This is an optimization exercise on Yosys and OpenROAD, whose aim is small area, a short achievable clock period and few clock cycles, not a production implementation.
At most, simulation tests tie the RTL to the original design; equivalence was not proved.
Not every run is shown, and edits may drop behaviour that the tests do not exercise.
No functional check of the RTL was part of run 5.
Power is estimated from default activity; no workload was simulated.

File: design/flow/config.mk
export PLATFORM = sky130hd
export DESIGN_NAME = MIPS_pipeline
export DESIGN_NICKNAME = MIPS_pipeline
export VERILOG_FILES = /design/flow/design.v
export SDC_FILE = /design/flow/constraint.sdc
export NUM_CORES = 8
export LEC_CHECK = 0
export CAP_MARGIN = 20
export CORE_MARGIN = 2
export CORE_UTILIZATION = 40
export SETUP_SLACK_MARGIN = 0.3
export SLEW_MARGIN = 20
File: design/flow/constraint.sdc
create_clock -name core_clock -period 9.5 [get_ports {clk}]
set_input_delay 1.9000 -clock core_clock [delete_from_list [all_inputs] [get_ports {clk}]]
set_output_delay 1.9000 -clock core_clock [all_outputs]
set_load 0.01 [all_outputs]
File: design/flow/design.v
module Register #(parameter N = 32) (clk, rst, ld_en, flush, PL, Q);
    input clk, rst, ld_en, flush;
    input [N-1:0] PL;
    output reg [N-1:0] Q;
    always @(posedge clk, posedge rst) begin
        if(rst) Q <= N'('d0);
        else if(ld_en) begin
            if(flush)  Q <= N'('d0);
            else Q <= PL;
        end
    end
endmodule
module Mux_2to1 #(parameter N = 32) (s, J0, J1,  W);
    input s;
    input [N-1:0] J0;
    input [N-1:0] J1;
    output [N-1:0] W;
	assign W = s ? J1 : J0;
endmodule
module Mux_3to1 #(parameter N = 32) (s, J0, J1, J2, W);
    input [1:0] s;
    input [N-1:0] J0, J1, J2;
    output [N-1:0] W;
	assign W = (s == 2'b00) ? J0 :
               (s == 2'b01) ? J1 :
               (s == 2'b10) ? J2 : J0;
endmodule 
module Mux_4to1 #(parameter N = 32) (s, J0, J1, J2, J3, W);
    input [1:0] s;
    input [N-1:0] J0, J1, J2, J3;
    output [N-1:0] W;
	assign W = (s == 2'b00) ? J0 :
               (s == 2'b01) ? J1 :
               (s == 2'b10) ? J2 :
               (s == 2'b11) ? J3 : J0;
endmodule 
module Adder #(parameter len = 32)(a, b, result);
input [len -1 : 0] a;
input [len -1 : 0] b;
output  [len -1 : 0] result;
assign result = a + b;
endmodule
module Lshifter #(parameter num_of_shifts = 2, input_len = 32) (in, out);
input [input_len - 1 : 0] in;
output [input_len - 1 : 0] out;
assign out = in << num_of_shifts;
endmodule
module SignExt(in, out);
input [15:0] in;
output [31:0] out;
assign out = (in[15]) ? {16'b1111111111111111, in} : {16'b0000000000000000, in};
endmodule
module EqComparator(IN_A, IN_B, OUT_Q);
    input [31:0] IN_A, IN_B;
    output OUT_Q;
    assign OUT_Q = (IN_A == IN_B) ? 1'b1 : 1'b0;
endmodule
module ALU (operation, A, B, result, zero);
    input [2:0] operation;
    input [31:0] A;
    input [31:0] B;
    output reg [31:0] result; 
    output zero;
    parameter [2:0] ADD = 3'b010, SUB = 3'b110, SLT = 3'b111;
    always @(A, B, operation) begin
        result = 32'd0;
        case (operation)
            ADD : result = A+B;
            SUB : result = A-B;
            SLT : result = (A<B)? 32'd1 : 32'd0;
            default : result = 32'd0;
        endcase
    end
    assign zero = (result == 32'd0) ? 1'b1 : 1'b0;
endmodule
module RegFile #(parameter AddrL = 5, WL = 32) (clk, rst, regwrite, ReadReg1, ReadReg2, WriteReg, WriteData, ReadData1, ReadData2);
    input clk, rst, regwrite;
    input [AddrL - 1:0] ReadReg1, ReadReg2, WriteReg;
    input [WL-1:0] WriteData;
    output [WL-1:0] ReadData1, ReadData2;
    reg [WL-1:0] RF [1:(2**AddrL)-1];
    assign ReadData1 = (ReadReg1 ==  AddrL'('d0) | rst) ? WL'('d0) : RF[ReadReg1];
    assign ReadData2 = (ReadReg2 == AddrL'('d0) | rst) ? WL'('d0) : RF[ReadReg2];
    always @(negedge clk) begin
        if(regwrite & ~rst & (WriteReg != AddrL'('d0))) RF[WriteReg] <= WriteData;
    end
endmodule
module New_PC(input clk, rst, ld_en, input [31:0]PL, output [31:0] Q);
Register #(32) pc (clk, rst, ld_en, 1'b0, PL, Q);
endmodule
module IF_ID(input clk, rst, IF_ID_en, IF_ID_flush, input[31:0] inst_pl, output [31:0] inst_q,
                input [31:0] pc_pl, output [31:0] pc_q);
    Register #(32) instruction_reg (.clk(clk), .rst(rst), .ld_en(IF_ID_en), .flush(IF_ID_flush), .PL(inst_pl), .Q(inst_q));
    Register #(32) pc_after_addition (.clk(clk), .rst(rst), .ld_en(IF_ID_en), .flush(IF_ID_flush), .PL(pc_pl), .Q(pc_q));
endmodule
module ID_EX(input clk, 
             input rst,
             input [31:0] data_1_pl,
             input [31:0] data_2_pl,
             input [31:0] extended_pl,
             input [31:0] pc_after_add_pl, 
             input [4:0] rt_pl,
             input [4:0] rd_pl,
             input [4:0] rs_pl,
             input [2:0] we_pl, input [1:0] m_pl, input [5:0] ex_pl,
             output [31:0] data_1_out,
             output [31:0] data_2_out,
             output [31:0] extended_out,
             output [31:0] pc_after_add_out, 
             output [4:0] rt_out,
             output [4:0] rd_out,
             output [4:0] rs_out, 
             output [2:0] we_out, output [1:0] m_out, output [5:0] ex_out);
    Register #(32) read_data_1 (.clk(clk), .rst(rst), .ld_en(1'b1), .flush(1'b0), .PL(data_1_pl), .Q(data_1_out));
    Register #(32) read_data_2 (.clk(clk), .rst(rst), .ld_en(1'b1), .flush(1'b0), .PL(data_2_pl), .Q(data_2_out));
    Register #(32) extended (.clk(clk), .rst(rst), .ld_en(1'b1), .flush(1'b0), .PL(extended_pl), .Q(extended_out));
    Register #(32) pc_after_addition (.clk(clk), .rst(rst), .ld_en(1'b1), .flush(1'b0), .PL(pc_after_add_pl), .Q(pc_after_add_out));
    Register #(5) Rt (.clk(clk), .rst(rst), .ld_en(1'b1), .flush(1'b0), .PL(rt_pl), .Q(rt_out));
    Register #(5) Rd (.clk(clk), .rst(rst), .ld_en(1'b1), .flush(1'b0), .PL(rd_pl), .Q(rd_out));
    Register #(5) Rs (.clk(clk), .rst(rst), .ld_en(1'b1), .flush(1'b0), .PL(rs_pl), .Q(rs_out));
    Register #(3) WE (.clk(clk), .rst(rst), .ld_en(1'b1), .flush(1'b0), .PL(we_pl), .Q(we_out));   
    Register #(2) M (.clk(clk), .rst(rst), .ld_en(1'b1), .flush(1'b0), .PL(m_pl), .Q(m_out));   
    Register #(6) EX (.clk(clk), .rst(rst), .ld_en(1'b1), .flush(1'b0), .PL(ex_pl), .Q(ex_out));  
endmodule
module EX_MEM(input clk, 
             input rst,
             input [31:0] alu_result_pl,
             input [31:0] data_from_reg_pl,
             input [31:0] pc_after_add_pl,
             input [4:0] write_address_pl,
             input [2:0] we_pl, input [1:0] m_pl,
             output  [31:0] alu_result_out,
             output  [31:0] data_from_reg_out,
             output  [31:0] pc_after_add_out,
             output  [4:0] write_address_out,
             output  [2:0] we_out, output [1:0] m_out);
    Register #(32) alu_result (.clk(clk), .rst(rst), .ld_en(1'b1), .flush(1'b0), .PL(alu_result_pl), .Q(alu_result_out));
    Register #(32) read_data_from_reg (.clk(clk), .rst(rst), .ld_en(1'b1), .flush(1'b0), .PL(data_from_reg_pl), .Q(data_from_reg_out));
    Register #(32) pc_after_addition (.clk(clk), .rst(rst), .ld_en(1'b1), .flush(1'b0), .PL(pc_after_add_pl), .Q(pc_after_add_out));
    Register #(5) write_address (.clk(clk), .rst(rst), .ld_en(1'b1), .flush(1'b0), .PL(write_address_pl), .Q(write_address_out));
    Register #(3) WE (.clk(clk), .rst(rst), .ld_en(1'b1), .flush(1'b0), .PL(we_pl), .Q(we_out)); 
    Register #(2) M (.clk(clk), .rst(rst), .ld_en(1'b1), .flush(1'b0), .PL(m_pl), .Q(m_out));
endmodule
module MEM_WB(input clk, 
             input rst, 
             input [31:0] alu_result_pl,
             input [31:0] data_from_mem_pl,
             input [31:0] pc_after_add_pl,
             input [4:0] write_address_pl,
             input [2:0]we_pl,
             output  [31:0] alu_result_out,
             output  [31:0] data_from_mem_out,
             output  [31:0] pc_after_add_out,
             output  [4:0] write_address_out,
             output  [2:0]we_out);
    Register #(32) alu_result (.clk(clk), .rst(rst), .ld_en(1'b1), .flush(1'b0), .PL(alu_result_pl), .Q(alu_result_out));
    Register #(32) read_data_from_mem (.clk(clk), .rst(rst), .ld_en(1'b1), .flush(1'b0), .PL(data_from_mem_pl), .Q(data_from_mem_out));
    Register #(32) pc_after_addition (.clk(clk), .rst(rst), .ld_en(1'b1), .flush(1'b0), .PL(pc_after_add_pl), .Q(pc_after_add_out));
    Register #(5) write_address (.clk(clk), .rst(rst), .ld_en(1'b1), .flush(1'b0), .PL(write_address_pl), .Q(write_address_out));
    Register #(3) WE (.clk(clk), .rst(rst), .ld_en(1'b1), .flush(1'b0), .PL(we_pl), .Q(we_out)); 
endmodule
module alu_control(alu_op, function_bits, alu_operation, is_jr);
    input [1:0]alu_op;
    input [5:0]function_bits;
    output reg [2:0]alu_operation;
    output reg is_jr;
    always@(alu_op, function_bits) begin
        alu_operation = 3'd0;
        if(alu_op == 2'b00) begin                     
            alu_operation = 3'b010;
        end
        else if (alu_op == 2'b01) begin               
            alu_operation = 3'b110;
        end
        else if (alu_op == 2'b11) begin                
            alu_operation = 3'b111;
        end
        else begin
            case(function_bits)
            6'b100000: alu_operation = 3'b010;       
            6'b100010: alu_operation = 3'b110;       
            6'b101010: alu_operation = 3'b111;       
            6'b001000: alu_operation = 3'b111;       
            endcase
        end
    end
    always@(alu_op, function_bits) begin
        is_jr = 1'b0;
        if(alu_op == 2'b10 && function_bits == 6'b001000) begin
            is_jr = 1'b1;
        end
    end
endmodule
module central_control(opcode, is_jr, alu_op, pc_src, reg_dst, Ch_31, reg_write, alu_src, mem_read, mem_write, mem_to_reg, pc_to_reg, zero_flag, hazard_en, cond_hazard, IF_flush);
    input [5:0]opcode;
    input is_jr;
    output reg [1:0] alu_op;
    output reg [1:0] pc_src;
    output  reg reg_dst, Ch_31, reg_write, alu_src, mem_read, mem_write, mem_to_reg, pc_to_reg, hazard_en, cond_hazard, IF_flush;
    input zero_flag;
    always@(opcode) begin  
        alu_op = 2'b00;
        case(opcode)
            6'b000000: alu_op = 2'b10;  
            6'b100011: alu_op = 2'b00;  
            6'b101011: alu_op = 2'b00;  
            6'b001000: alu_op = 2'b00;  
            6'b001010: alu_op = 2'b11;  
            6'b000010: alu_op = 2'b01;  
            6'b000011: alu_op = 2'b01;  
            6'b000100: alu_op = 2'b01;  
            6'b000101: alu_op = 2'b01;  
        endcase
    end
    always@(opcode, is_jr) begin  
        {reg_dst, Ch_31, reg_write, alu_src, mem_read, mem_write, mem_to_reg, pc_to_reg, hazard_en, cond_hazard} = 10'b0000000000;
        case(opcode)
            6'b000000: begin
                if(is_jr == 1'b1) begin
                    {reg_dst, Ch_31, reg_write, alu_src, mem_read, mem_write, mem_to_reg, pc_to_reg, hazard_en, cond_hazard} = 10'b0000000011;  
                end
                else
                    {reg_dst, Ch_31, reg_write, alu_src, mem_read, mem_write, mem_to_reg, pc_to_reg, hazard_en, cond_hazard} = 10'b1010000010;  
            end
            6'b100011: {reg_dst, Ch_31, reg_write, alu_src, mem_read, mem_write, mem_to_reg, pc_to_reg, hazard_en, cond_hazard} = 10'b0011101010;  
            6'b101011: {reg_dst, Ch_31, reg_write, alu_src, mem_read, mem_write, mem_to_reg, pc_to_reg, hazard_en, cond_hazard} = 10'b0001010010;  
            6'b001000: {reg_dst, Ch_31, reg_write, alu_src, mem_read, mem_write, mem_to_reg, pc_to_reg, hazard_en, cond_hazard} = 10'b0011000010;  
            6'b001010: {reg_dst, Ch_31, reg_write, alu_src, mem_read, mem_write, mem_to_reg, pc_to_reg, hazard_en, cond_hazard} = 10'b0011000010;  
            6'b000010: {reg_dst, Ch_31, reg_write, alu_src, mem_read, mem_write, mem_to_reg, pc_to_reg, hazard_en, cond_hazard} = 10'b0000000000;  
            6'b000011: {reg_dst, Ch_31, reg_write, alu_src, mem_read, mem_write, mem_to_reg, pc_to_reg, hazard_en, cond_hazard} = 10'b0110000100;  
            6'b000100: {reg_dst, Ch_31, reg_write, alu_src, mem_read, mem_write, mem_to_reg, pc_to_reg, hazard_en, cond_hazard} = 10'b0000000011;  
            6'b000101: {reg_dst, Ch_31, reg_write, alu_src, mem_read, mem_write, mem_to_reg, pc_to_reg, hazard_en, cond_hazard} = 10'b0000000011;  
        endcase
    end
    always@(opcode, is_jr, zero_flag) begin  
        if(is_jr == 1'b1) begin pc_src = 2'b11; IF_flush = 1'b1; end        
        else if(opcode == 6'b000010 || opcode == 6'b000011) begin pc_src = 2'b10; IF_flush = 1'b1; end 
        else if(opcode == 6'b000100 && zero_flag == 1'b1) begin pc_src = 2'b01; IF_flush = 1'b1; end 
        else if(opcode == 6'b000101 && zero_flag == 1'b0) begin pc_src = 2'b01; IF_flush = 1'b1; end 
        else begin pc_src = 2'b00; IF_flush = 1'b0; end                                      
    end
endmodule
module Controller(opcode, function_bits, pc_src, reg_dst, Ch_31, reg_write, alu_src, mem_read, mem_write, mem_to_reg, pc_to_reg, alu_operation, zero_flag, hazard_en, cond_hazard, IF_flush);
    input [5:0] opcode;
    input [5:0] function_bits;
    input zero_flag;
    output [1:0] pc_src;
    output reg_dst, Ch_31, reg_write, alu_src, mem_read, mem_write, mem_to_reg, pc_to_reg, hazard_en, cond_hazard, IF_flush;
    output [2:0] alu_operation;
    wire [1:0]alu_op;
    wire is_jr;
    alu_control ALU_CU(.alu_op(alu_op), .function_bits(function_bits), .alu_operation(alu_operation), .is_jr(is_jr));
    central_control CENTERAL_CU(.opcode(opcode), .is_jr(is_jr), .alu_op(alu_op), .pc_src(pc_src), .reg_dst(reg_dst), .Ch_31(Ch_31),
                    .reg_write(reg_write), .alu_src(alu_src), .mem_read(mem_read), .mem_write(mem_write), .mem_to_reg(mem_to_reg), .pc_to_reg(pc_to_reg), .zero_flag(zero_flag),
                    .hazard_en(hazard_en), .cond_hazard(cond_hazard), .IF_flush(IF_flush));
endmodule
module HazardUnit(  
                    hazard_en,cond_hazard,
                    ID_EX_Rd,ID_EX_MemRead,ID_EX_RegWtrite,
                    EX_MEM_Rd,EX_MEM_RegWrite,
                    IF_ID_Rs,IF_ID_Rt,
                    IF_ID_Write,PC_Write,Inst_src
                );
    input hazard_en,cond_hazard;
    input ID_EX_MemRead,ID_EX_RegWtrite,EX_MEM_RegWrite;
    input [4:0] ID_EX_Rd,EX_MEM_Rd,IF_ID_Rs,IF_ID_Rt;
    output reg IF_ID_Write,PC_Write,Inst_src;
    always @(hazard_en,cond_hazard,
            ID_EX_Rd,ID_EX_MemRead,ID_EX_RegWtrite,
            EX_MEM_Rd,EX_MEM_RegWrite,
            IF_ID_Rs,IF_ID_Rt)
    begin
        {IF_ID_Write, PC_Write, Inst_src} = 3'b111;
        if(hazard_en) begin  
            if(cond_hazard) begin  
                if((ID_EX_MemRead | ID_EX_RegWtrite) & (ID_EX_Rd == IF_ID_Rs | ID_EX_Rd == IF_ID_Rt) & ID_EX_Rd != 5'b0000)
                    {IF_ID_Write, PC_Write, Inst_src} = 3'b000;
                else if(EX_MEM_RegWrite & (EX_MEM_Rd == IF_ID_Rs | EX_MEM_Rd == IF_ID_Rt) & EX_MEM_Rd != 5'b0000)
                    {IF_ID_Write, PC_Write, Inst_src} = 3'b000;
            end
            else begin   
                if(ID_EX_MemRead & (ID_EX_Rd == IF_ID_Rs | ID_EX_Rd == IF_ID_Rt) & ID_EX_Rd != 5'b0000)
                    {IF_ID_Write, PC_Write, Inst_src} = 3'b000;
            end
        end
    end
endmodule
module ForwardingUnit(MEM_WB_Rd, EX_MEM_Rd, EX_MEM_RegWrite, MEM_WB_RegWrite, ID_EX_Rs, ID_EX_Rt, forwardA, forwardB);
    input [4:0] MEM_WB_Rd, EX_MEM_Rd, ID_EX_Rs, ID_EX_Rt;
    input EX_MEM_RegWrite, MEM_WB_RegWrite;
    output reg [1:0] forwardA, forwardB;
    always @(MEM_WB_Rd, EX_MEM_Rd, EX_MEM_RegWrite, MEM_WB_RegWrite, ID_EX_Rs) begin
        if(EX_MEM_RegWrite & EX_MEM_Rd == ID_EX_Rs & EX_MEM_Rd != 5'b00000) forwardA = 2'b01;  
        else if (MEM_WB_RegWrite & MEM_WB_Rd == ID_EX_Rs & MEM_WB_Rd != 5'b00000) forwardA = 2'b10;  
        else forwardA = 2'b00;
    end
    always @(MEM_WB_Rd, EX_MEM_Rd, EX_MEM_RegWrite, MEM_WB_RegWrite, ID_EX_Rt) begin
        if(EX_MEM_RegWrite & EX_MEM_Rd == ID_EX_Rt & EX_MEM_Rd != 5'b00000) forwardB = 2'b01;  
        else if (MEM_WB_RegWrite & MEM_WB_Rd == ID_EX_Rt & MEM_WB_Rd != 5'b00000) forwardB = 2'b10;  
        else forwardB = 2'b00;
    end
endmodule
module pipeline_dp
(imem_addr, imem_rdata, dmem_addr, dmem_wdata, dmem_rd_en, dmem_wr_en, dmem_rdata, clk, rst, pc_en, pc_src, IF_ID_en, IF_ID_flush, reg_dst, jal_sel, forward_a, forward_b, alu_src,
 comparator_out, alu_opr, reg_write, mem_read, mem_write, mem_to_reg, pc_to_reg, ID_EX_Rd,
  ID_EX_MemRead, ID_EX_RegWtrite, EX_MEM_Rd, EX_MEM_RegWrite, IF_ID_Rs, IF_ID_Rt, opcode, function_bits, MEM_WB_Rd, ID_EX_Rs, ID_EX_Rt, MEM_WB_RegWrite);
output [31:0] imem_addr, dmem_addr, dmem_wdata;
output dmem_rd_en, dmem_wr_en;
input [31:0] imem_rdata, dmem_rdata;
input clk, rst, pc_en;
input [1:0] pc_src;
input IF_ID_en, IF_ID_flush;
input mem_read, mem_write;
input reg_dst, jal_sel, alu_src;
input [2:0]alu_opr;
input mem_to_reg, pc_to_reg;
input reg_write;
input [1:0]forward_a, forward_b;
output comparator_out;
wire [2:0]we_after_mem_wb;
wire [1:0]m_after_ex_mem;
wire [27:0] shifter2_out;
wire [31:0] pc_pl, pc_out, pc_plus_four, pc_plus_extended, inst_after_if_id, read_data_1_before_reg, read_data_2_before_reg, inst_mem_out, pc_after_if_id;
wire [31:0] inst_extended, inst_ex_shift, data_1_after_id_ex, data_2_after_id_ex, extended_after_id_ex, alu_result, alu_result_after_ex_mem;
wire [31:0]data_mem_read_data , alu_result_after_mem_wb, mem_data_after_mem_wb, mux2_3_result, mux2_4_result , mux2_5_result, pc_add_after_idex, pc_add_after_exem, pc_add_after_memwb;
wire [31:0]mux3_1_result, mux3_2_result, data_32_after_ex_mem; 
wire [4:0] rt_after_id_ex, rd_after_id_ex, rs_after_id_ex, from_mux2_2, write_address_after_ex_mem, mux2_1_result;
wire [2:0] we_after_id_ex, we_after_ex_mem;
wire [1:0] m_after_id_ex;
wire [2:0] alu_opr;
wire [5:0] ex_after_id_ex;
wire [4:0] write_address_after_mem_wb;
output [4:0]ID_EX_Rd, IF_ID_Rs, IF_ID_Rt;
output ID_EX_MemRead, ID_EX_RegWtrite, EX_MEM_RegWrite;
output [5:0]opcode, function_bits;
output [4:0] MEM_WB_Rd, EX_MEM_Rd, ID_EX_Rs, ID_EX_Rt;
output MEM_WB_RegWrite;
assign MEM_WB_Rd = write_address_after_mem_wb;
assign EX_MEM_Rd = write_address_after_ex_mem;
assign ID_EX_Rs = rs_after_id_ex;
assign ID_EX_Rt = rt_after_id_ex;
assign EX_MEM_RegWrite = we_after_ex_mem[2];
assign MEM_WB_RegWrite = we_after_mem_wb[2];
assign opcode = inst_after_if_id[31:26];
assign function_bits = inst_after_if_id[5:0];
assign ID_EX_Rd = from_mux2_2;
assign ID_EX_MemRead = m_after_id_ex[0];
assign ID_EX_RegWtrite = we_after_id_ex[2];
assign IF_ID_Rs = inst_after_if_id[25:21];
assign IF_ID_Rt = inst_after_if_id[20:16];
New_PC PC (.clk(clk), .rst(rst), .ld_en(pc_en), .PL(pc_pl), .Q(pc_out));
IF_ID if_id(.clk(clk), .rst(rst),  .IF_ID_en(IF_ID_en), .IF_ID_flush(IF_ID_flush), .inst_pl(inst_mem_out), .inst_q(inst_after_if_id), .pc_pl(pc_plus_four), .pc_q(pc_after_if_id)); 
ID_EX id_ex(.clk(clk), 
            .rst(rst), 
            .data_1_pl(read_data_1_before_reg),
            .data_2_pl(read_data_2_before_reg),
            .extended_pl(inst_extended),
            .pc_after_add_pl(pc_after_if_id),
            .rt_pl(inst_after_if_id[20:16]),
            .rd_pl(inst_after_if_id[15:11]),
            .rs_pl(inst_after_if_id[25:21]),
            .we_pl({reg_write, mem_to_reg, pc_to_reg}), .m_pl({mem_write, mem_read}), .ex_pl({alu_opr, alu_src, reg_dst, jal_sel}),
            .data_1_out(data_1_after_id_ex),
            .data_2_out(data_2_after_id_ex),
            .extended_out(extended_after_id_ex),
            .pc_after_add_out(pc_add_after_idex),
            .rt_out(rt_after_id_ex),
            .rd_out(rd_after_id_ex),
            .rs_out(rs_after_id_ex), 
            .we_out(we_after_id_ex),
            .m_out(m_after_id_ex),
            .ex_out(ex_after_id_ex));
EX_MEM ex_mem(.clk(clk), 
              .rst(rst), 
              .alu_result_pl(alu_result),
              .data_from_reg_pl(mux3_2_result),
              .pc_after_add_pl(pc_add_after_idex),
              .write_address_pl(from_mux2_2),
              .we_pl(we_after_id_ex),
              .m_pl(m_after_id_ex),
              .alu_result_out(alu_result_after_ex_mem),
              .data_from_reg_out(data_32_after_ex_mem),
              .pc_after_add_out(pc_add_after_exem),
              .write_address_out(write_address_after_ex_mem),
              .we_out(we_after_ex_mem),
              .m_out(m_after_ex_mem));
MEM_WB mem_wb(.clk(clk), 
              .rst(rst),  
              .alu_result_pl(alu_result_after_ex_mem),
              .data_from_mem_pl(data_mem_read_data),
              .pc_after_add_pl(pc_add_after_exem),
              .write_address_pl(write_address_after_ex_mem),
              .we_pl(we_after_ex_mem),
              .alu_result_out(alu_result_after_mem_wb),
              .data_from_mem_out(mem_data_after_mem_wb),
              .pc_after_add_out(pc_add_after_memwb),
              .write_address_out(write_address_after_mem_wb),
              .we_out(we_after_mem_wb));
Mux_4to1 #(32) pc_mux (.s(pc_src), .J0(pc_plus_four), .J1(pc_plus_extended), .J2({pc_plus_four[31:28], shifter2_out}), .J3(read_data_1_before_reg), .W(pc_pl));
Adder #(32) pc_four (.a(pc_out), .b(32'd4), .result(pc_plus_four));
Adder #(32) pc_plus_offset (.a(pc_after_if_id), .b(inst_ex_shift), .result(pc_plus_extended));
Lshifter #(2, 32) left_shifter1(.in(inst_extended), .out(inst_ex_shift));
Lshifter #(2, 28) left_shifter2(.in({2'b00, inst_after_if_id[25:0]}), .out(shifter2_out));
assign imem_addr = pc_out;
assign inst_mem_out = imem_rdata;
Mux_2to1 #(5) mux2_1 (.s(ex_after_id_ex[1]), .J0(rt_after_id_ex), .J1(rd_after_id_ex),  .W(mux2_1_result));
Mux_2to1 #(5) mux2_2 (.s(ex_after_id_ex[0]), .J0(mux2_1_result), .J1(5'd31), .W(from_mux2_2));
Mux_2to1 #(32) mux2_3 (.s(we_after_mem_wb[1]), .J0(alu_result_after_mem_wb), .J1(mem_data_after_mem_wb),  .W(mux2_3_result));
Mux_2to1 #(32) mux2_4 (.s(we_after_mem_wb[0]), .J0(mux2_3_result), .J1(pc_add_after_memwb),  .W(mux2_4_result));
Mux_2to1 #(32) mux2_5 (.s(ex_after_id_ex[2]), .J0(mux3_2_result), .J1(extended_after_id_ex),  .W(mux2_5_result));
SignExt sext(.in(inst_after_if_id[15:0]), .out(inst_extended));
EqComparator comp(.IN_A(read_data_1_before_reg), .IN_B(read_data_2_before_reg), .OUT_Q(comparator_out));
ALU alu (.operation(ex_after_id_ex[5:3]), .A(mux3_1_result), .B(mux2_5_result), .result(alu_result), .zero());
RegFile #(5,32)  reg_file(.clk(clk), .rst(rst), .regwrite(we_after_mem_wb[2]), .ReadReg1(inst_after_if_id[25:21]), .ReadReg2(inst_after_if_id[20:16]), .WriteReg(write_address_after_mem_wb), .WriteData(mux2_4_result), .ReadData1(read_data_1_before_reg), .ReadData2(read_data_2_before_reg));
Mux_3to1 #(32) mux3_1 (.s(forward_a), .J0(data_1_after_id_ex), .J1(alu_result_after_ex_mem), .J2(mux2_4_result), .W(mux3_1_result));
Mux_3to1 #(32) mux3_2 (.s(forward_b), .J0(data_2_after_id_ex), .J1(alu_result_after_ex_mem), .J2(mux2_4_result), .W(mux3_2_result));
assign dmem_addr = alu_result_after_ex_mem;
assign dmem_wdata = data_32_after_ex_mem;
assign dmem_rd_en = m_after_ex_mem[0];
assign dmem_wr_en = m_after_ex_mem[1];
assign data_mem_read_data = dmem_rdata;
endmodule
module MIPS_pipeline (
    input clk, rst,
    output [31:0] imem_addr,
    input  [31:0] imem_rdata,
    output [31:0] dmem_addr,
    output [31:0] dmem_wdata,
    output dmem_rd_en,
    output dmem_wr_en,
    input  [31:0] dmem_rdata
);
    wire [5:0] opcode;
    wire [5:0] function_bits;
    wire zero_flag;
    wire [1:0] pc_src;
    wire reg_dst, Ch_31, reg_write, alu_src, mem_read, mem_write, mem_to_reg, pc_to_reg, hazard_en, cond_hazard, IF_flush;
    wire [2:0] alu_operation;
    wire ID_EX_MemRead,ID_EX_RegWtrite;
    wire [4:0] ID_EX_Rd,EX_MEM_Rd,IF_ID_Rs,IF_ID_Rt;
    wire IF_ID_Write,PC_Write,control_src;
    wire [4:0] MEM_WB_Rd, ID_EX_Rs, ID_EX_Rt;
    wire EX_MEM_RegWrite, MEM_WB_RegWrite;
    wire [1:0] forwardA, forwardB;
    wire [10:0] control_signals;
    Controller controller(opcode, function_bits, pc_src, reg_dst, Ch_31, reg_write, alu_src, mem_read, mem_write, mem_to_reg, pc_to_reg, alu_operation, zero_flag, hazard_en, cond_hazard, IF_flush);
    HazardUnit hazard_unit(  
                    hazard_en,cond_hazard,
                    ID_EX_Rd,ID_EX_MemRead,ID_EX_RegWtrite,
                    EX_MEM_Rd,EX_MEM_RegWrite,
                    IF_ID_Rs,IF_ID_Rt,
                    IF_ID_Write,PC_Write,control_src
                );
    ForwardingUnit forwarding_unit(MEM_WB_Rd, EX_MEM_Rd, EX_MEM_RegWrite, MEM_WB_RegWrite, ID_EX_Rs, ID_EX_Rt, forwardA, forwardB);
    Mux_2to1 #(11) control_mux(control_src, 11'd0, {reg_dst, Ch_31, reg_write, alu_src, mem_read, mem_write, mem_to_reg, pc_to_reg, alu_operation}, control_signals);
    pipeline_dp datapath(imem_addr, imem_rdata, dmem_addr, dmem_wdata, dmem_rd_en, dmem_wr_en, dmem_rdata, clk, rst, PC_Write, pc_src, IF_ID_Write, IF_flush, control_signals[10], control_signals[9], forwardA, forwardB, control_signals[7],
                zero_flag, control_signals[2:0], control_signals[8], control_signals[6], control_signals[5], control_signals[4], control_signals[3], ID_EX_Rd,
                 ID_EX_MemRead, ID_EX_RegWtrite, EX_MEM_Rd, EX_MEM_RegWrite, IF_ID_Rs, IF_ID_Rt, opcode, function_bits, MEM_WB_Rd, ID_EX_Rs, ID_EX_Rt,
                 MEM_WB_RegWrite);
endmodule
File: design/flow/run.sh
#!/bin/bash
# synth_recipe.tcl (not shown) runs the flow's synth.tcl, then flattens the netlist and writes it again
# the make line also repeats each setting of config.mk as NAME=value (left out here)
make -C /OpenROAD-flow-scripts/flow DESIGN_CONFIG=/design/flow/config.mk WORK_HOME=/design/flow/orfs CLKGATE_MAP_FILE= SYNTH_SCRIPT=/design/flow/synth_recipe.tcl finish
### Cell area per tile, run 1

Scale: 1 px per µm. 21 x 21 tiles, from dark purple (low) to yellow (high), 0 to 100% covered.
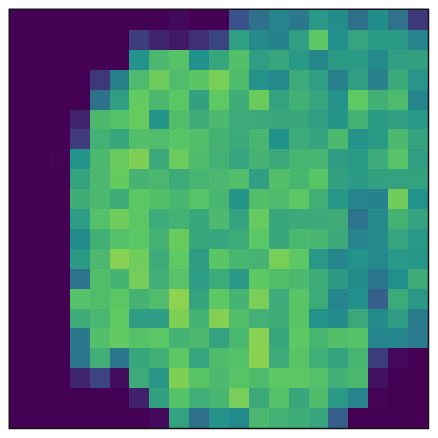
emptiest ninth of the die: top left
mean over tiles: 46%
tiles over 75% full: 6.6%
nearly empty tiles: 22%
fullest tile: 83%
Final Util: 49.0%
Initial Utilization: 40.4%
core area: 170000 µm²

### Placed standard cells, run 1

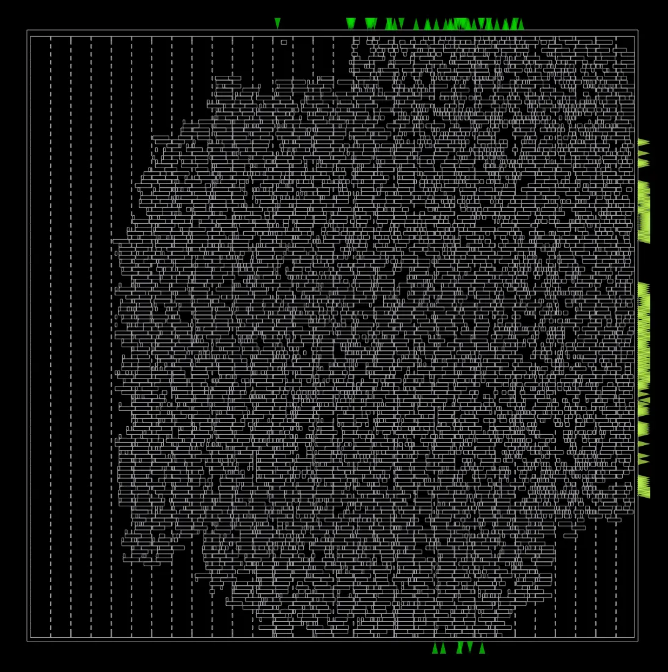
fill cell count: 14766
Seq area share: 49.0%
final non-filler cell total: 8170

==> impl_metrics.csv, run 1 <==
group,metric,value,unit
global_route,grtUsageTotal,27.3,%
pwr,power.share.clock,41.0,%
yosys,yosys.area_share.xor_xnor,1.87,%
yosys,ys_ff_latch,1428,
timing,fin_skew,0.0763,ns
place,place_congestion,0.935,
cells_and_area,multi_input_area_share,31.8,%
cells_and_area,drive_above_1_share,18.6,%
pwr,pwr-share-seq,41.3,%
yosys,synth_top_family_by_area,"multiplexers",
timing,slew_headroom,24.1,%
pwr,power,19.9,mW
yosys,synth-main-ff-cell,"edfxtp_1",
pwr,pg_clk,8.15,mW
global_route,grt_max_degree,176,
cells_and_area,final_cell_area,83200,µm²
cells_and_area,syn_to_final_growth,21.5,%
timing,hold_violations,0,
timing,setup_viol,0,
yosys,synthArstFlopShare,30.5,%
clocking,cts.sinks,1428,
yosys,yosys.area_share.adder,1.79,%
yosys,synth_edf_count,992,
critical_path,worstPathCellList,"mux4_2 -> nor2b_1 -> a211oi_1 -> a21oi_1 -> a21oi_1 -> xnor2_1 -> nand4_1 -> nor4_4 -> and3_1 -> nor2_8 -> buf_4 -> buf_12 -> o221a_1 -> a31oi_1",
critical_path,reg2reg_depth,14,
min_path,min-delay-start,"datapath.id_ex.pc_after_addition.Q[4]",
pwr,leakage,33.5,nW
timing,holdWs,0.346,ns
yosys,yosys.area_share.simple,5.85,%
critical_path,critPathLaunch,"datapath.reg_file.RF[21][28]",
timing,drv_slew,0,
min_path,hp-class,"register to register",
critical_path,crit_end,"datapath.PC.pc.Q[3]",
routing,wire_per_inst,29.4,µm
pwr,pg_comb,3.53,mW
clocking,insertion_delay,0.84,ns
status,status,"complete, no violations",
global_route,grt_first_pass_wirelength,341000,µm
routing,wl_met3,24100,µm
critical_path,crit_cells,14,
global_route,use_met2,43.3,%
routing,top_layer,"met5",
cells_and_area,largest_reg_flops,992,
critical_path,path_max_fanout,10,
global_route,grt_pass1_vias,49429,
place,place_ws,0.124,ns
pwr,p_per_area,239,nW/µm²
timing,setup-tns-final,0,ns
yosys,synth_top_cell_by_area,"edfxtp_1",
global_route,grt-busiest-layer,"met2",
global_route,grt_overflow_total,0,
run,max_cap_viol_count,0,
cells_and_area,area_dominant_class,"flip-flops and latches",
cells_and_area,final_common_cell,"inv_1",
global_route,use_met3,7.84,%
place,place_hpwl,153000,µm
pwr,p_int,13.4,mW
pwr,ir_drop,0.157,mV
place,dpl.cell_count,6889,
pwr,power_leader,"registers",
clocking,cts_made_buffers,157,
yosys,yosys.area.top_type_share,43.5,%
pwr,power.switching,6.52,mW
routing,postRouteAntennaNets,0,
clocking,cts_tree,"yes",
floorplan,io_pins,164,
yosys,synth_compound_area_share,9.20,%
yosys,synth_most_common_cell,"edfxtp_1",
routing,drt-initial-drc-count,6079,
floorplan,num_tap_cells,2218,
Testbench counts for the RTL of run 1, summed over its fixed seeds: cycles 57,895.
### M1 wires, run 1

Scale: 1 px per µm. Cells faint in the background.
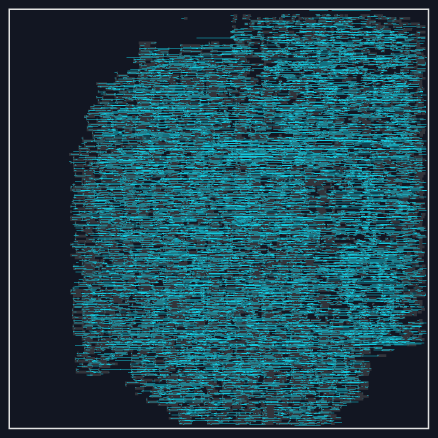
share of all routed wire: 37%
longest straight run: 126 µm
wire length on this layer: 89.1 mm
nets with wire on the layer: 5726
vias: 48547
final WL: 240000 µm
global routing usage on met1: 33.6%

--- run 2 (changed files replaced; the others as in run 1) ---
==> design/flow/design.v <==
module ALU (
    input  [31:0] a, op2, b, ld,
    input         lda, ldb, lds, inv, slt, jal,
    input  [31:0] pc4,
    output [31:0] res,
    output [31:0] sdata
);
    wire [31:0] x_a = lda ? ld : a;
    wire [31:0] x_b = (ldb ? ld : op2) ^ {32{inv}};
    wire [32:0] sum = {1'b0, x_a} + {1'b0, x_b} + {32'd0, inv};
    wire        lt  = ~sum[32];
    assign res   = jal ? pc4 : slt ? {31'd0, lt} : sum[31:0];
    assign sdata = lds ? ld : b;
endmodule
module RegFile (
    input  [4:0]        ra, rb,
    input  [32*31-1:0]  rf,
    output [31:0]       da, db
);
    wire [31:0] regs [0:31];
    assign regs[0] = 32'd0;
    genvar i;
    generate
        for (i = 1; i < 32; i = i + 1) begin : g
            assign regs[i] = rf[32*(i-1) +: 32];
        end
    endgenerate
    assign da = regs[ra];
    assign db = regs[rb];
endmodule
module New_PC (
    input  [7:0]  z,
    input         jr, jmp, beq, bne,
    input  [31:0] a, tgt, pc4,
    output [31:0] next_pc
);
    wire eq = &z;
    wire [31:0] pc_eq = jr ? a : (jmp | beq) ? tgt : pc4;
    wire [31:0] pc_ne = jr ? a : (jmp | bne) ? tgt : pc4;
    assign next_pc = eq ? pc_eq : pc_ne;
endmodule
module Controller (
    input  [31:0] inst,
    input  [4:0]  e_rd,
    input         e_we, e_lw,
    input  [4:0]  m_rd,
    input         m_we,
    output [4:0]  dest,
    output        f_we, use_imm, use_tgt, inv, slt, lw, sw, beq, bne, jr, jmp, jal, is_j,
    output        hit_a, hit_b, ma, mb, stall, lda, ldb, lds
);
    wire [5:0] op = inst[31:26];
    wire [5:0] fn = inst[5:0];
    wire [4:0] rs = inst[25:21];
    wire [4:0] rt = inst[20:16];
    wire [4:0] rd = inst[15:11];
    wire is_r   = (op == 6'b000000);
    wire f_add  = is_r & (fn == 6'b100000);
    wire f_sub  = is_r & (fn == 6'b100010);
    wire f_sltr = is_r & (fn == 6'b101010);
    assign jr   = is_r & (fn == 6'b001000);
    wire f_addi = (op == 6'b001000);
    wire f_slti = (op == 6'b001010);
    assign lw   = (op == 6'b100011);
    assign sw   = (op == 6'b101011);
    assign beq  = (op == 6'b000100);
    assign bne  = (op == 6'b000101);
    wire f_j    = (op == 6'b000010);
    assign jal  = (op == 6'b000011);
    assign is_j = f_j | jal;
    assign jmp  = is_j;
    assign dest    = jal ? 5'd31 : (is_r ? rd : rt);
    assign f_we    = (f_add | f_sub | f_sltr | f_addi | f_slti | lw | jal) & (dest != 5'd0);
    assign use_imm = f_addi | f_slti | lw | sw;
    assign use_tgt = beq | bne | is_j;
    assign inv     = f_sub | f_sltr | f_slti;
    assign slt     = f_sltr | f_slti;
    assign hit_a = e_we & (e_rd == rs);
    assign hit_b = e_we & (e_rd == rt);
    assign ma    = m_we & (m_rd == rs);
    assign mb    = m_we & (m_rd == rt);
    assign stall = e_lw & (((beq | bne | jr) & hit_a) | ((beq | bne) & hit_b));
    assign lda   = e_lw & hit_a;
    assign ldb   = e_lw & hit_b & ~use_imm & ~use_tgt;
    assign lds   = e_lw & hit_b & sw;
endmodule
module ForwardingUnit (
    input  [31:0] ra, rb,
    input  [31:0] e_res, m_wb,
    input         hit_a, ma, hit_b, mb,
    input  [31:0] simm, tgt,
    input         use_imm, use_tgt,
    output [31:0] a_val, b_val, op2,
    output [7:0]  z
);
    assign a_val = hit_a ? e_res : ma ? m_wb : ra;
    assign b_val = hit_b ? e_res : mb ? m_wb : rb;
    assign op2   = use_tgt ? tgt : use_imm ? simm : b_val;
    wire [31:0] d = a_val ^ b_val;
    genvar k;
    generate
        for (k = 0; k < 8; k = k + 1) begin : g
            assign z[k] = ~|d[4*k+3:4*k];
        end
    endgenerate
endmodule
module pipeline_dp (
    input  [31:0] pc,
    input  [31:0] inst,
    input         is_j, stall,
    output [31:0] pc4_next,
    output [31:0] tgt
);
    wire [31:0] pc4  = {pc[31:2] + 30'd1, pc[1:0]};
    wire [3:0]  pc8h = pc[31:28] + {3'd0, &pc[27:3]};
    wire [29:0] off  = {{14{inst[15]}}, inst[15:0]};
    wire [29:0] bsum = pc[31:2] + off + 30'd1;
    assign tgt      = is_j ? {pc8h, inst[25:0], 2'b00} : {bsum, pc[1:0]};
    assign pc4_next = stall ? pc : pc4;
endmodule
module MIPS_pipeline (
    input clk, rst,
    output [31:0] imem_addr,
    input  [31:0] imem_rdata,
    output [31:0] dmem_addr,
    output [31:0] dmem_wdata,
    output dmem_rd_en,
    output dmem_wr_en,
    input  [31:0] dmem_rdata
);
    reg [31:0] e_a;       
    reg [31:0] e_b;       
    reg [31:0] e_op2;     
    reg [31:0] e_pc4;     
    reg [7:0]  e_z;       
    reg        e_inv, e_beq, e_bne, e_jmp, e_jr, e_lw, e_sw, e_jal, e_slt, e_we;
    reg        e_lda, e_ldb, e_lds;
    reg [4:0]  e_rd;
    reg [31:0] m_res;     
    reg [31:0] m_wdata;
    reg        m_lw, m_sw, m_we;
    reg [4:0]  m_rd;
    assign dmem_addr  = m_res;
    assign dmem_wdata = m_wdata;
    assign dmem_rd_en = m_lw;
    assign dmem_wr_en = m_sw;
    wire [31:0] m_wb = m_lw ? dmem_rdata : m_res;
    reg [31:0] rf [1:31];
    wire [32*31-1:0] rf_flat;
    genvar gi;
    generate
        for (gi = 1; gi < 32; gi = gi + 1) begin : g_rf
            always @(posedge clk)
                if (m_we && m_rd == gi) rf[gi] <= m_wb;
            assign rf_flat[32*(gi-1) +: 32] = rf[gi];
        end
    endgenerate
    wire [31:0] e_res, x_s;
    ALU alu (.a(e_a), .op2(e_op2), .b(e_b), .ld(dmem_rdata), .lda(e_lda), .ldb(e_ldb), .lds(e_lds),
             .inv(e_inv), .slt(e_slt), .jal(e_jal), .pc4(e_pc4), .res(e_res), .sdata(x_s));
    wire [31:0] next_pc;
    New_PC npc (.z(e_z), .jr(e_jr), .jmp(e_jmp), .beq(e_beq), .bne(e_bne),
                .a(e_a), .tgt(e_op2), .pc4(e_pc4), .next_pc(next_pc));
    assign imem_addr = next_pc;
    wire [31:0] inst = imem_rdata;
    wire [31:0] simm = {{16{inst[15]}}, inst[15:0]};
    wire [4:0]  dest;
    wire f_we, use_imm, use_tgt, inv, slt, lw, sw, beq, bne, jr, jmp, jal, is_j;
    wire hit_a, hit_b, ma, mb, stall, lda, ldb, lds;
    Controller ctl (.inst(inst), .e_rd(e_rd), .e_we(e_we), .e_lw(e_lw), .m_rd(m_rd), .m_we(m_we),
                    .dest(dest), .f_we(f_we), .use_imm(use_imm), .use_tgt(use_tgt), .inv(inv), .slt(slt),
                    .lw(lw), .sw(sw), .beq(beq), .bne(bne), .jr(jr), .jmp(jmp), .jal(jal), .is_j(is_j),
                    .hit_a(hit_a), .hit_b(hit_b), .ma(ma), .mb(mb), .stall(stall),
                    .lda(lda), .ldb(ldb), .lds(lds));
    wire [31:0] ra, rb;
    RegFile rfr (.ra(inst[25:21]), .rb(inst[20:16]), .rf(rf_flat), .da(ra), .db(rb));
    wire [31:0] pc4_next, tgt;
    pipeline_dp fpc (.pc(next_pc), .inst(inst), .is_j(is_j), .stall(stall), .pc4_next(pc4_next), .tgt(tgt));
    wire [31:0] a_val, b_val, op2;
    wire [7:0]  z;
    ForwardingUnit fwd (.ra(ra), .rb(rb), .e_res(e_res), .m_wb(m_wb), .hit_a(hit_a), .ma(ma),
                        .hit_b(hit_b), .mb(mb), .simm(simm), .tgt(tgt), .use_imm(use_imm),
                        .use_tgt(use_tgt), .a_val(a_val), .b_val(b_val), .op2(op2), .z(z));
    always @(posedge clk) begin
        e_a   <= a_val;
        e_b   <= b_val;
        e_op2 <= op2;
        e_z   <= z;
        m_res   <= e_res;
        m_wdata <= x_s;
    end
    always @(posedge clk or posedge rst) begin
        if (rst) begin
            e_pc4 <= 32'd0;
            e_inv <= 1'b0;
            e_beq <= 1'b0; e_bne <= 1'b0; e_jmp <= 1'b0; e_jr <= 1'b0;
            e_lw  <= 1'b0; e_sw  <= 1'b0; e_jal <= 1'b0; e_slt <= 1'b0;
            e_we  <= 1'b0;
            e_lda <= 1'b0; e_ldb <= 1'b0; e_lds <= 1'b0;
            e_rd  <= 5'd0;
            m_lw  <= 1'b0; m_sw <= 1'b0; m_we <= 1'b0;
            m_rd  <= 5'd0;
        end else begin
            e_pc4 <= pc4_next;
            if (stall) begin
                e_inv <= 1'b0;
                e_beq <= 1'b0; e_bne <= 1'b0; e_jmp <= 1'b0; e_jr <= 1'b0;
                e_lw  <= 1'b0; e_sw  <= 1'b0; e_jal <= 1'b0; e_slt <= 1'b0;
                e_we  <= 1'b0;
                e_lda <= 1'b0; e_ldb <= 1'b0; e_lds <= 1'b0;
            end else begin
                e_inv <= inv;
                e_beq <= beq; e_bne <= bne; e_jmp <= jmp; e_jr <= jr;
                e_lw  <= lw;  e_sw  <= sw;  e_jal <= jal; e_slt <= slt;
                e_we  <= f_we;
                e_lda <= lda; e_ldb <= ldb; e_lds <= lds;
            end
            e_rd  <= dest;
            m_lw  <= e_lw; m_sw <= e_sw; m_we <= e_we;
            m_rd  <= e_rd;
        end
    end
endmodule
==> design/flow/config.mk <==
export PLATFORM = sky130hd
export DESIGN_NAME = MIPS_pipeline
export DESIGN_NICKNAME = MIPS_pipeline
export VERILOG_FILES = /design/flow/design.v
export SDC_FILE = /design/flow/constraint.sdc
export NUM_CORES = 8
export LEC_CHECK = 0
export CAP_MARGIN = 20
export CORE_MARGIN = 2
export CORE_UTILIZATION = 40
export SETUP_SLACK_MARGIN = 5
export SLEW_MARGIN = 20
### Cell area per tile, run 2

Scale: 1 px per µm. 38 x 38 tiles, from dark purple (low) to yellow (high), 0 to 100% covered.
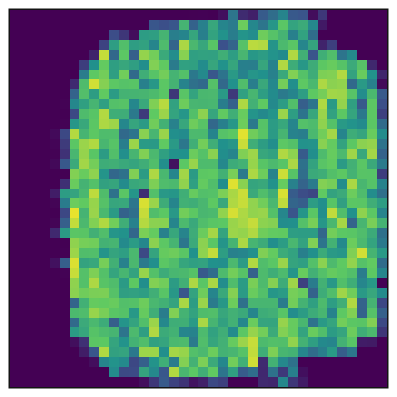
densest ninth of the die: middle
tiles over 75% full: 18%
nearly empty tiles: 22%
fullest tile: 97%
mean over tiles: 47%
emptiest ninth of the die: top left
Final Util: 49.8%
core area: 138000 µm²
Initial Utilization: 40.4%

### Where the registers sit, run 2

Scale: 1 px per µm.
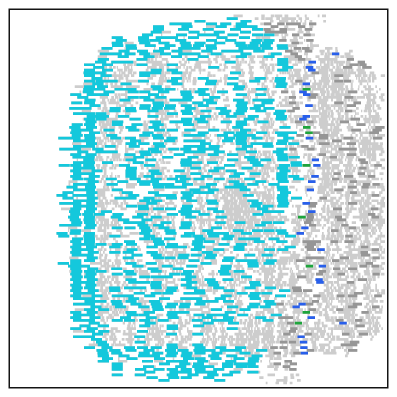
legend:
  `rf`:
    colour: cyan
    flops: 992
  `e_a`:
    colour: blue
    flops: 32
    where: a column on the right
  `e_z`:
    colour: green
    flops: 8
not coloured: 186
Sequential Area: 34600 µm²
Sequential Power: 6.87 mW
Seq area share: 50.5%

==> run 2 against run 1 <==
Compared with the run above:
- sequential power decreased by 16%
- combinational power up 7.4%
- critical path depth unchanged
- routed wire length increased by 16%
- sequential share of layout area grew 1.5 points
- worst setup slack improved by 4.4 ns
- clock skew fell by 0.021 ns
- die area down 19%
- synthesized area is 19% lower
- clock-buffer cell count decreased by 18
- sequential cell count down 210
- largest cell class unchanged
- largest power group unchanged
==> impl_metrics.csv, run 2 <==
group,metric,value,unit
pwr,power.switching,4.84,mW
clocking,insertion_delay,0.79,ns
timing,drv_slew,0,
yosys,ys.warnings.count,3,
pwr,power.share.clock,32.5,%
run,max_cap_viol_count,0,
pwr,pg_comb,3.79,mW
routing,postRouteAntennaNets,0,
yosys,ys_ff_latch,1218,
global_route,grt_overflow_total,0,
cells_and_area,drive_above_1_share,24.2,%
pwr,power,15.8,mW
pwr,leakage,23.8,nW
routing,wire_per_inst,41.2,µm
floorplan,io_pins,164,
global_route,use_met1,44.7,%
global_route,grtUsageTotal,37.4,%
pwr,pg_clk,5.14,mW
yosys,synth_common_cells,"edfxtp_1 (992), a22oi_1 (865), nand2_1 (387)",
floorplan,num_tap_cells,1794,
routing,top_layer,"met5",
timing,slew_headroom,14.9,%
routing,wl_met2,112000,µm
timing,holdWs,0.355,ns
pwr,power_leader,"registers",
pwr,pwr-share-seq,43.5,%
global_route,grt_pass1_vias,46037,
routing,vias,49874,
routing,drt-initial-drc-count,12360,
status,status,"complete, no violations",
global_route,antenna_found_initial,9,
cells_and_area,finalNonFillerCells,6758,
floorplan,dieArea,142000,µm²
yosys,synth_compound_area_share,18.7,%
yosys,yosys.area_share.simple,8.78,%
place,place_hpwl,158000,µm
critical_path,cp_slowest_cell,"a21oi_1",
critical_path,crit_end,"e_z[6]",
critical_path,path_max_fanout,11,
cells_and_area,final_common_cell,"edfxtp_1",
yosys,synth_top_family_by_area,"compound AO/OA/AOI/OAI gates",
pwr,p_int,11.0,mW
global_route,use_met3,17.8,%
timing,min_period,4.69,ns
timing,fin_skew,0.0553,ns
yosys,synth_most_common_cell,"edfxtp_1",
yosys,syn-cell-area,55700,µm²
place,dpl.cell_count,6240,
timing,setup_viol,0,
critical_path,critPathLaunch,"imem_rdata[23]",
critical_path,worstPathCellList,"clkdlybuf4s15_2 -> nand3b_1 -> buf_4 -> nor2_4 -> buf_4 -> buf_4 -> a22oi_1 -> nand3_1 -> nor3_1 -> a21oi_1 -> a211oi_1 -> a21oi_2 -> xor2_1 -> nor4_1",
yosys,synth_nets,4560,
pwr,p_per_area,230,nW/µm²
yosys,synth-main-ff-cell,"edfxtp_1",
routing,wl_met3,48600,µm
min_path,min-delay-start,"e_sw",
yosys,yosys-top-cells-area,"edfxtp_1 (54%), a22oi_1 (12%), dfxtp_1 (6.0%)",
critical_path,reg2reg_depth,16,
global_route,grt-busiest-layer,"met2",
clocking,cts.path.max_buffers,3,
global_route,grt_first_pass_wirelength,369000,µm
cells_and_area,non_clock_buffer_count,595,
timing,setup-tns-final,0,ns
critical_path,crit_cells,14,
timing,hold_violations,0,
yosys,yosys.area_share.adder,1.49,%
cells_and_area,largest_reg_flops,992,
place,place_ws,3.01,ns
yosys,synth_edf_count,992,
routing,drt_wl_total,278000,µm
min_path,worstHoldEndpoint,"m_sw",
pwr,ir_drop,0.189,mV
critical_path,crit_arrival,5.33,ns
timing,setup_slack,4.81,ns
floorplan,dieHeight,377,µm
cells_and_area,fill_cells,11842,
min_path,hp-class,"register to register",
critical_path,r2r_start,"e_ldb",
clocking,cts_tree,"yes",
cells_and_area,multiInputGateArea,21900,µm²
place,place_congestion,1.01,
routing,remaining_drc_errors,0,
global_route,use_met2,53.2,%
yosys,yosys.area.top_type_share,53.5,%
cells_and_area,num-multi-input-gates,2857,
cells_and_area,area_dominant_class,"flip-flops and latches",
yosys,yosys.area_share.xor_xnor,2.61,%
yosys,synthArstFlopShare,4.76,%
cells_and_area,syn_to_final_growth,23.2,%
critical_path,reg2reg_to,"e_op2[30]",
cells_and_area,final_cell_area,68600,µm²
critical_path,cp-start-kind,"primary input",
clocking,cts.sinks,1218,
clocking,clkTransAtPathRegs,0.07,ns
cells_and_area,seq_cell_count,1218,
global_route,grt_max_degree,65,
clocking,cts_made_buffers,121,
yosys,synth_top_cell_by_area,"edfxtp_1",
cells_and_area,multi_input_area_share,31.9,%
Testbench counts for the RTL of run 2, summed over its fixed seeds: cycles 43,473.
## Run 3: what changed since run 2
--- a/design/flow/design.v
+++ b/design/flow/design.v
@@ -30,13 +30,13 @@
 endmodule
 module New_PC (
     input  [7:0]  z,
-    input         jr, jmp, beq, bne,
+    input         jr, xt, xp, yt, yp,
     input  [31:0] a, tgt, pc4,
     output [31:0] next_pc
 );
     wire eq = &z;
-    wire [31:0] pc_eq = jr ? a : (jmp | beq) ? tgt : pc4;
-    wire [31:0] pc_ne = jr ? a : (jmp | bne) ? tgt : pc4;
+    wire [31:0] pc_eq = ({32{jr}} & a) | ({32{xt}} & tgt) | ({32{xp}} & pc4);
+    wire [31:0] pc_ne = ({32{jr}} & a) | ({32{yt}} & tgt) | ({32{yp}} & pc4);
     assign next_pc = eq ? pc_eq : pc_ne;
 endmodule
 module Controller (
@@ -133,7 +133,8 @@
     reg [31:0] e_op2;     
     reg [31:0] e_pc4;     
     reg [7:0]  e_z;       
-    reg        e_inv, e_beq, e_bne, e_jmp, e_jr, e_lw, e_sw, e_jal, e_slt, e_we;
+    reg        e_xt, e_xp, e_yt, e_yp;   
+    reg        e_inv, e_jr, e_lw, e_sw, e_jal, e_slt, e_we;
     reg        e_lda, e_ldb, e_lds;
     reg [4:0]  e_rd;
     reg [31:0] m_res;     
@@ -159,7 +160,7 @@
     ALU alu (.a(e_a), .op2(e_op2), .b(e_b), .ld(dmem_rdata), .lda(e_lda), .ldb(e_ldb), .lds(e_lds),
              .inv(e_inv), .slt(e_slt), .jal(e_jal), .pc4(e_pc4), .res(e_res), .sdata(x_s));
     wire [31:0] next_pc;
-    New_PC npc (.z(e_z), .jr(e_jr), .jmp(e_jmp), .beq(e_beq), .bne(e_bne),
+    New_PC npc (.z(e_z), .jr(e_jr), .xt(e_xt), .xp(e_xp), .yt(e_yt), .yp(e_yp),
                 .a(e_a), .tgt(e_op2), .pc4(e_pc4), .next_pc(next_pc));
     assign imem_addr = next_pc;
     wire [31:0] inst = imem_rdata;
@@ -193,7 +194,7 @@
         if (rst) begin
             e_pc4 <= 32'd0;
             e_inv <= 1'b0;
-            e_beq <= 1'b0; e_bne <= 1'b0; e_jmp <= 1'b0; e_jr <= 1'b0;
+            e_xt  <= 1'b0; e_xp  <= 1'b1; e_yt  <= 1'b0; e_yp  <= 1'b1; e_jr <= 1'b0;
             e_lw  <= 1'b0; e_sw  <= 1'b0; e_jal <= 1'b0; e_slt <= 1'b0;
             e_we  <= 1'b0;
             e_lda <= 1'b0; e_ldb <= 1'b0; e_lds <= 1'b0;
@@ -204,13 +205,15 @@
             e_pc4 <= pc4_next;
             if (stall) begin
                 e_inv <= 1'b0;
-                e_beq <= 1'b0; e_bne <= 1'b0; e_jmp <= 1'b0; e_jr <= 1'b0;
+                e_xt  <= 1'b0; e_xp  <= 1'b1; e_yt  <= 1'b0; e_yp  <= 1'b1; e_jr <= 1'b0;
                 e_lw  <= 1'b0; e_sw  <= 1'b0; e_jal <= 1'b0; e_slt <= 1'b0;
                 e_we  <= 1'b0;
                 e_lda <= 1'b0; e_ldb <= 1'b0; e_lds <= 1'b0;
             end else begin
                 e_inv <= inv;
-                e_beq <= beq; e_bne <= bne; e_jmp <= jmp; e_jr <= jr;
+                e_xt  <= jmp | beq;       e_xp <= ~(jr | jmp | beq);
+                e_yt  <= jmp | bne;       e_yp <= ~(jr | jmp | bne);
+                e_jr  <= jr;
                 e_lw  <= lw;  e_sw  <= sw;  e_jal <= jal; e_slt <= slt;
                 e_we  <= f_we;
                 e_lda <= lda; e_ldb <= ldb; e_lds <= lds;
--- a/design/flow/config.mk
+++ b/design/flow/config.mk
@@ -8,5 +8,7 @@
 export CAP_MARGIN = 20
 export CORE_MARGIN = 2
 export CORE_UTILIZATION = 40
+export CTS_CLUSTER_DIAMETER = 80
+export CTS_CLUSTER_SIZE = 25
 export SETUP_SLACK_MARGIN = 5
 export SLEW_MARGIN = 20
### M1 wires, run 3

Scale: 1 px per µm. Cells faint in the background.
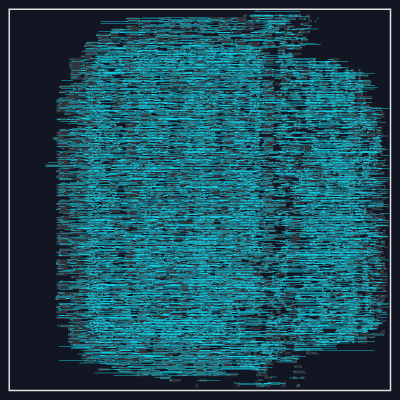
share of all routed wire: 33%
nets with wire on the layer: 4673
global routing usage on met1: 46.4%
final WL: 291000 µm
vias: 50165

==> run 3 against run 2 <==
Compared with the run above:
- still clean
- sequential power about the same
- clock power down 41%
- synthesized cell count up 1.9%
- clock skew shrank 0.020 ns
- routed wire length up 4.6%
- total power down 14%
- core utilization fell by 2.1 points
- cell count decreased by 0.33%
- largest cell class unchanged
==> impl_metrics.csv, run 3 <==
group,metric,value,unit
pwr,p_int,9.11,mW
global_route,grt-busiest-layer,"met2",
cells_and_area,largest_reg_flops,992,
global_route,use_met2,55.0,%
yosys,ys.warnings.count,3,
clocking,clkTransAtPathRegs,0.10,ns
critical_path,crit_cells,12,
cells_and_area,multiInputGateArea,22300,µm²
routing,top_layer,"met5",
global_route,use_met3,17.4,%
place,place_ws,2.55,ns
clocking,insertion_delay,0.77,ns
yosys,synth_most_common_cell,"edfxtp_1",
floorplan,start_util,40.4,%
floorplan,core_area,140000,µm²
place,dpl.cell_count,6404,
clocking,cts_made_buffers,59,
place,place_congestion,1.01,
global_route,antenna_found_initial,11,
critical_path,path_max_fanout,25,
critical_path,r2r_start,"e_z[5]",
critical_path,crit_end,"e_z[0]",
cells_and_area,seq_cell_count,1219,
yosys,synth_top_cell_by_area,"edfxtp_1",
floorplan,dieArea,144000,µm²
clocking,cts_tree,"yes",
cells_and_area,area_dominant_class,"flip-flops and latches",
global_route,grt_pass1_vias,46139,
place,place_hpwl,164000,µm
critical_path,cp-start-kind,"primary input",
status,status,"complete, no violations",
critical_path,reg2reg_depth,20,
cells_and_area,drive_above_1_share,21.6,%
clocking,cts.sinks,1219,
pwr,ir_drop,0.172,mV
routing,wl_met3,49900,µm
routing,postRouteAntennaNets,0,
pwr,power.share.clock,22.3,%
yosys,synth_compound_area_share,19.7,%
routing,wl_met2,116000,µm
timing,fin_skew,0.0350,ns
timing,hold_violations,0,
cells_and_area,seq_share,52.0,%
global_route,grtUsageTotal,38.7,%
timing,slew_headroom,20.8,%
floorplan,num_tap_cells,1876,
timing,setup-tns-final,0,ns
critical_path,reg2reg_to,"e_op2[31]",
critical_path,cp_slowest_cell,"or3b_4",
global_route,grt_overflow_total,0,
yosys,yosys.area_share.adder,1.47,%
timing,setup_viol,0,
yosys,synthArstFlopShare,4.84,%
min_path,worstHoldEndpoint,"m_sw",
yosys,syn-cell-area,56500,µm²
yosys,synth_edf_count,992,
pwr,leakage,22.7,nW
critical_path,critPathLaunch,"imem_rdata[23]",
timing,holdWs,0.355,ns
min_path,hp-class,"register to register",
global_route,grt_first_pass_wirelength,389000,µm
pwr,power.switching,4.49,mW
cells_and_area,final_cell_area,66600,µm²
yosys,synth-main-ff-cell,"edfxtp_1",
cells_and_area,non_clock_buffer_count,559,
Testbench counts for the RTL of run 3, summed over its fixed seeds: cycles 43,473.
### Where the registers sit, run 3

Scale: 1 px per µm.
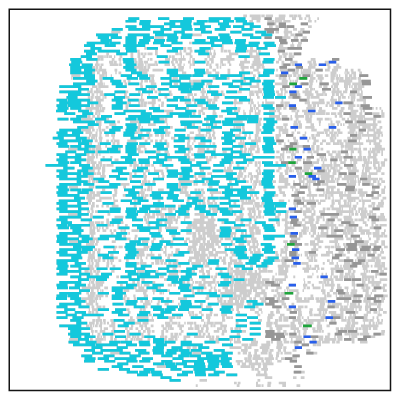
legend:
  `e_z`:
    colour: green
    flops: 8
  `e_a`:
    colour: blue
    flops: 32
    where: a column on the right
  `rf`:
    colour: cyan
    flops: 992
not coloured: 187
Sequential Area: 34700 µm²
Final Util: 47.6%

## Run 4: what changed since run 3
==> design/flow/flow/run.sh (new file) <==
#!/bin/bash
# Standard ORFS layout, with the port buffers inserted as buf_4 cells
# (the default choice is a slow delay buffer). The make output goes to
# flow_make.log in this folder.
set -euo pipefail
bash standard.sh "BUFFER_PORTS_ARGS=-buffer_cell sky130_fd_sc_hd__buf_4" finish > flow_make.log 2>&1
==> design/flow/standard.sh (new file) <==
#!/bin/bash
# synth_recipe.tcl (not shown) runs the flow's synth.tcl, then flattens the netlist and writes it again
# the make line also repeats each setting of config.mk as NAME=value (left out here)
make -C /OpenROAD-flow-scripts/flow DESIGN_CONFIG=/design/flow/config.mk WORK_HOME=/design/flow/orfs CLKGATE_MAP_FILE= SYNTH_SCRIPT=/design/flow/synth_recipe.tcl "${@:-finish}"
removed: design/flow/run.sh
### Signal metal coverage by tile, run 4

Scale: 1 px per µm. 38 x 38 tiles, from dark purple (low) to yellow (high), scaled to the fullest tile. Values are wire area over tile area, all layers added.
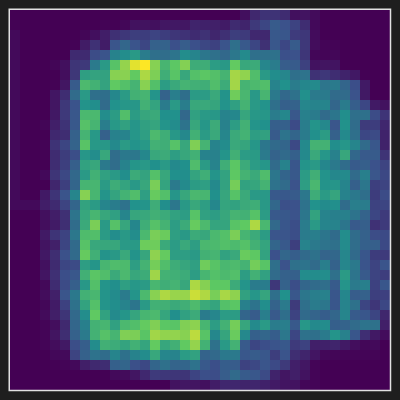
nearly empty tiles: 18%
densest ninth of the die: middle
tiles over half the peak: 34%
fullest tile: 1.1
mean over tiles: 0.37
total track usage: 38.0%
post-DR wirelength/cell: 43.2 µm
vias: 49367

==> run 4 against run 3 <==
Compared with the run above:
- total power up 1.7%
- largest power group unchanged
- critical endpoint is now e_z[1]
- fmax up 2.1%
- highest routed layer unchanged
- core utilization down 1.1 points
- non-clock buffer count down 120
==> impl_metrics.csv, run 4 <==
group,metric,value,unit
floorplan,start_util,40.4,%
place,dpl.cell_count,6381,
floorplan,dieArea,144000,µm²
critical_path,crit_cells,12,
routing,wl_met2,118000,µm
place,place_ws,3.37,ns
clocking,cts.sinks,1219,
yosys,synthArstFlopShare,4.84,%
cells_and_area,multiInputGateArea,21900,µm²
routing,wl_met3,46800,µm
global_route,grt_first_pass_wirelength,382000,µm
global_route,use_met2,55.0,%
clocking,cts_tree,"yes",
global_route,grt_overflow_total,0,
timing,hold_violations,0,
global_route,antenna_found_initial,12,
routing,postRouteAntennaNets,0,
yosys,syn-cell-area,56500,µm²
routing,top_layer,"met5",
yosys,synth_compound_area_share,19.7,%
cells_and_area,bufAreaShareNonClock,5.74,%
global_route,grt-busiest-layer,"met2",
clocking,clkTransAtPathRegs,0.10,ns
cells_and_area,non_clock_buffer_count,439,
timing,holdWs,0.363,ns
min_path,worstHoldEndpoint,"m_sw",
status,status,"complete, no violations",
floorplan,core_area,140000,µm²
clocking,cts_hold_buf,0,
global_route,use_met3,14.3,%
clocking,insertion_delay,0.73,ns
yosys,synth_edf_count,992,
cells_and_area,ff_latch_area,34700,µm²
min_path,hp-class,"register to register",
timing,setup-tns-final,0,ns
critical_path,cp-start-kind,"primary input",
timing,slew_headroom,12.1,%
pwr,power.share.clock,25.1,%
critical_path,r2r_start,"e_ldb",
timing,fin_skew,0.0359,ns
cells_and_area,final_cell_area,65100,µm²
critical_path,crit_end,"e_z[1]",
critical_path,cp_slowest_cell,"or3_1",
cells_and_area,drive_above_1_share,20.5,%
critical_path,critPathLaunch,"imem_rdata[22]",
critical_path,path_max_fanout,28,
yosys,ys.warnings.count,3,
pwr,leakage,22.1,nW
global_route,grt_pass1_vias,45666,
timing,setup_viol,0,
pwr,ir_drop,0.135,mV
global_route,use_met1,47.5,%
pwr,p_int,9.31,mW
cells_and_area,largest_reg_flops,992,
pwr,power.switching,4.52,mW
cells_and_area,area_dominant_class,"flip-flops and latches",
### Placed standard cells, run 4

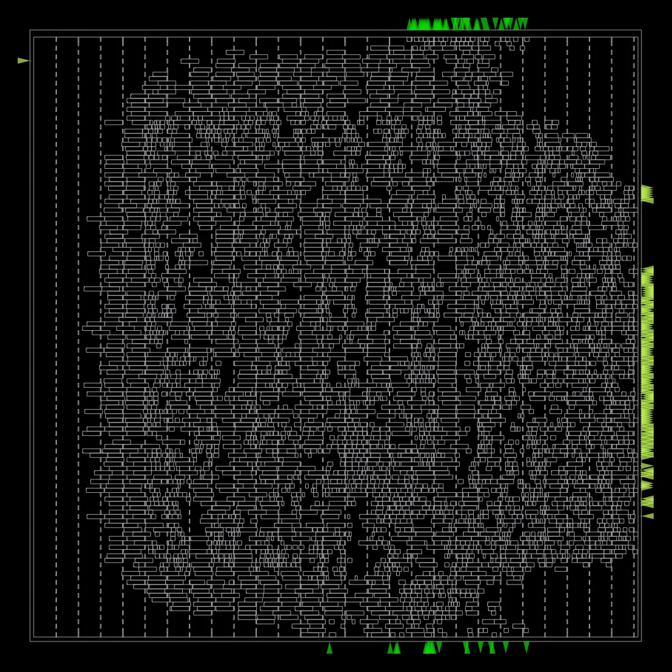
Seq area share: 53.2%
fill cell count: 12508
n_taps: 1876
Final Util: 46.6%

## Run 5: what changed since run 4
==> design/flow/design.v (replaced) <==
module MIPS_pipeline (
    input clk, rst,
    output [31:0] imem_addr,
    input  [31:0] imem_rdata,
    output [31:0] dmem_addr,
    output [31:0] dmem_wdata,
    output dmem_rd_en,
    output dmem_wr_en,
    input  [31:0] dmem_rdata
);
    reg [31:0] e_a;       
    reg [31:0] e_b;       
    reg [31:0] e_op2;     
    reg        e_cin;     
    reg [31:0] e_pc4;     
    reg [31:0] e_tgt;     
    reg        e_beq, e_bne, e_jmp, e_jr, e_lw, e_sw, e_jal, e_slt, e_we;
    reg [4:0]  e_rd;
    wire [32:0] sum = {1'b0, e_a} + {1'b0, e_op2} + {32'd0, e_cin};
    wire        lt  = ~sum[32];                
    wire [31:0] wb  = e_lw  ? dmem_rdata :
                      e_jal ? e_pc4 :
                      e_slt ? {31'd0, lt} : sum[31:0];
    wire eq    = (e_a == e_b);
    wire taken = e_jmp | (e_beq & eq) | (e_bne & ~eq);
    wire [31:0] next_pc = e_jr ? e_a : (taken ? e_tgt : e_pc4);
    assign imem_addr  = next_pc;
    assign dmem_addr  = sum[31:0];
    assign dmem_wdata = e_b;
    assign dmem_rd_en = e_lw;
    assign dmem_wr_en = e_sw;
    reg  [31:0] rf [1:31];
    wire [31:0] regs [0:31];
    assign regs[0] = 32'd0;
    genvar gi;
    generate
        for (gi = 1; gi < 32; gi = gi + 1) begin : g_rf
            always @(posedge clk)
                if (e_we && e_rd == gi) rf[gi] <= wb;
            assign regs[gi] = rf[gi];
        end
    endgenerate
    wire [31:0] inst = imem_rdata;
    wire [5:0]  op = inst[31:26];
    wire [5:0]  fn = inst[5:0];
    wire [4:0]  rs = inst[25:21];
    wire [4:0]  rt = inst[20:16];
    wire [4:0]  rd = inst[15:11];
    wire [31:0] simm = {{16{inst[15]}}, inst[15:0]};
    wire is_r    = (op == 6'b000000);
    wire f_add   = is_r & (fn == 6'b100000);
    wire f_sub   = is_r & (fn == 6'b100010);
    wire f_sltr  = is_r & (fn == 6'b101010);
    wire f_jr    = is_r & (fn == 6'b001000);
    wire f_addi  = (op == 6'b001000);
    wire f_slti  = (op == 6'b001010);
    wire f_lw    = (op == 6'b100011);
    wire f_sw    = (op == 6'b101011);
    wire f_beq   = (op == 6'b000100);
    wire f_bne   = (op == 6'b000101);
    wire f_j     = (op == 6'b000010);
    wire f_jal   = (op == 6'b000011);
    wire [4:0] dest = f_jal ? 5'd31 : (is_r ? rd : rt);
    wire f_we = (f_add | f_sub | f_sltr | f_addi | f_slti | f_lw | f_jal) & (dest != 5'd0);
    wire use_imm = f_addi | f_slti | f_lw | f_sw;
    wire inv     = f_sub | f_sltr | f_slti;
    wire [31:0] a_val = (e_we && e_rd == rs) ? wb : regs[rs];
    wire [31:0] b_val = (e_we && e_rd == rt) ? wb : regs[rt];
    wire [31:0] op2   = (use_imm ? simm : b_val) ^ {32{inv}};
    wire [31:0] pc4  = imem_addr + 32'd4;
    wire [31:0] pc8  = imem_addr + 32'd8;
    wire [31:0] btgt = pc4 + {simm[29:0], 2'b00};
    wire [31:0] jtgt = {pc8[31:28], inst[25:0], 2'b00};
    always @(posedge clk) begin
        e_a   <= a_val;
        e_b   <= b_val;
        e_op2 <= op2;
        e_tgt <= (f_j | f_jal) ? jtgt : btgt;
    end
    always @(posedge clk or posedge rst) begin
        if (rst) begin
            e_pc4 <= 32'd0;
            e_cin <= 1'b0;
            e_beq <= 1'b0; e_bne <= 1'b0; e_jmp <= 1'b0; e_jr <= 1'b0;
            e_lw  <= 1'b0; e_sw  <= 1'b0; e_jal <= 1'b0; e_slt <= 1'b0;
            e_we  <= 1'b0;
            e_rd  <= 5'd0;
        end else begin
            e_pc4 <= pc4;
            e_cin <= inv;
            e_beq <= f_beq; e_bne <= f_bne; e_jmp <= f_j | f_jal; e_jr <= f_jr;
            e_lw  <= f_lw;  e_sw  <= f_sw;  e_jal <= f_jal; e_slt <= f_sltr | f_slti;
            e_we  <= f_we;
            e_rd  <= dest;
        end
    end
endmodule
==> design/flow/run.sh (new file) <==
#!/bin/bash
# synth_recipe.tcl (not shown) runs the flow's synth.tcl, then flattens the netlist and writes it again
# the make line also repeats each setting of config.mk as NAME=value (left out here)
make -C /OpenROAD-flow-scripts/flow DESIGN_CONFIG=/design/flow/config.mk WORK_HOME=/design/flow/orfs CLKGATE_MAP_FILE= SYNTH_SCRIPT=/design/flow/synth_recipe.tcl finish
--- a/design/flow/config.mk
+++ b/design/flow/config.mk
@@ -8,7 +8,5 @@
 export CAP_MARGIN = 20
 export CORE_MARGIN = 2
 export CORE_UTILIZATION = 40
-export CTS_CLUSTER_DIAMETER = 80
-export CTS_CLUSTER_SIZE = 25
-export SETUP_SLACK_MARGIN = 5
+export SETUP_SLACK_MARGIN = 0.3
 export SLEW_MARGIN = 20
removed: design/flow/flow/run.sh
removed: design/flow/standard.sh
==> run 5 against run 4 <==
Compared with the run above:
- clock-buffer cell count increased by 67
- highest routed layer unchanged
- sequential share of layout area increased by 1.5 points
- worst hold slack improved by 0.31 ns
- worst setup slack got worse by 3.1 ns
- register-to-register slack got worse by 3.2 ns
- largest cell class unchanged
- still clean
- via count decreased by 8.5%
==> impl_metrics.csv, run 5 <==
group,metric,value,unit
critical_path,path_max_fanout,29,
global_route,use_met2,53.9,%
cells_and_area,multiInputGateArea,18300,µm²
cells_and_area,largest_reg_flops,992,
timing,slew_headroom,9.68,%
critical_path,r2r_start,"e_a[30]",
pwr,ir_drop,0.157,mV
global_route,use_met1,45.3,%
place,place_ws,1.97,ns
clocking,cts_hold_buf,0,
global_route,grt-busiest-layer,"met2",
yosys,syn-cell-area,52200,µm²
timing,hold_violations,0,
clocking,cts_tree,"yes",
place,dpl.cell_count,5716,
routing,vias,45168,
global_route,antenna_found_initial,13,
pwr,p_int,10.6,mW
pwr,power.share.clock,32.3,%
status,status,"complete, no violations",
floorplan,dieArea,134000,µm²
min_path,hp-class,"register to register",
floorplan,core_area,129000,µm²
routing,wl_met3,46600,µm
pwr,leakage,20.1,nW
critical_path,crit_end,"e_tgt[31]",
timing,max_freq,0.130,GHz
routing,top_layer,"met5",
yosys,synth_edf_count,992,
timing,holdWs,0.669,ns
min_path,worstHoldEndpoint,"e_pc4[2]",
critical_path,critPathLaunch,"e_a[30]",
pwr,pwr-share-seq,43.8,%
clocking,insertion_delay,0.77,ns
routing,wl_met2,105000,µm
timing,fin_skew,0.0464,ns
pwr,power.switching,4.73,mW
global_route,grt_first_pass_wirelength,346000,µm
floorplan,start_util,40.3,%
yosys,synth_nets,4051,
timing,setup_viol,0,
yosys,ys_ff_latch,1167,
critical_path,crit_cells,25,
cells_and_area,non_clock_buffer_count,334,
global_route,grt_overflow_total,0,
yosys,synth_compound_area_share,20.4,%
yosys,yosys.area_share.simple,7.96,%
clocking,cts_resized,0,
clocking,clkTransAtPathRegs,0.06,ns
yosys,synthArstFlopShare,4.03,%
critical_path,cp_slowest_cell,"or4_4",
routing,wire_per_inst,43.7,µm
global_route,use_met3,17.6,%
cells_and_area,area_dominant_class,"flip-flops and latches",
routing,avgViaCountPerCell,7.59,
yosys,ys.warnings.count,2,
cells_and_area,drive_above_1_share,12.9,%
run,max_cap_viol_count,0,
### Where the registers sit, run 5

Scale: 1 px per µm.
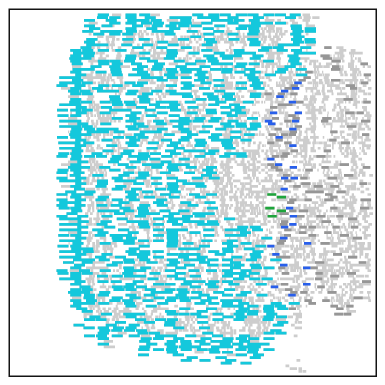
legend:
  `rf`:
    colour: cyan
    flops: 992
  `e_rd`:
    colour: green
    flops: 5
    where: right middle
  `e_a`:
    colour: blue
    flops: 32
not coloured: 138
Seq area share: 54.7%
Sequential Power: 6.72 mW
Final Util: 47.3%
Sequential Area: 33500 µm²

### Placed standard cells, run 5

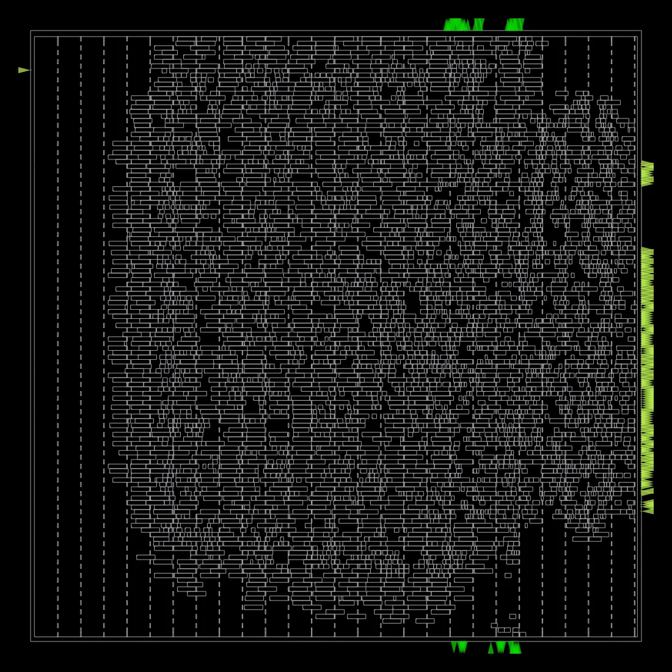
Cell Rows: 132
fill cell count: 11303
n_taps: 1742
seq_cells: 1167

### M1 wires, run 5

Scale: 1 px per µm. Cells faint in the background.
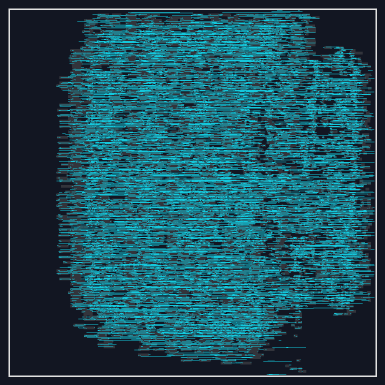

## Run 6: files that changed since run 5, shown whole
removed: design/flow/run.sh
==> design/flow/design.v <==
module MIPS_pipeline (
    input clk, rst,
    output [31:0] imem_addr,
    input  [31:0] imem_rdata,
    output [31:0] dmem_addr,
    output [31:0] dmem_wdata,
    output dmem_rd_en,
    output dmem_wr_en,
    input  [31:0] dmem_rdata
);
    reg [31:0] pc, ras;
    reg [31:0] e_a, e_b, e_op2, e_pc4;       
    reg        e_inv, e_slt, e_jal, e_lw, e_sw, e_we;
    reg        e_beq, e_bne, e_jr, e_pt, e_tok;   
    reg [4:0]  e_rd;
    reg [31:0] m_res, m_wdata;
    reg        m_lw, m_sw, m_we;
    reg [4:0]  m_rd;
    assign dmem_addr  = m_res;
    assign dmem_wdata = m_wdata;
    assign dmem_rd_en = m_lw;
    assign dmem_wr_en = m_sw;
    wire [31:0] m_wb = m_lw ? dmem_rdata : m_res;
    reg  [31:0] rf [1:31];
    wire [31:0] regs [0:31];
    assign regs[0] = 32'd0;
    genvar gi;
    generate
        for (gi = 1; gi < 32; gi = gi + 1) begin : g_rf
            always @(posedge clk)
                if (m_we && m_rd == gi) rf[gi] <= m_wb;
            assign regs[gi] = rf[gi];
        end
    endgenerate
    wire [31:0] x_a   = e_a;
    wire [31:0] x_op2 = e_op2;
    wire [31:0] x_b   = e_b;
    wire [32:0] sum   = {1'b0, x_a} + {1'b0, x_op2 ^ {32{e_inv}}} + {32'd0, e_inv};
    wire        lt    = ~sum[32];               
    wire [31:0] e_res = e_jal ? e_pc4 : e_slt ? {31'd0, lt} : sum[31:0];
    wire eq      = (x_a == x_b);
    wire taken   = e_beq ? eq : ~eq;            
    wire mis_br  = (e_beq | e_bne) & ((taken ^ e_pt) | (taken & ~e_tok));
    wire mis_jr  = e_jr & (x_a != pc);
    wire mis     = mis_br | mis_jr;
    wire [31:0] e_tgt    = e_pc4 + e_op2;
    wire [31:0] redirect = e_jr ? x_a : (taken ? e_tgt : e_pc4);
    assign imem_addr = pc;
    wire [31:0] inst = imem_rdata;
    wire [5:0]  op = inst[31:26];
    wire [5:0]  fn = inst[5:0];
    wire [4:0]  rs = inst[25:21];
    wire [4:0]  rt = inst[20:16];
    wire [4:0]  rd = inst[15:11];
    wire [31:0] simm = {{16{inst[15]}}, inst[15:0]};
    wire is_r    = (op == 6'b000000);
    wire f_add   = is_r & (fn == 6'b100000);
    wire f_sub   = is_r & (fn == 6'b100010);
    wire f_sltr  = is_r & (fn == 6'b101010);
    wire f_jr    = is_r & (fn == 6'b001000);
    wire f_addi  = (op == 6'b001000);
    wire f_slti  = (op == 6'b001010);
    wire f_lw    = (op == 6'b100011);
    wire f_sw    = (op == 6'b101011);
    wire f_beq   = (op == 6'b000100);
    wire f_bne   = (op == 6'b000101);
    wire f_j     = (op == 6'b000010);
    wire f_jal   = (op == 6'b000011);
    wire f_br    = f_beq | f_bne;
    wire [4:0] dest = f_jal ? 5'd31 : (is_r ? rd : rt);
    wire f_we    = (f_add | f_sub | f_sltr | f_addi | f_slti | f_lw | f_jal) & (dest != 5'd0);
    wire use_imm = f_addi | f_slti | f_lw | f_sw;
    wire use_rt  = is_r | f_br | f_sw;
    wire fam = e_we & (e_rd == rs);
    wire ftm = e_we & (e_rd == rt);
    wire stall = e_lw & (fam | (ftm & use_rt));
    wire fa  = fam | (m_we & (m_rd == rs));
    wire fb  = ftm | (m_we & (m_rd == rt));
    wire [31:0] bp_a = fam ? e_res : m_wb;
    wire [31:0] bp_b = ftm ? e_res : m_wb;
    wire [31:0] rv_a = fa ? bp_a : regs[rs];
    wire [31:0] rv_b = fb ? bp_b : regs[rt];
    wire [31:0] pc4  = pc + 32'd4;
    wire [3:0]  pc8h = pc[31:28] + {3'd0, &pc[27:3]};
    wire [10:0] blo  = {1'b0, pc[11:2]} + {1'b0, inst[9:0]} + 11'd1;
    wire p_tok = (inst[15:10] == 6'b000000) ? ~blo[10] : (inst[15:10] == 6'b111111) ? blo[10] : 1'b0;
    wire p_pt  = f_br & (f_bne | inst[15]);      
    wire [31:0] pred = f_jr ? ras :
                       (f_j | f_jal) ? {pc8h, inst[25:0], 2'b00} :
                       p_pt ? {pc[31:12], blo[9:0], pc[1:0]} : pc4;
    always @(posedge clk) begin
        e_a   <= rv_a;
        e_b   <= rv_b;
        e_op2 <= use_imm ? simm : f_br ? {simm[29:0], 2'b00} : rv_b;
        e_pc4 <= pc4;
        m_res   <= e_res;
        m_wdata <= x_b;
    end
    always @(posedge clk or posedge rst) begin
        if (rst) begin
            pc <= 32'd0; ras <= 32'd0;
            e_inv <= 1'b0; e_slt <= 1'b0; e_jal <= 1'b0; e_lw <= 1'b0; e_sw <= 1'b0; e_we <= 1'b0;
            e_beq <= 1'b0; e_bne <= 1'b0; e_jr <= 1'b0; e_pt <= 1'b0; e_tok <= 1'b0;
            e_rd <= 5'd0;
            m_lw <= 1'b0; m_sw <= 1'b0; m_we <= 1'b0; m_rd <= 5'd0;
        end else begin
            if (mis)         pc <= redirect;
            else if (!stall) pc <= pred;
            if (f_jal & ~stall) ras <= pc4;
            if (mis | stall) begin
                e_lw <= 1'b0; e_sw <= 1'b0; e_we <= 1'b0;
                e_beq <= 1'b0; e_bne <= 1'b0; e_jr <= 1'b0;
            end else begin
                e_lw <= f_lw; e_sw <= f_sw; e_we <= f_we;
                e_beq <= f_beq; e_bne <= f_bne; e_jr <= f_jr;
            end
            e_inv <= f_sub | f_sltr | f_slti;
            e_slt <= f_sltr | f_slti;
            e_jal <= f_jal; e_pt <= p_pt; e_tok <= p_tok;
            e_rd <= dest;
            m_lw <= e_lw; m_sw <= e_sw; m_we <= e_we; m_rd <= e_rd;
        end
    end
endmodule
==> design/flow/flow/run.sh <==
#!/bin/bash
set -euo pipefail
bash standard.sh "BUFFER_PORTS_ARGS=-buffer_cell sky130_fd_sc_hd__buf_4" "SETUP_SLACK_MARGIN=6" finish > flow_make.log 2>&1
==> design/flow/standard.sh <==
#!/bin/bash
# synth_recipe.tcl (not shown) runs the flow's synth.tcl, then flattens the netlist and writes it again
# the make line also repeats each setting of config.mk as NAME=value (left out here)
make -C /OpenROAD-flow-scripts/flow DESIGN_CONFIG=/design/flow/config.mk WORK_HOME=/design/flow/orfs CLKGATE_MAP_FILE= SYNTH_SCRIPT=/design/flow/synth_recipe.tcl "${@:-finish}"
==> design/flow/config.mk <==
export PLATFORM = sky130hd
export DESIGN_NAME = MIPS_pipeline
export DESIGN_NICKNAME = MIPS_pipeline
export VERILOG_FILES = /design/flow/design.v
export SDC_FILE = /design/flow/constraint.sdc
export NUM_CORES = 8
export LEC_CHECK = 0
export CAP_MARGIN = 20
export CORE_MARGIN = 2
export CORE_UTILIZATION = 40
export CTS_CLUSTER_DIAMETER = 80
export CTS_CLUSTER_SIZE = 20
export SETUP_SLACK_MARGIN = 5
export SLEW_MARGIN = 20
### M1 wires, run 6

Scale: 1 px per µm. Cells faint in the background.
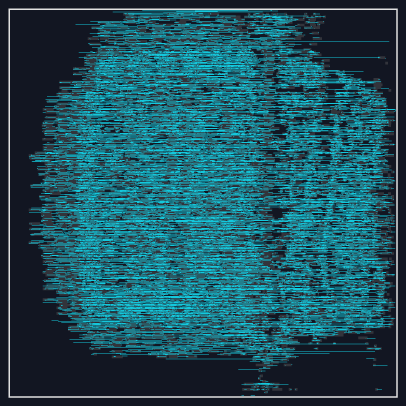
longest straight run: 155 µm
nets with wire on the layer: 5085
main direction: horizontal
global routing usage on met1: 46.6%
vias: 55048
final WL: 316000 µm

==> run 6 against run 5 <==
Compared with the run above:
- total power is 1.3% higher
- cell count up 21%
- non-clock buffer count is 386 higher
- final area grew 19%
- sequential share of layout area shrank 5.7 points
- clock-buffer cell count is 45 lower
- fmax up 100%
- still clean on timing, DRC and antenna
- combinational power rose by 15%
- critical path depth fell by 12
- sequential power up 11%
- clock power fell by 22%
==> impl_metrics.csv, run 6 <==
group,metric,value,unit
status,status,"complete, no violations",
cells_and_area,ff_latch_area,35800,µm²
pwr,leakage,26.1,nW
critical_path,r2r_start,"e_inv",
routing,drt_first_pass_iters,17,
timing,setup_viol,0,
yosys,ys.warnings.count,2,
clocking,cts.sinks,1272,
global_route,grt_first_pass_wirelength,409000,µm
run,max_cap_viol_count,0,
cells_and_area,non_clock_buffer_count,720,
clocking,cts_tree,"yes",
critical_path,crit_end,"e_op2[13]",
routing,wl_met3,55900,µm
floorplan,num_tap_cells,1917,
clocking,cts_hold_buf,0,
floorplan,core_area,145000,µm²
clocking,insertion_delay,0.80,ns
global_route,antenna_found_initial,18,
timing,max_freq,0.265,GHz
pwr,p_int,10.1,mW
routing,avgViaCountPerCell,7.63,
critical_path,reg2reg_depth,12,
cells_and_area,multiInputGateArea,23900,µm²
cells_and_area,clkCellAreaFrac,3.54,%
yosys,yosys.area_share.simple,9.93,%
yosys,synthArstFlopShare,6.92,%
floorplan,dieArea,149000,µm²
clocking,cts_resized,374,
pwr,ir_drop,0.153,mV
place,place_hpwl,171000,µm
yosys,yosys.area_share.adder,1.88,%
pwr,p_seq,7.47,mW
critical_path,path_max_fanout,7,
pwr,pwr-share-seq,48.1,%
yosys,synthDistinctLibCells,99,
global_route,grt-busiest-layer,"met2",
critical_path,crit_cells,13,
min_path,hp-class,"register to register",
cells_and_area,area_dominant_class,"flip-flops and latches",
timing,slew_headroom,20.3,%
timing,hold_violations,0,
yosys,syn-cell-area,58500,µm²
cells_and_area,seq_cell_count,1272,
min_path,worstHoldEndpoint,"m_sw",
cells_and_area,seq_share,49.1,%
routing,wl_met2,122000,µm
global_route,use_met3,20.5,%
yosys,ys_ff_latch,1272,
clocking,clkTransAtPathRegs,0.09,ns
global_route,use_met2,55.0,%
critical_path,cp_slowest_cell,"or3b_4",
cells_and_area,drive_above_1_share,25.3,%
yosys,synth_nets,4910,
critical_path,critPathLaunch,"imem_rdata[16]",
routing,top_layer,"met5",
timing,holdWs,0.356,ns
pwr,power.share.clock,24.7,%
cells_and_area,fill_cells,12269,
routing,wire_per_inst,43.8,µm
floorplan,rows,140,
timing,fin_skew,0.0670,ns
Testbench counts for the RTL of run 6, summed over its fixed seeds: cycles 45,282.
### Cell area per tile, run 6

Scale: 1 px per µm. 39 x 39 tiles, from dark purple (low) to yellow (high), 0 to 100% covered.
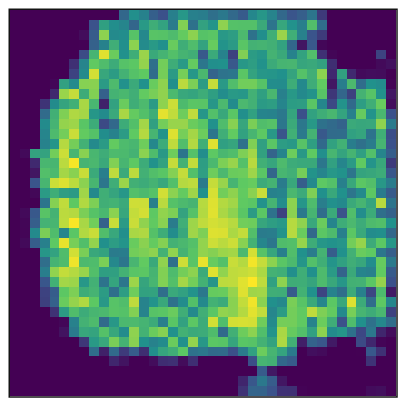
tiles over 75% full: 21%
nearly empty tiles: 21%
emptiest ninth of the die: bottom left
densest ninth of the die: middle
mean over tiles: 47%
fullest tile: 100%
Final Util: 50.3%
Initial Utilization: 40.2%

### Signal metal coverage by tile, run 6

Scale: 1 px per µm. 39 x 39 tiles, from dark purple (low) to yellow (high), scaled to the fullest tile. Values are wire area over tile area, all layers added.
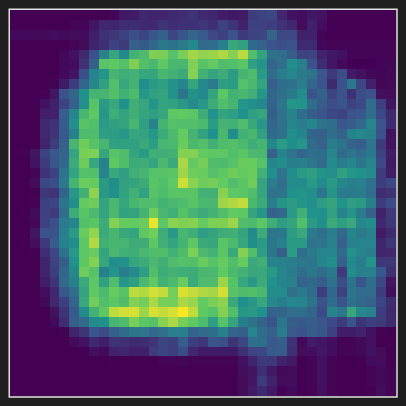

## Run 7: what changed since run 6
--- a/design/flow/design.v
+++ b/design/flow/design.v
@@ -93,20 +93,24 @@
         e_b   <= rv_b;
         e_op2 <= use_imm ? simm : f_br ? {simm[29:0], 2'b00} : rv_b;
         e_pc4 <= pc4;
+        if (f_jal & ~stall) ras <= pc4;
+        e_inv <= f_sub | f_sltr | f_slti;
+        e_slt <= f_sltr | f_slti;
+        e_jal <= f_jal; e_pt <= p_pt; e_tok <= p_tok;
+        e_rd  <= dest;
+        m_rd  <= e_rd;
         m_res   <= e_res;
         m_wdata <= x_b;
     end
     always @(posedge clk or posedge rst) begin
         if (rst) begin
-            pc <= 32'd0; ras <= 32'd0;
-            e_inv <= 1'b0; e_slt <= 1'b0; e_jal <= 1'b0; e_lw <= 1'b0; e_sw <= 1'b0; e_we <= 1'b0;
-            e_beq <= 1'b0; e_bne <= 1'b0; e_jr <= 1'b0; e_pt <= 1'b0; e_tok <= 1'b0;
-            e_rd <= 5'd0;
-            m_lw <= 1'b0; m_sw <= 1'b0; m_we <= 1'b0; m_rd <= 5'd0;
+            pc <= 32'd0;
+            e_lw <= 1'b0; e_sw <= 1'b0; e_we <= 1'b0;
+            e_beq <= 1'b0; e_bne <= 1'b0; e_jr <= 1'b0;
+            m_lw <= 1'b0; m_sw <= 1'b0; m_we <= 1'b0;
         end else begin
             if (mis)         pc <= redirect;
             else if (!stall) pc <= pred;
-            if (f_jal & ~stall) ras <= pc4;
             if (mis | stall) begin
                 e_lw <= 1'b0; e_sw <= 1'b0; e_we <= 1'b0;
                 e_beq <= 1'b0; e_bne <= 1'b0; e_jr <= 1'b0;
@@ -114,11 +118,7 @@
                 e_lw <= f_lw; e_sw <= f_sw; e_we <= f_we;
                 e_beq <= f_beq; e_bne <= f_bne; e_jr <= f_jr;
             end
-            e_inv <= f_sub | f_sltr | f_slti;
-            e_slt <= f_sltr | f_slti;
-            e_jal <= f_jal; e_pt <= p_pt; e_tok <= p_tok;
-            e_rd <= dest;
-            m_lw <= e_lw; m_sw <= e_sw; m_we <= e_we; m_rd <= e_rd;
+            m_lw <= e_lw; m_sw <= e_sw; m_we <= e_we;
         end
     end
 endmodule
### Signal metal coverage by tile, run 7

Scale: 1 px per µm. 38 x 38 tiles, from dark purple (low) to yellow (high), scaled to the fullest tile. Values are wire area over tile area, all layers added.
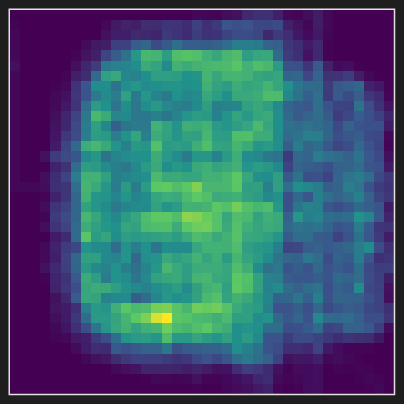
densest ninth of the die: middle
mean over tiles: 0.42
tiles over half the peak: 28%
nearly empty tiles: 20%
total track usage: 39.6%
vias: 53706
post-DR wirelength/cell: 44.2 µm
final WL: 312000 µm

==> run 7 against run 6 <==
Compared with the run above:
- still clean
- worst setup slack got worse by 0.079 ns
- synthesized cell count decreased by 2.4%
- global-route usage is 0.37 points lower
- routed wire length decreased by 1.2%
- core utilization fell by 0.40 points
- sequential power is essentially flat
- clock power decreased by 4%
- sequential cell count unchanged
- fmax fell by 2.1%
- combinational power is 3% lower
- cell count is 2.2% lower
- largest cell class unchanged
==> impl_metrics.csv, run 7 <==
group,metric,value,unit
min_path,worstHoldEndpoint,"m_sw",
clocking,clkTransAtPathRegs,0.08,ns
critical_path,cp_slowest_cell,"a221o_1",
global_route,use_met3,18.8,%
min_path,hp-class,"register to register",
critical_path,r2r_start,"e_inv",
routing,wl_met2,122000,µm
floorplan,num_tap_cells,1903,
yosys,ys.warnings.count,2,
routing,top_layer,"met5",
floorplan,rows,139,
yosys,synthArstFlopShare,3.22,%
yosys,yosys.area_share.simple,8.97,%
yosys,syn-cell-area,57700,µm²
global_route,use_met2,55.1,%
yosys,synthDistinctLibCells,84,
pwr,pwr-share-seq,48.9,%
global_route,grt_first_pass_wirelength,400000,µm
timing,max_freq,0.259,GHz
critical_path,reg2reg_depth,11,
pwr,power.share.clock,24.2,%
cells_and_area,area_dominant_class,"flip-flops and latches",
clocking,cts_tree,"yes",
cells_and_area,seq_cell_count,1272,
cells_and_area,drive_above_1_share,24.1,%
cells_and_area,multiInputGateArea,23200,µm²
timing,holdWs,0.377,ns
cells_and_area,clkCellAreaFrac,3.42,%
critical_path,critPathLaunch,"imem_rdata[17]",
place,place_hpwl,165000,µm
critical_path,path_max_fanout,7,
yosys,yosys.area_share.adder,1.91,%
global_route,use_met1,46.9,%
clocking,insertion_delay,0.76,ns
yosys,ys_ff_latch,1272,
timing,slew_headroom,19.0,%
floorplan,dieArea,147000,µm²
pwr,p_int,9.99,mW
cells_and_area,non_clock_buffer_count,635,
routing,drt_first_pass_iters,17,
clocking,cts.sinks,1272,
cells_and_area,seq_share,50.3,%
critical_path,crit_cells,15,
run,max_cap_viol_count,0,
yosys,synth_nets,4797,
pwr,ir_drop,0.257,mV
clocking,cts_resized,347,
global_route,grt-busiest-layer,"met2",
timing,fin_skew,0.0490,ns
routing,avgViaCountPerCell,7.62,
status,status,"complete, no violations",
Testbench counts for the RTL of run 7, summed over its fixed seeds: cycles 45,282.
### Cell area per tile, run 7

Scale: 1 px per µm. 38 x 38 tiles, from dark purple (low) to yellow (high), 0 to 100% covered.
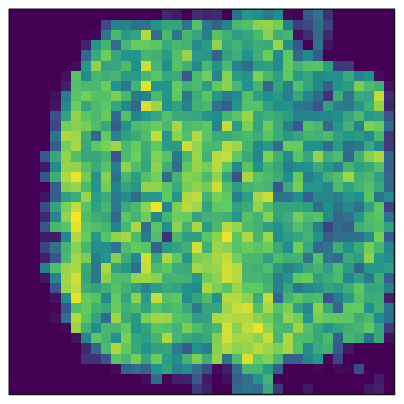
fullest tile: 98%
mean over tiles: 47%
nearly empty tiles: 20%
tiles over 75% full: 17%
densest ninth of the die: middle
Final Util: 49.8%
Initial Utilization: 40.2%
core area: 143000 µm²

## Run 8: what changed since run 7
--- a/design/flow/design.v
+++ b/design/flow/design.v
@@ -9,7 +9,9 @@
     input  [31:0] dmem_rdata
 );
     reg [31:0] pc, ras;
-    reg [31:0] e_a, e_b, e_op2, e_pc4;       
+    reg [31:0] e_a, e_b, e_pc4;
+    reg [15:0] e_imm;                      
+    reg        e_rtop;                     
     reg        e_inv, e_slt, e_jal, e_lw, e_sw, e_we;
     reg        e_beq, e_bne, e_jr, e_pt, e_tok;   
     reg [4:0]  e_rd;
@@ -33,9 +35,10 @@
         end
     endgenerate
     wire [31:0] x_a   = e_a;
-    wire [31:0] x_op2 = e_op2;
+    wire [31:0] e_simm = {{16{e_imm[15]}}, e_imm};
+    wire [31:0] x_op2 = e_rtop ? (e_b ^ {32{e_inv}}) : e_simm;
     wire [31:0] x_b   = e_b;
-    wire [32:0] sum   = {1'b0, x_a} + {1'b0, x_op2 ^ {32{e_inv}}} + {32'd0, e_inv};
+    wire [32:0] sum   = {1'b0, x_a} + {1'b0, x_op2} + {32'd0, e_inv};
     wire        lt    = ~sum[32];               
     wire [31:0] e_res = e_jal ? e_pc4 : e_slt ? {31'd0, lt} : sum[31:0];
     wire eq      = (x_a == x_b);
@@ -43,7 +46,7 @@
     wire mis_br  = (e_beq | e_bne) & ((taken ^ e_pt) | (taken & ~e_tok));
     wire mis_jr  = e_jr & (x_a != pc);
     wire mis     = mis_br | mis_jr;
-    wire [31:0] e_tgt    = e_pc4 + e_op2;
+    wire [31:0] e_tgt    = e_pc4 + {e_simm[29:0], 2'b00};
     wire [31:0] redirect = e_jr ? x_a : (taken ? e_tgt : e_pc4);
     assign imem_addr = pc;
     wire [31:0] inst = imem_rdata;
@@ -91,7 +94,8 @@
     always @(posedge clk) begin
         e_a   <= rv_a;
         e_b   <= rv_b;
-        e_op2 <= use_imm ? simm : f_br ? {simm[29:0], 2'b00} : rv_b;
+        e_imm <= f_slti ? ~inst[15:0] : inst[15:0];
+        e_rtop <= ~use_imm;
         e_pc4 <= pc4;
         if (f_jal & ~stall) ras <= pc4;
         e_inv <= f_sub | f_sltr | f_slti;
==> design/flow/flow/run.sh (replaced) <==
#!/bin/bash
set -euo pipefail
bash standard.sh "BUFFER_PORTS_ARGS=-buffer_cell sky130_fd_sc_hd__buf_4" "SETUP_SLACK_MARGIN=5.7" finish > flow_make.log 2>&1
### Placed standard cells, run 8

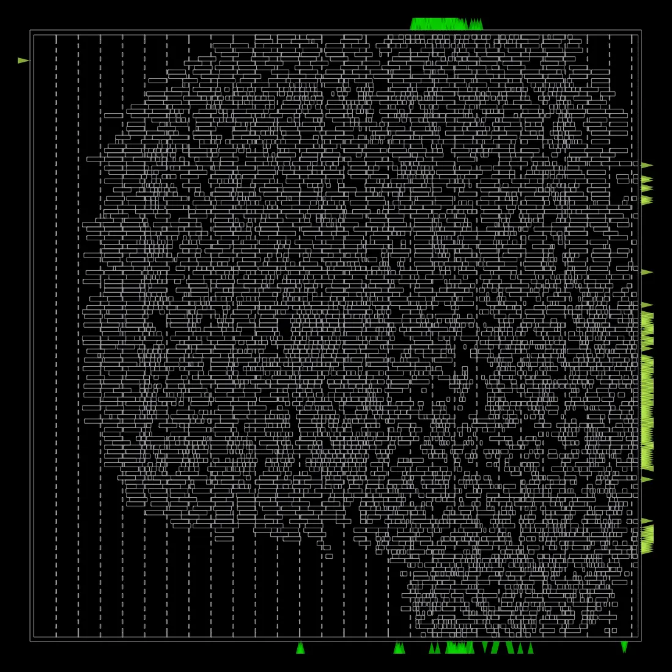
core area: 141000 µm²
fill cell count: 12447

==> run 8 against run 7 <==
Compared with the run above:
- clock-buffer cell count fell by 1
- critical path depth fell by 4
- worst setup slack got worse by 0.0082 ns
- clock skew rose by 0.0055 ns
- sequential share of layout area rose by 3.6 points
- global-route usage fell by 0.79 points
- die area fell by 1.3%
- final area fell by 7.4%
- cell count fell by 6.3%
- largest power group unchanged
- sequential cell count fell by 15
- fmax fell by 0.21%
==> impl_metrics.csv, run 8 <==
group,metric,value,unit
status,status,"complete, no violations",
critical_path,cp_slowest_cell,"buf_4",
routing,avgViaCountPerCell,7.67,
pwr,power.share.clock,25.1,%
timing,slew_headroom,18.6,%
pwr,ir_drop,0.185,mV
routing,drt_wl_total,295000,µm
cells_and_area,non_clock_buffer_count,441,
global_route,use_met3,18.4,%
critical_path,r2r_start,"e_b[6]",
critical_path,path_max_fanout,31,
place,place_hpwl,173000,µm
timing,drv_slew,0,
min_path,worstHoldEndpoint,"m_sw",
floorplan,start_util,40.2,%
clocking,cts.sinks,1257,
yosys,yosys.area_share.simple,8.45,%
yosys,synth_edf_count,1024,
global_route,use_met2,52.6,%
timing,holdWs,0.365,ns
floorplan,dieArea,145000,µm²
yosys,syn-cell-area,56900,µm²
floorplan,num_tap_cells,1890,
yosys,ys.warnings.count,2,
critical_path,crit_cells,11,
cells_and_area,layout_common_cells,"edfxtp_1 (1024), a22oi_1 (637), buf_4 (356)",
yosys,synth_compound_area_share,20.2,%
floorplan,rows,138,
run,max_cap_viol_count,0,
cells_and_area,seq_cell_count,1257,
pwr,pwr-share-seq,49.8,%
yosys,yosys.area_share.adder,1.75,%
cells_and_area,multiInputGateArea,21300,µm²
cells_and_area,fin_util,46.8,%
min_path,hp-class,"register to register",
critical_path,cp-end-kind,"register",
routing,wl_met2,114000,µm
yosys,synthArstFlopShare,3.26,%
clocking,insertion_delay,0.75,ns
clocking,clkTransAtPathRegs,0.08,ns
global_route,grt-busiest-layer,"met2",
timing,max_freq,0.259,GHz
cells_and_area,clkCellAreaFrac,3.84,%
global_route,grtUsageTotal,38.8,%
global_route,grt_first_pass_wirelength,390000,µm
pwr,p_int,9.83,mW
yosys,synth_nets,4582,
critical_path,critPathLaunch,"imem_rdata[18]",
cells_and_area,area_dominant_class,"flip-flops and latches",
clocking,cts_tree,"yes",
cells_and_area,seq_share,53.9,%
critical_path,reg2reg_depth,9,
Testbench counts for the RTL of run 8, summed over its fixed seeds: cycles 45,282.
### M1 wires, run 8

Scale: 1 px per µm. Cells faint in the background.
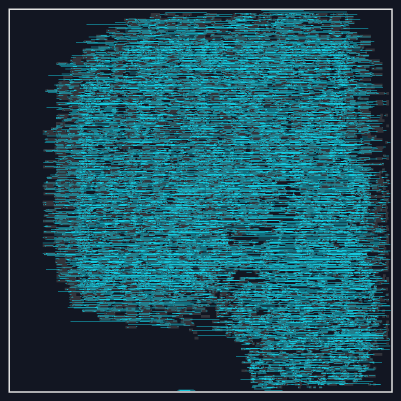
share of all routed wire: 34%
longest straight run: 106 µm
wire length on this layer: 99.7 mm
main direction: horizontal
nets with wire on the layer: 4550
global routing usage on met1: 48.9%
vias: 50700

## Run 9: what changed since run 8
==> design/flow/flow/run.sh (replaced) <==
#!/bin/bash
set -euo pipefail
bash standard.sh "BUFFER_PORTS_ARGS=-buffer_cell sky130_fd_sc_hd__buf_4" "SETUP_SLACK_MARGIN=6.2" finish > flow_make.log 2>&1
--- a/design/flow/config.mk
+++ b/design/flow/config.mk
@@ -12,3 +12,4 @@
 export CTS_CLUSTER_SIZE = 20
 export SETUP_SLACK_MARGIN = 5
 export SLEW_MARGIN = 20
+export TNS_END_PERCENT = 0
### Cell area per tile, run 9

Scale: 1 px per µm. 38 x 38 tiles, from dark purple (low) to yellow (high), 0 to 100% covered.
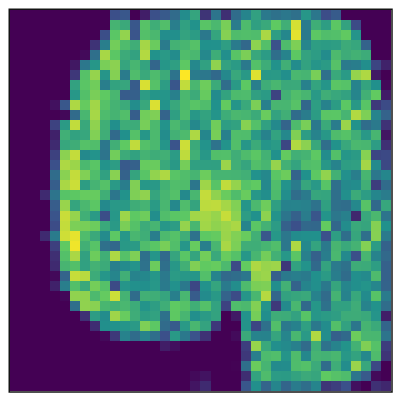
fullest tile: 100%
tiles over 75% full: 13%
emptiest ninth of the die: bottom left
Initial Utilization: 40.2%
Final Util: 46.8%

==> run 9 against run 8 <==
Compared with the run above:
- register-to-register slack better by 0.10 ns
- clock-buffer cell count is 4 lower
- via count is 0.58% higher
- largest cell class unchanged
- total power is 1.4% lower
- routed wire length is 0.28% higher
- combinational power hardly changed
- critical path depth is 2 lower
- critical path type unchanged
- worst setup slack better by 0.0021 ns
- critical endpoint is now e_b[21]
==> impl_metrics.csv, run 9 <==
group,metric,value,unit
cells_and_area,multiInputGateArea,21500,µm²
global_route,grt-busiest-layer,"met2",
pwr,power.share.clock,24.2,%
clocking,clkTransAtPathRegs,0.08,ns
timing,drv_slew,0,
clocking,cts_tree,"yes",
routing,avgViaCountPerCell,7.72,
critical_path,path_max_fanout,31,
place,place_hpwl,169000,µm
timing,slew_headroom,15.5,%
timing,holdWs,0.353,ns
clocking,insertion_delay,0.71,ns
global_route,use_met3,18.9,%
global_route,use_met1,48.2,%
floorplan,num_tap_cells,1890,
yosys,ys.warnings.count,2,
routing,vias,50995,
timing,setup_viol,0,
cells_and_area,non_clock_buffer_count,436,
cells_and_area,layout_common_cells,"edfxtp_1 (1024), a22oi_1 (636), buf_4 (352)",
floorplan,core_area,141000,µm²
cells_and_area,clkCellAreaFrac,3.54,%
min_path,hp-class,"register to register",
routing,wl_met2,114000,µm
timing,max_freq,0.259,GHz
yosys,syn-cell-area,56900,µm²
critical_path,cp-end-kind,"register",
critical_path,cp_slowest_cell,"or3b_2",
cells_and_area,seq_share,53.9,%
floorplan,dieArea,145000,µm²
min_path,worstHoldEndpoint,"m_sw",
routing,drt_wl_total,296000,µm
status,status,"complete, no violations",
global_route,grt_first_pass_wirelength,392000,µm
yosys,yosys.area_share.adder,1.75,%
yosys,synth_nets,4582,
global_route,grtUsageTotal,39.0,%
global_route,use_met2,53.3,%
pwr,ir_drop,0.212,mV
timing,rsz0062_at_grt,"true",
cells_and_area,area_dominant_class,"flip-flops and latches",
yosys,synth_compound_area_share,20.2,%
### Placed standard cells, run 9

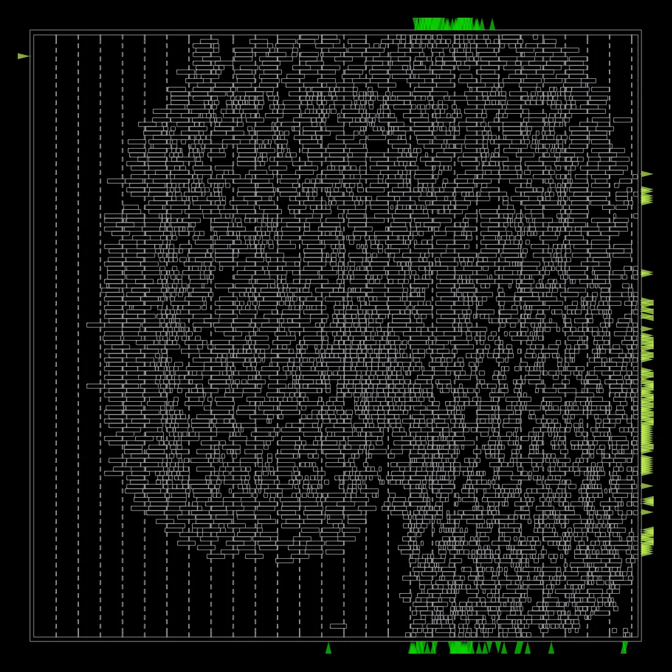
final non-filler cell total: 6603
seq_cells: 1257
fill cell count: 12417
Cell Rows: 138

## Run 10: what changed since run 9
--- a/design/flow/design.v
+++ b/design/flow/design.v
@@ -97,7 +97,6 @@
         e_imm <= f_slti ? ~inst[15:0] : inst[15:0];
         e_rtop <= ~use_imm;
         e_pc4 <= pc4;
-        if (f_jal & ~stall) ras <= pc4;
         e_inv <= f_sub | f_sltr | f_slti;
         e_slt <= f_sltr | f_slti;
         e_jal <= f_jal; e_pt <= p_pt; e_tok <= p_tok;
@@ -109,12 +108,14 @@
     always @(posedge clk or posedge rst) begin
         if (rst) begin
             pc <= 32'd0;
+            ras <= 32'd0;
             e_lw <= 1'b0; e_sw <= 1'b0; e_we <= 1'b0;
             e_beq <= 1'b0; e_bne <= 1'b0; e_jr <= 1'b0;
             m_lw <= 1'b0; m_sw <= 1'b0; m_we <= 1'b0;
         end else begin
             if (mis)         pc <= redirect;
             else if (!stall) pc <= pred;
+            if (f_jal & ~stall) ras <= pc4;
             if (mis | stall) begin
                 e_lw <= 1'b0; e_sw <= 1'b0; e_we <= 1'b0;
                 e_beq <= 1'b0; e_bne <= 1'b0; e_jr <= 1'b0;
### Placed standard cells, run 10

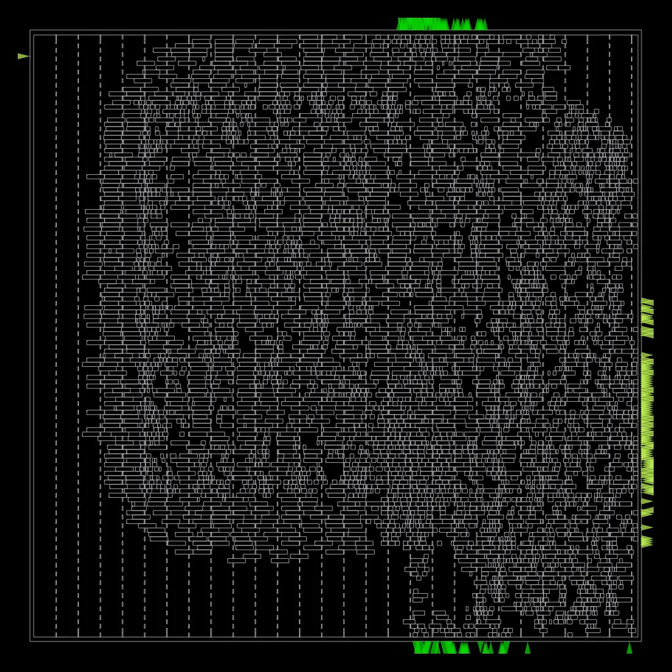
n_taps: 1890
fill cell count: 12584
final non-filler cell total: 6761

==> run 10 against run 9 <==
Compared with the run above:
- non-clock buffer count increased by 17
- critical path depth increased by 1
- routed wire length increased by 3.1%
- critical path type unchanged
- total power increased by 2.8%
- global-route usage increased by 1.4 points
- still clean on timing, DRC and antenna
- core utilization increased by 0.39 points
- synthesized cell count increased by 3.2%
- worst hold slack got worse by 0.00095 ns
- synthesized area about the same
==> impl_metrics.csv, run 10 <==
group,metric,value,unit
critical_path,r2r_start,"e_inv",
timing,period_share,40.9,%
cells_and_area,multiInputGateArea,21700,µm²
routing,wire_per_inst,45.1,µm
floorplan,start_util,40.2,%
yosys,synth_most_common_cell,"edfxtp_1",
cells_and_area,clkCellAreaFrac,3.74,%
cells_and_area,area_dominant_class,"flip-flops and latches",
critical_path,path_max_fanout,27,
critical_path,criticalPathCategory,"primary input to register",
clocking,htreeDepth,3,
critical_path,cp_slowest_cell,"buf_6",
global_route,grt-busiest-layer,"met2",
yosys,synth.avg_cell_area,12.4,µm²
pwr,power.share.clock,24.5,%
cells_and_area,largest_reg_flops,992,
cells_and_area,seq_share,53.3,%
critical_path,critPathLaunch,"imem_rdata[22]",
yosys,ys.warnings.count,2,
global_route,grtUsageTotal,40.4,%
critical_path,path_buf_inv,4,
yosys,synthDistinctLibCells,84,
global_route,use_met2,56.4,%
yosys,syn-cell-area,56900,µm²
cells_and_area,non_clock_buffer_count,453,
critical_path,cp-end-kind,"register",
routing,drt-initial-drc-count,13641,
floorplan,dieArea,145000,µm²
clocking,cts_tree,"yes",
yosys,synth_nets,4725,
timing,slew_headroom,20.4,%
critical_path,crit_arrival,4.47,ns
pwr,pwr-share-seq,49.7,%
routing,wl_met2,121000,µm
yosys,synth_compound_area_share,19.9,%
status,status,"complete, no violations",
critical_path,critPathMaxStageDelay,0.59,ns
critical_path,crit_end,"e_a[1]",
min_path,worstHoldEndpoint,"m_sw",
timing,holdWs,0.352,ns
floorplan,rows,138,
pwr,ir_drop,0.268,mV
pwr,pg_comb,3.91,mW
cells_and_area,fin_util,47.1,%
timing,drv_slew,0,
routing,avgViaCountPerCell,7.57,
yosys,netlist_instances,4582,
timing,max_freq,0.257,GHz
timing,rsz0062_at_grt,"true",
routing,wl_met3,51600,µm
global_route,use_met3,18.5,%
clocking,insertion_delay,0.77,ns
global_route,grt_max_degree,74,
place,place_hpwl,172000,µm
cells_and_area,syn_to_final_growth,17.1,%
place,dpl.cell_count,6466,
yosys,yosys.area_share.adder,1.75,%
floorplan,core_area,141000,µm²
cells_and_area,layout_common_cells,"edfxtp_1 (992), a22oi_1 (752), buf_4 (352)",
clocking,clkTransAtPathRegs,0.09,ns
global_route,grt_first_pass_wirelength,402000,µm
cells_and_area,seq_cell_count,1257,
timing,setup_viol,0,
min_path,hp-class,"register to register",
Testbench counts for the RTL of run 10, summed over its fixed seeds: cycles 45,282.
### M1 wires, run 10

Scale: 1 px per µm. Cells faint in the background.
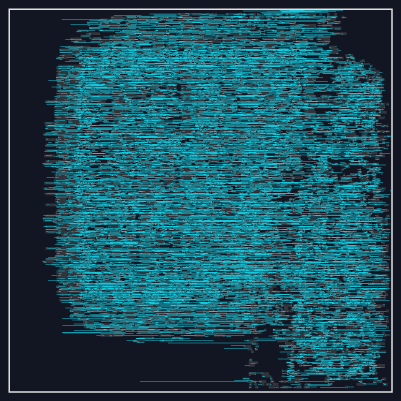
nets with wire on the layer: 4672
wire length on this layer: 97.5 mm
longest straight run: 158 µm
vias: 51204
final WL: 305000 µm
global routing usage on met1: 46.9%

### Signal metal coverage by tile, run 10

Scale: 1 px per µm. 38 x 38 tiles, from dark purple (low) to yellow (high), scaled to the fullest tile. Values are wire area over tile area, all layers added.
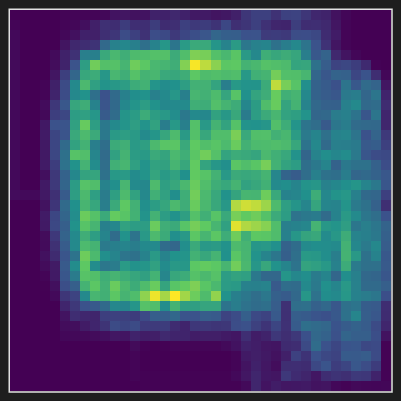

## Run 11: what changed since run 10
--- a/design/flow/design.v
+++ b/design/flow/design.v
@@ -9,6 +9,7 @@
     input  [31:0] dmem_rdata
 );
     reg [31:0] pc, ras;
+    reg        ras_v;                     
     reg [31:0] e_a, e_b, e_pc4;
     reg [15:0] e_imm;                      
     reg        e_rtop;                     
@@ -88,7 +89,7 @@
     wire [10:0] blo  = {1'b0, pc[11:2]} + {1'b0, inst[9:0]} + 11'd1;
     wire p_tok = (inst[15:10] == 6'b000000) ? ~blo[10] : (inst[15:10] == 6'b111111) ? blo[10] : 1'b0;
     wire p_pt  = f_br & (f_bne | inst[15]);      
-    wire [31:0] pred = f_jr ? ras :
+    wire [31:0] pred = (f_jr & ras_v) ? ras :
                        (f_j | f_jal) ? {pc8h, inst[25:0], 2'b00} :
                        p_pt ? {pc[31:12], blo[9:0], pc[1:0]} : pc4;
     always @(posedge clk) begin
@@ -97,6 +98,7 @@
         e_imm <= f_slti ? ~inst[15:0] : inst[15:0];
         e_rtop <= ~use_imm;
         e_pc4 <= pc4;
+        if (f_jal & ~stall) ras <= pc4;
         e_inv <= f_sub | f_sltr | f_slti;
         e_slt <= f_sltr | f_slti;
         e_jal <= f_jal; e_pt <= p_pt; e_tok <= p_tok;
@@ -108,14 +110,14 @@
     always @(posedge clk or posedge rst) begin
         if (rst) begin
             pc <= 32'd0;
-            ras <= 32'd0;
+            ras_v <= 1'b0;
             e_lw <= 1'b0; e_sw <= 1'b0; e_we <= 1'b0;
             e_beq <= 1'b0; e_bne <= 1'b0; e_jr <= 1'b0;
             m_lw <= 1'b0; m_sw <= 1'b0; m_we <= 1'b0;
         end else begin
             if (mis)         pc <= redirect;
             else if (!stall) pc <= pred;
-            if (f_jal & ~stall) ras <= pc4;
+            if (f_jal & ~stall) ras_v <= 1'b1;
             if (mis | stall) begin
                 e_lw <= 1'b0; e_sw <= 1'b0; e_we <= 1'b0;
                 e_beq <= 1'b0; e_bne <= 1'b0; e_jr <= 1'b0;
### Signal metal coverage by tile, run 11

Scale: 1 px per µm. 38 x 38 tiles, from dark purple (low) to yellow (high), scaled to the fullest tile. Values are wire area over tile area, all layers added.
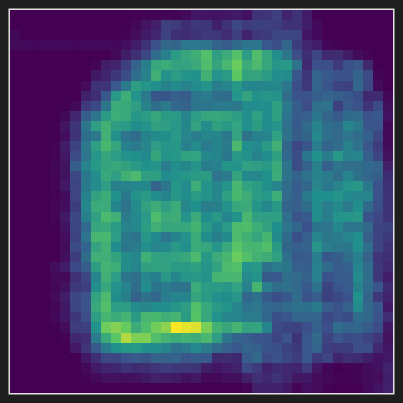
emptiest ninth of the die: top left
tiles over half the peak: 24%
mean over tiles: 0.39
nearly empty tiles: 21%
post-DR wirelength/cell: 42.8 µm
total track usage: 38.7%
final WL: 294000 µm

### Placed standard cells, run 11

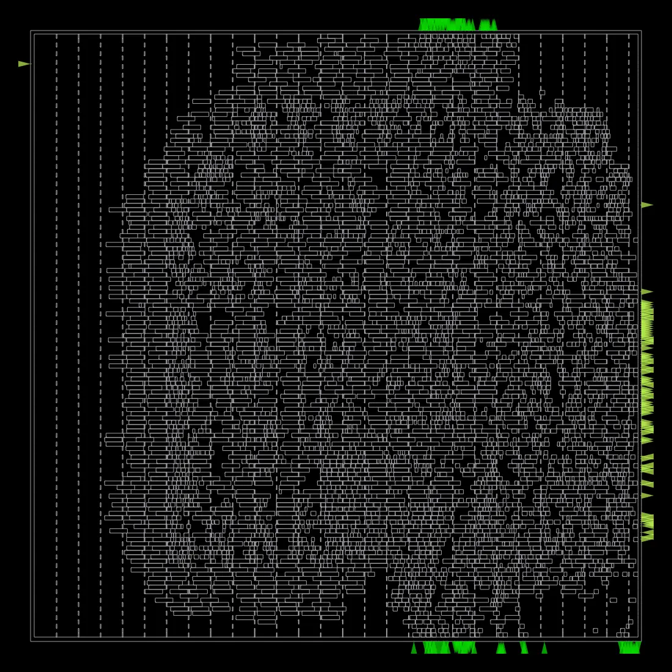
final non-filler cell total: 6869
Seq area share: 53.1%
Cell Rows: 139
core area: 143000 µm²

==> run 11 against run 10 <==
Compared with the run above:
- still clean on timing, DRC and antenna
- critical path depth unchanged
- via count decreased by 0.12%
- global-route usage decreased by 1.7 points
- sequential power decreased by 2%
==> impl_metrics.csv, run 11 <==
group,metric,value,unit
cells_and_area,area_dominant_class,"flip-flops and latches",
clocking,cts_tree,"yes",
clocking,cts_hold_buf,0,
place,dpl.cell_count,6567,
pwr,swShare,34.0,%
yosys,synth_compound_area_share,19.5,%
timing,period_share,39.0,%
critical_path,criticalPathCategory,"primary input to register",
critical_path,crit_end,"e_b[3]",
pwr,p_seq,7.36,mW
yosys,ys.warnings.count,2,
cells_and_area,multi_input_area_share,32.9,%
pwr,pwr-share-seq,49.5,%
yosys,netlist_instances,4664,
cells_and_area,multiInputGateArea,22100,µm²
cells_and_area,fill_cells,12669,
global_route,grt_first_pass_wirelength,391000,µm
critical_path,cp_slowest_cell,"or3b_2",
clocking,htreeDepth,3,
critical_path,crit_arrival,4.39,ns
cells_and_area,syn_to_final_growth,16.9,%
pwr,pg_comb,3.98,mW
routing,drt-initial-drc-count,12772,
critical_path,path_max_fanout,19,
cells_and_area,largest_reg_flops,992,
yosys,yosys.area_share.simple,9.47,%
global_route,use_met2,55.5,%
cells_and_area,fin_util,46.9,%
timing,holdWs,0.347,ns
yosys,synth.avg_cell_area,12.3,µm²
clocking,clkTransAtPathRegs,0.08,ns
yosys,syn-cell-area,57500,µm²
pwr,power.share.clock,23.7,%
yosys,synth_nets,4807,
critical_path,reg2reg_depth,14,
routing,wl_met2,119000,µm
global_route,use_met3,16.6,%
critical_path,ff2ff_setup_slack,5.89,ns
routing,wl_met3,48900,µm
pwr,pg_clk,3.53,mW
global_route,use_met1,45.0,%
floorplan,start_util,40.1,%
cells_and_area,num-multi-input-gates,3041,
yosys,synth_most_common_cell,"edfxtp_1",
routing,wl_met1,92200,µm
critical_path,critPathMaxStageDelay,0.61,ns
yosys,synthDistinctLibCells,101,
min_path,hp-class,"register to register",
timing,drv_slew,0,
timing,setup-tns-final,0,ns
cells_and_area,final_common_cell,"edfxtp_1",
yosys,yosys-top-cells-area,"edfxtp_1 (54%), a22oi_1 (12%), dfxtp_1 (6.7%)",
status,status,"complete, no violations",
cells_and_area,layout_common_cells,"edfxtp_1 (1024), a22oi_1 (899), nand2_1 (442)",
yosys,yosys.area_share.adder,1.73,%
floorplan,dieHeight,383,µm
pwr,power_leader,"registers",
timing,setup_viol,0,
global_route,grt-busiest-layer,"met2",
floorplan,dieArea,147000,µm²
critical_path,critPathLaunch,"imem_rdata[17]",
cells_and_area,non_clock_buffer_count,470,
clocking,cts_made_buffers,75,
cells_and_area,clkCellAreaFrac,3.36,%
critical_path,cp-start-kind,"primary input",
global_route,grt_max_degree,60,
place,place_hpwl,164000,µm
clocking,cts_resized,254,
clocking,insertion_delay,0.73,ns
critical_path,cp.required,10.18,ns
min_path,worstHoldEndpoint,"m_sw",
routing,vias,51142,
timing,max_freq,0.270,GHz
critical_path,cp-end-kind,"register",
routing,avgViaCountPerCell,7.45,
critical_path,path_buf_inv,3,
place,port_buffers,163,
timing,slew_headroom,18.6,%
floorplan,num_tap_cells,1903,
critical_path,r2r_start,"e_inv",
pwr,ir_drop,0.248,mV
cells_and_area,seq_cell_count,1258,
timing,rsz0062_at_grt,"true",
Testbench counts for the RTL of run 11, summed over its fixed seeds: cycles 45,282.
### Where the registers sit, run 11

Scale: 1 px per µm.
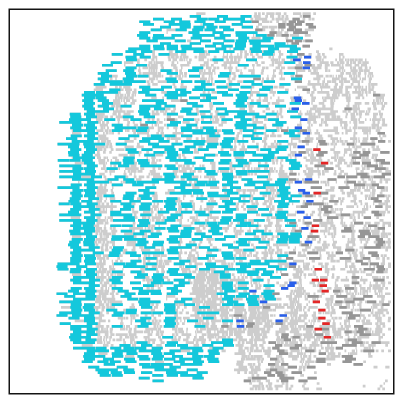

--- run 12: outline of the changes from run 11 ---
design/flow/design.v: 131 -> 139 lines; modules unchanged: 0
  MIPS_pipeline: edited, 131 -> 139 lines
==> design/flow/flow/run.sh (replaced) <==
#!/bin/bash
set -euo pipefail
bash standard.sh "BUFFER_PORTS_ARGS=-buffer_cell sky130_fd_sc_hd__buf_4" "SETUP_SLACK_MARGIN=6" finish > flow_make.log 2>&1
--- a/design/flow/config.mk
+++ b/design/flow/config.mk
@@ -13,3 +13,2 @@
 export SETUP_SLACK_MARGIN = 5
 export SLEW_MARGIN = 20
-export TNS_END_PERCENT = 0
### Where the registers sit, run 12

Scale: 1 px per µm.
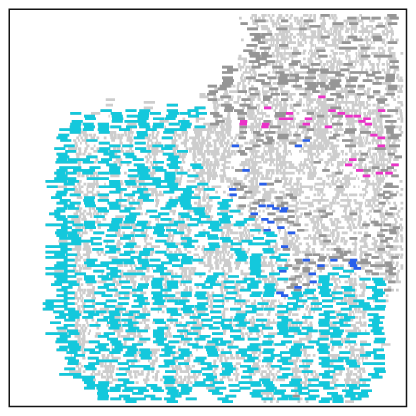
legend:
  `e_a`:
    colour: blue
    flops: 32
  `e_pc4`:
    colour: magenta
    flops: 30
  `rf`:
    colour: cyan
    flops: 992
not coloured: 318
Seq area share: 53.8%
Sequential Area: 38500 µm²
Sequential Power: 8.44 mW

### Cell area per tile, run 12

Scale: 1 px per µm. 40 x 40 tiles, from dark purple (low) to yellow (high), 0 to 100% covered.
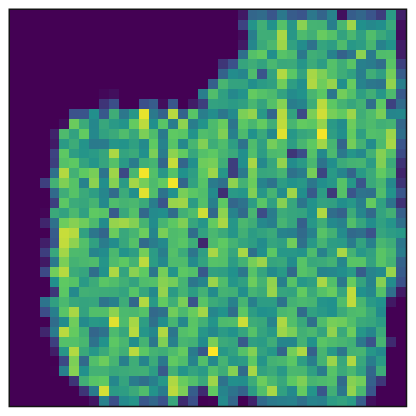
nearly empty tiles: 22%
mean over tiles: 44%
tiles over 75% full: 12%
fullest tile: 100%
Initial Utilization: 40.4%
Final Util: 47.1%
core area: 152000 µm²

==> run 12 against run 11 <==
Compared with the run above:
- first-iteration DRC count down 12%
- critical path type is now register to register
- sequential cell count is 114 higher
- global-route usage decreased by 2.6 points
- fmax is 0.58% higher
- sequential share of layout area increased by 0.71 points
- still clean
==> impl_metrics.csv, run 12 <==
group,metric,value,unit
routing,drt_wl_total,295000,µm
pwr,power_leader,"registers",
cells_and_area,area_dominant_class,"flip-flops and latches",
global_route,grtUsageTotal,36.1,%
critical_path,crit_end,"e_op2[29]",
routing,avgViaCountPerCell,7.47,
global_route,grt-busiest-layer,"met2",
yosys,synth_compound_area_share,17.7,%
floorplan,rows,143,
routing,wl_met1,101000,µm
critical_path,critPathMaxStageDelay,0.68,ns
pwr,pg_comb,4.12,mW
cells_and_area,multi_input_area_share,32.9,%
cells_and_area,syn_to_final_growth,16.7,%
cells_and_area,largest_reg_flops,992,
critical_path,path_buf_inv,4,
clocking,cts_tree,"yes",
clocking,cts_made_buffers,84,
yosys,ys.warnings.count,2,
yosys,yosys.area_share.simple,7.00,%
timing,max_freq,0.271,GHz
cells_and_area,non_clock_buffer_count,454,
critical_path,cp.required,10.20,ns
yosys,synth_most_common_cell,"edfxtp_1",
clocking,htreeDepth,3,
cells_and_area,fill_cells,13341,
critical_path,reg2reg_depth,11,
timing,rsz0062_at_grt,"true",
timing,setup-tns-final,0,ns
critical_path,criticalPathCategory,"register to register",
cells_and_area,layout_common_cells,"edfxtp_1 (1056), a22oi_1 (438), buf_4 (397)",
cells_and_area,num-multi-input-gates,2859,
place,place_hpwl,171000,µm
floorplan,num_tap_cells,2030,
critical_path,cp-end-kind,"register",
timing,drv_slew,0,
yosys,synth.avg_cell_area,13.3,µm²
floorplan,dieArea,157000,µm²
critical_path,crit_arrival,4.38,ns
cells_and_area,seq_cell_count,1372,
cells_and_area,finalNonFillerCells,6933,
pwr,power.share.clock,24.1,%
routing,wl_met3,50600,µm
place,dpl.cell_count,6649,
status,status,"complete, no violations",
clocking,cts_hold_buf,0,
yosys,netlist_instances,4609,
timing,holdWs,0.345,ns
routing,wire_per_inst,42.6,µm
yosys,syn-cell-area,61400,µm²
Testbench counts for the RTL of run 12, summed over its fixed seeds: cycles 46,525.

-- port drivers added, routing unchanged --
In the flow no input, the clock included, has a driving cell. The finished layouts below were timed again as built, in two steps. Step 1 assumes that a clkbuf_16 drives the clock port and a buf_2 every other input. Step 2 times the ports against the registers' clock, not the clock port: input delays grow and output delays shrink by t, the midpoint of the rising clock arrivals with the driver on. a / b / c = ideal / step 1 / step 2; a / b = the first two.
run	shift t [ns]	slack for setup (ns)	worst setup path at the end	clock arrival spread, ns
run 2	0.843	4.811 / 4.778 / 4.022	input to register	0.055 / 0.055
run 3	0.828	4.778 / 4.830 / 4.003	input to register	0.039 / 0.039
run 4	0.781	4.876 / 4.870 / 4.089	input to register	0.047 / 0.048
run 5	0.835	1.784 / 1.784 / 1.784	register to register	0.053 / 0.052
run 6	0.841	5.723 / 5.511 / 4.670	input to register	0.088 / 0.088
run 7	0.830	5.644 / 5.546 / 4.717	input to register	0.052 / 0.053
run 8	0.791	5.636 / 5.435 / 4.644	input to register	0.067 / 0.067
run 9	0.775	5.638 / 5.549 / 4.774	input to register	0.076 / 0.076
run 10	0.824	5.610 / 5.618 / 4.795	input to register	0.059 / 0.059
run 11	0.803	5.793 / 5.840 / 5.037	input to register	0.051 / 0.050
run 12	0.796	5.814 / 5.814 / 5.215	input to register	0.102 / 0.101
After both steps setup and hold are still met in every run listed. The setup slack of run 6, which loses most, moves by -0.212 ns with the drivers and by -1.053 ns with both steps.
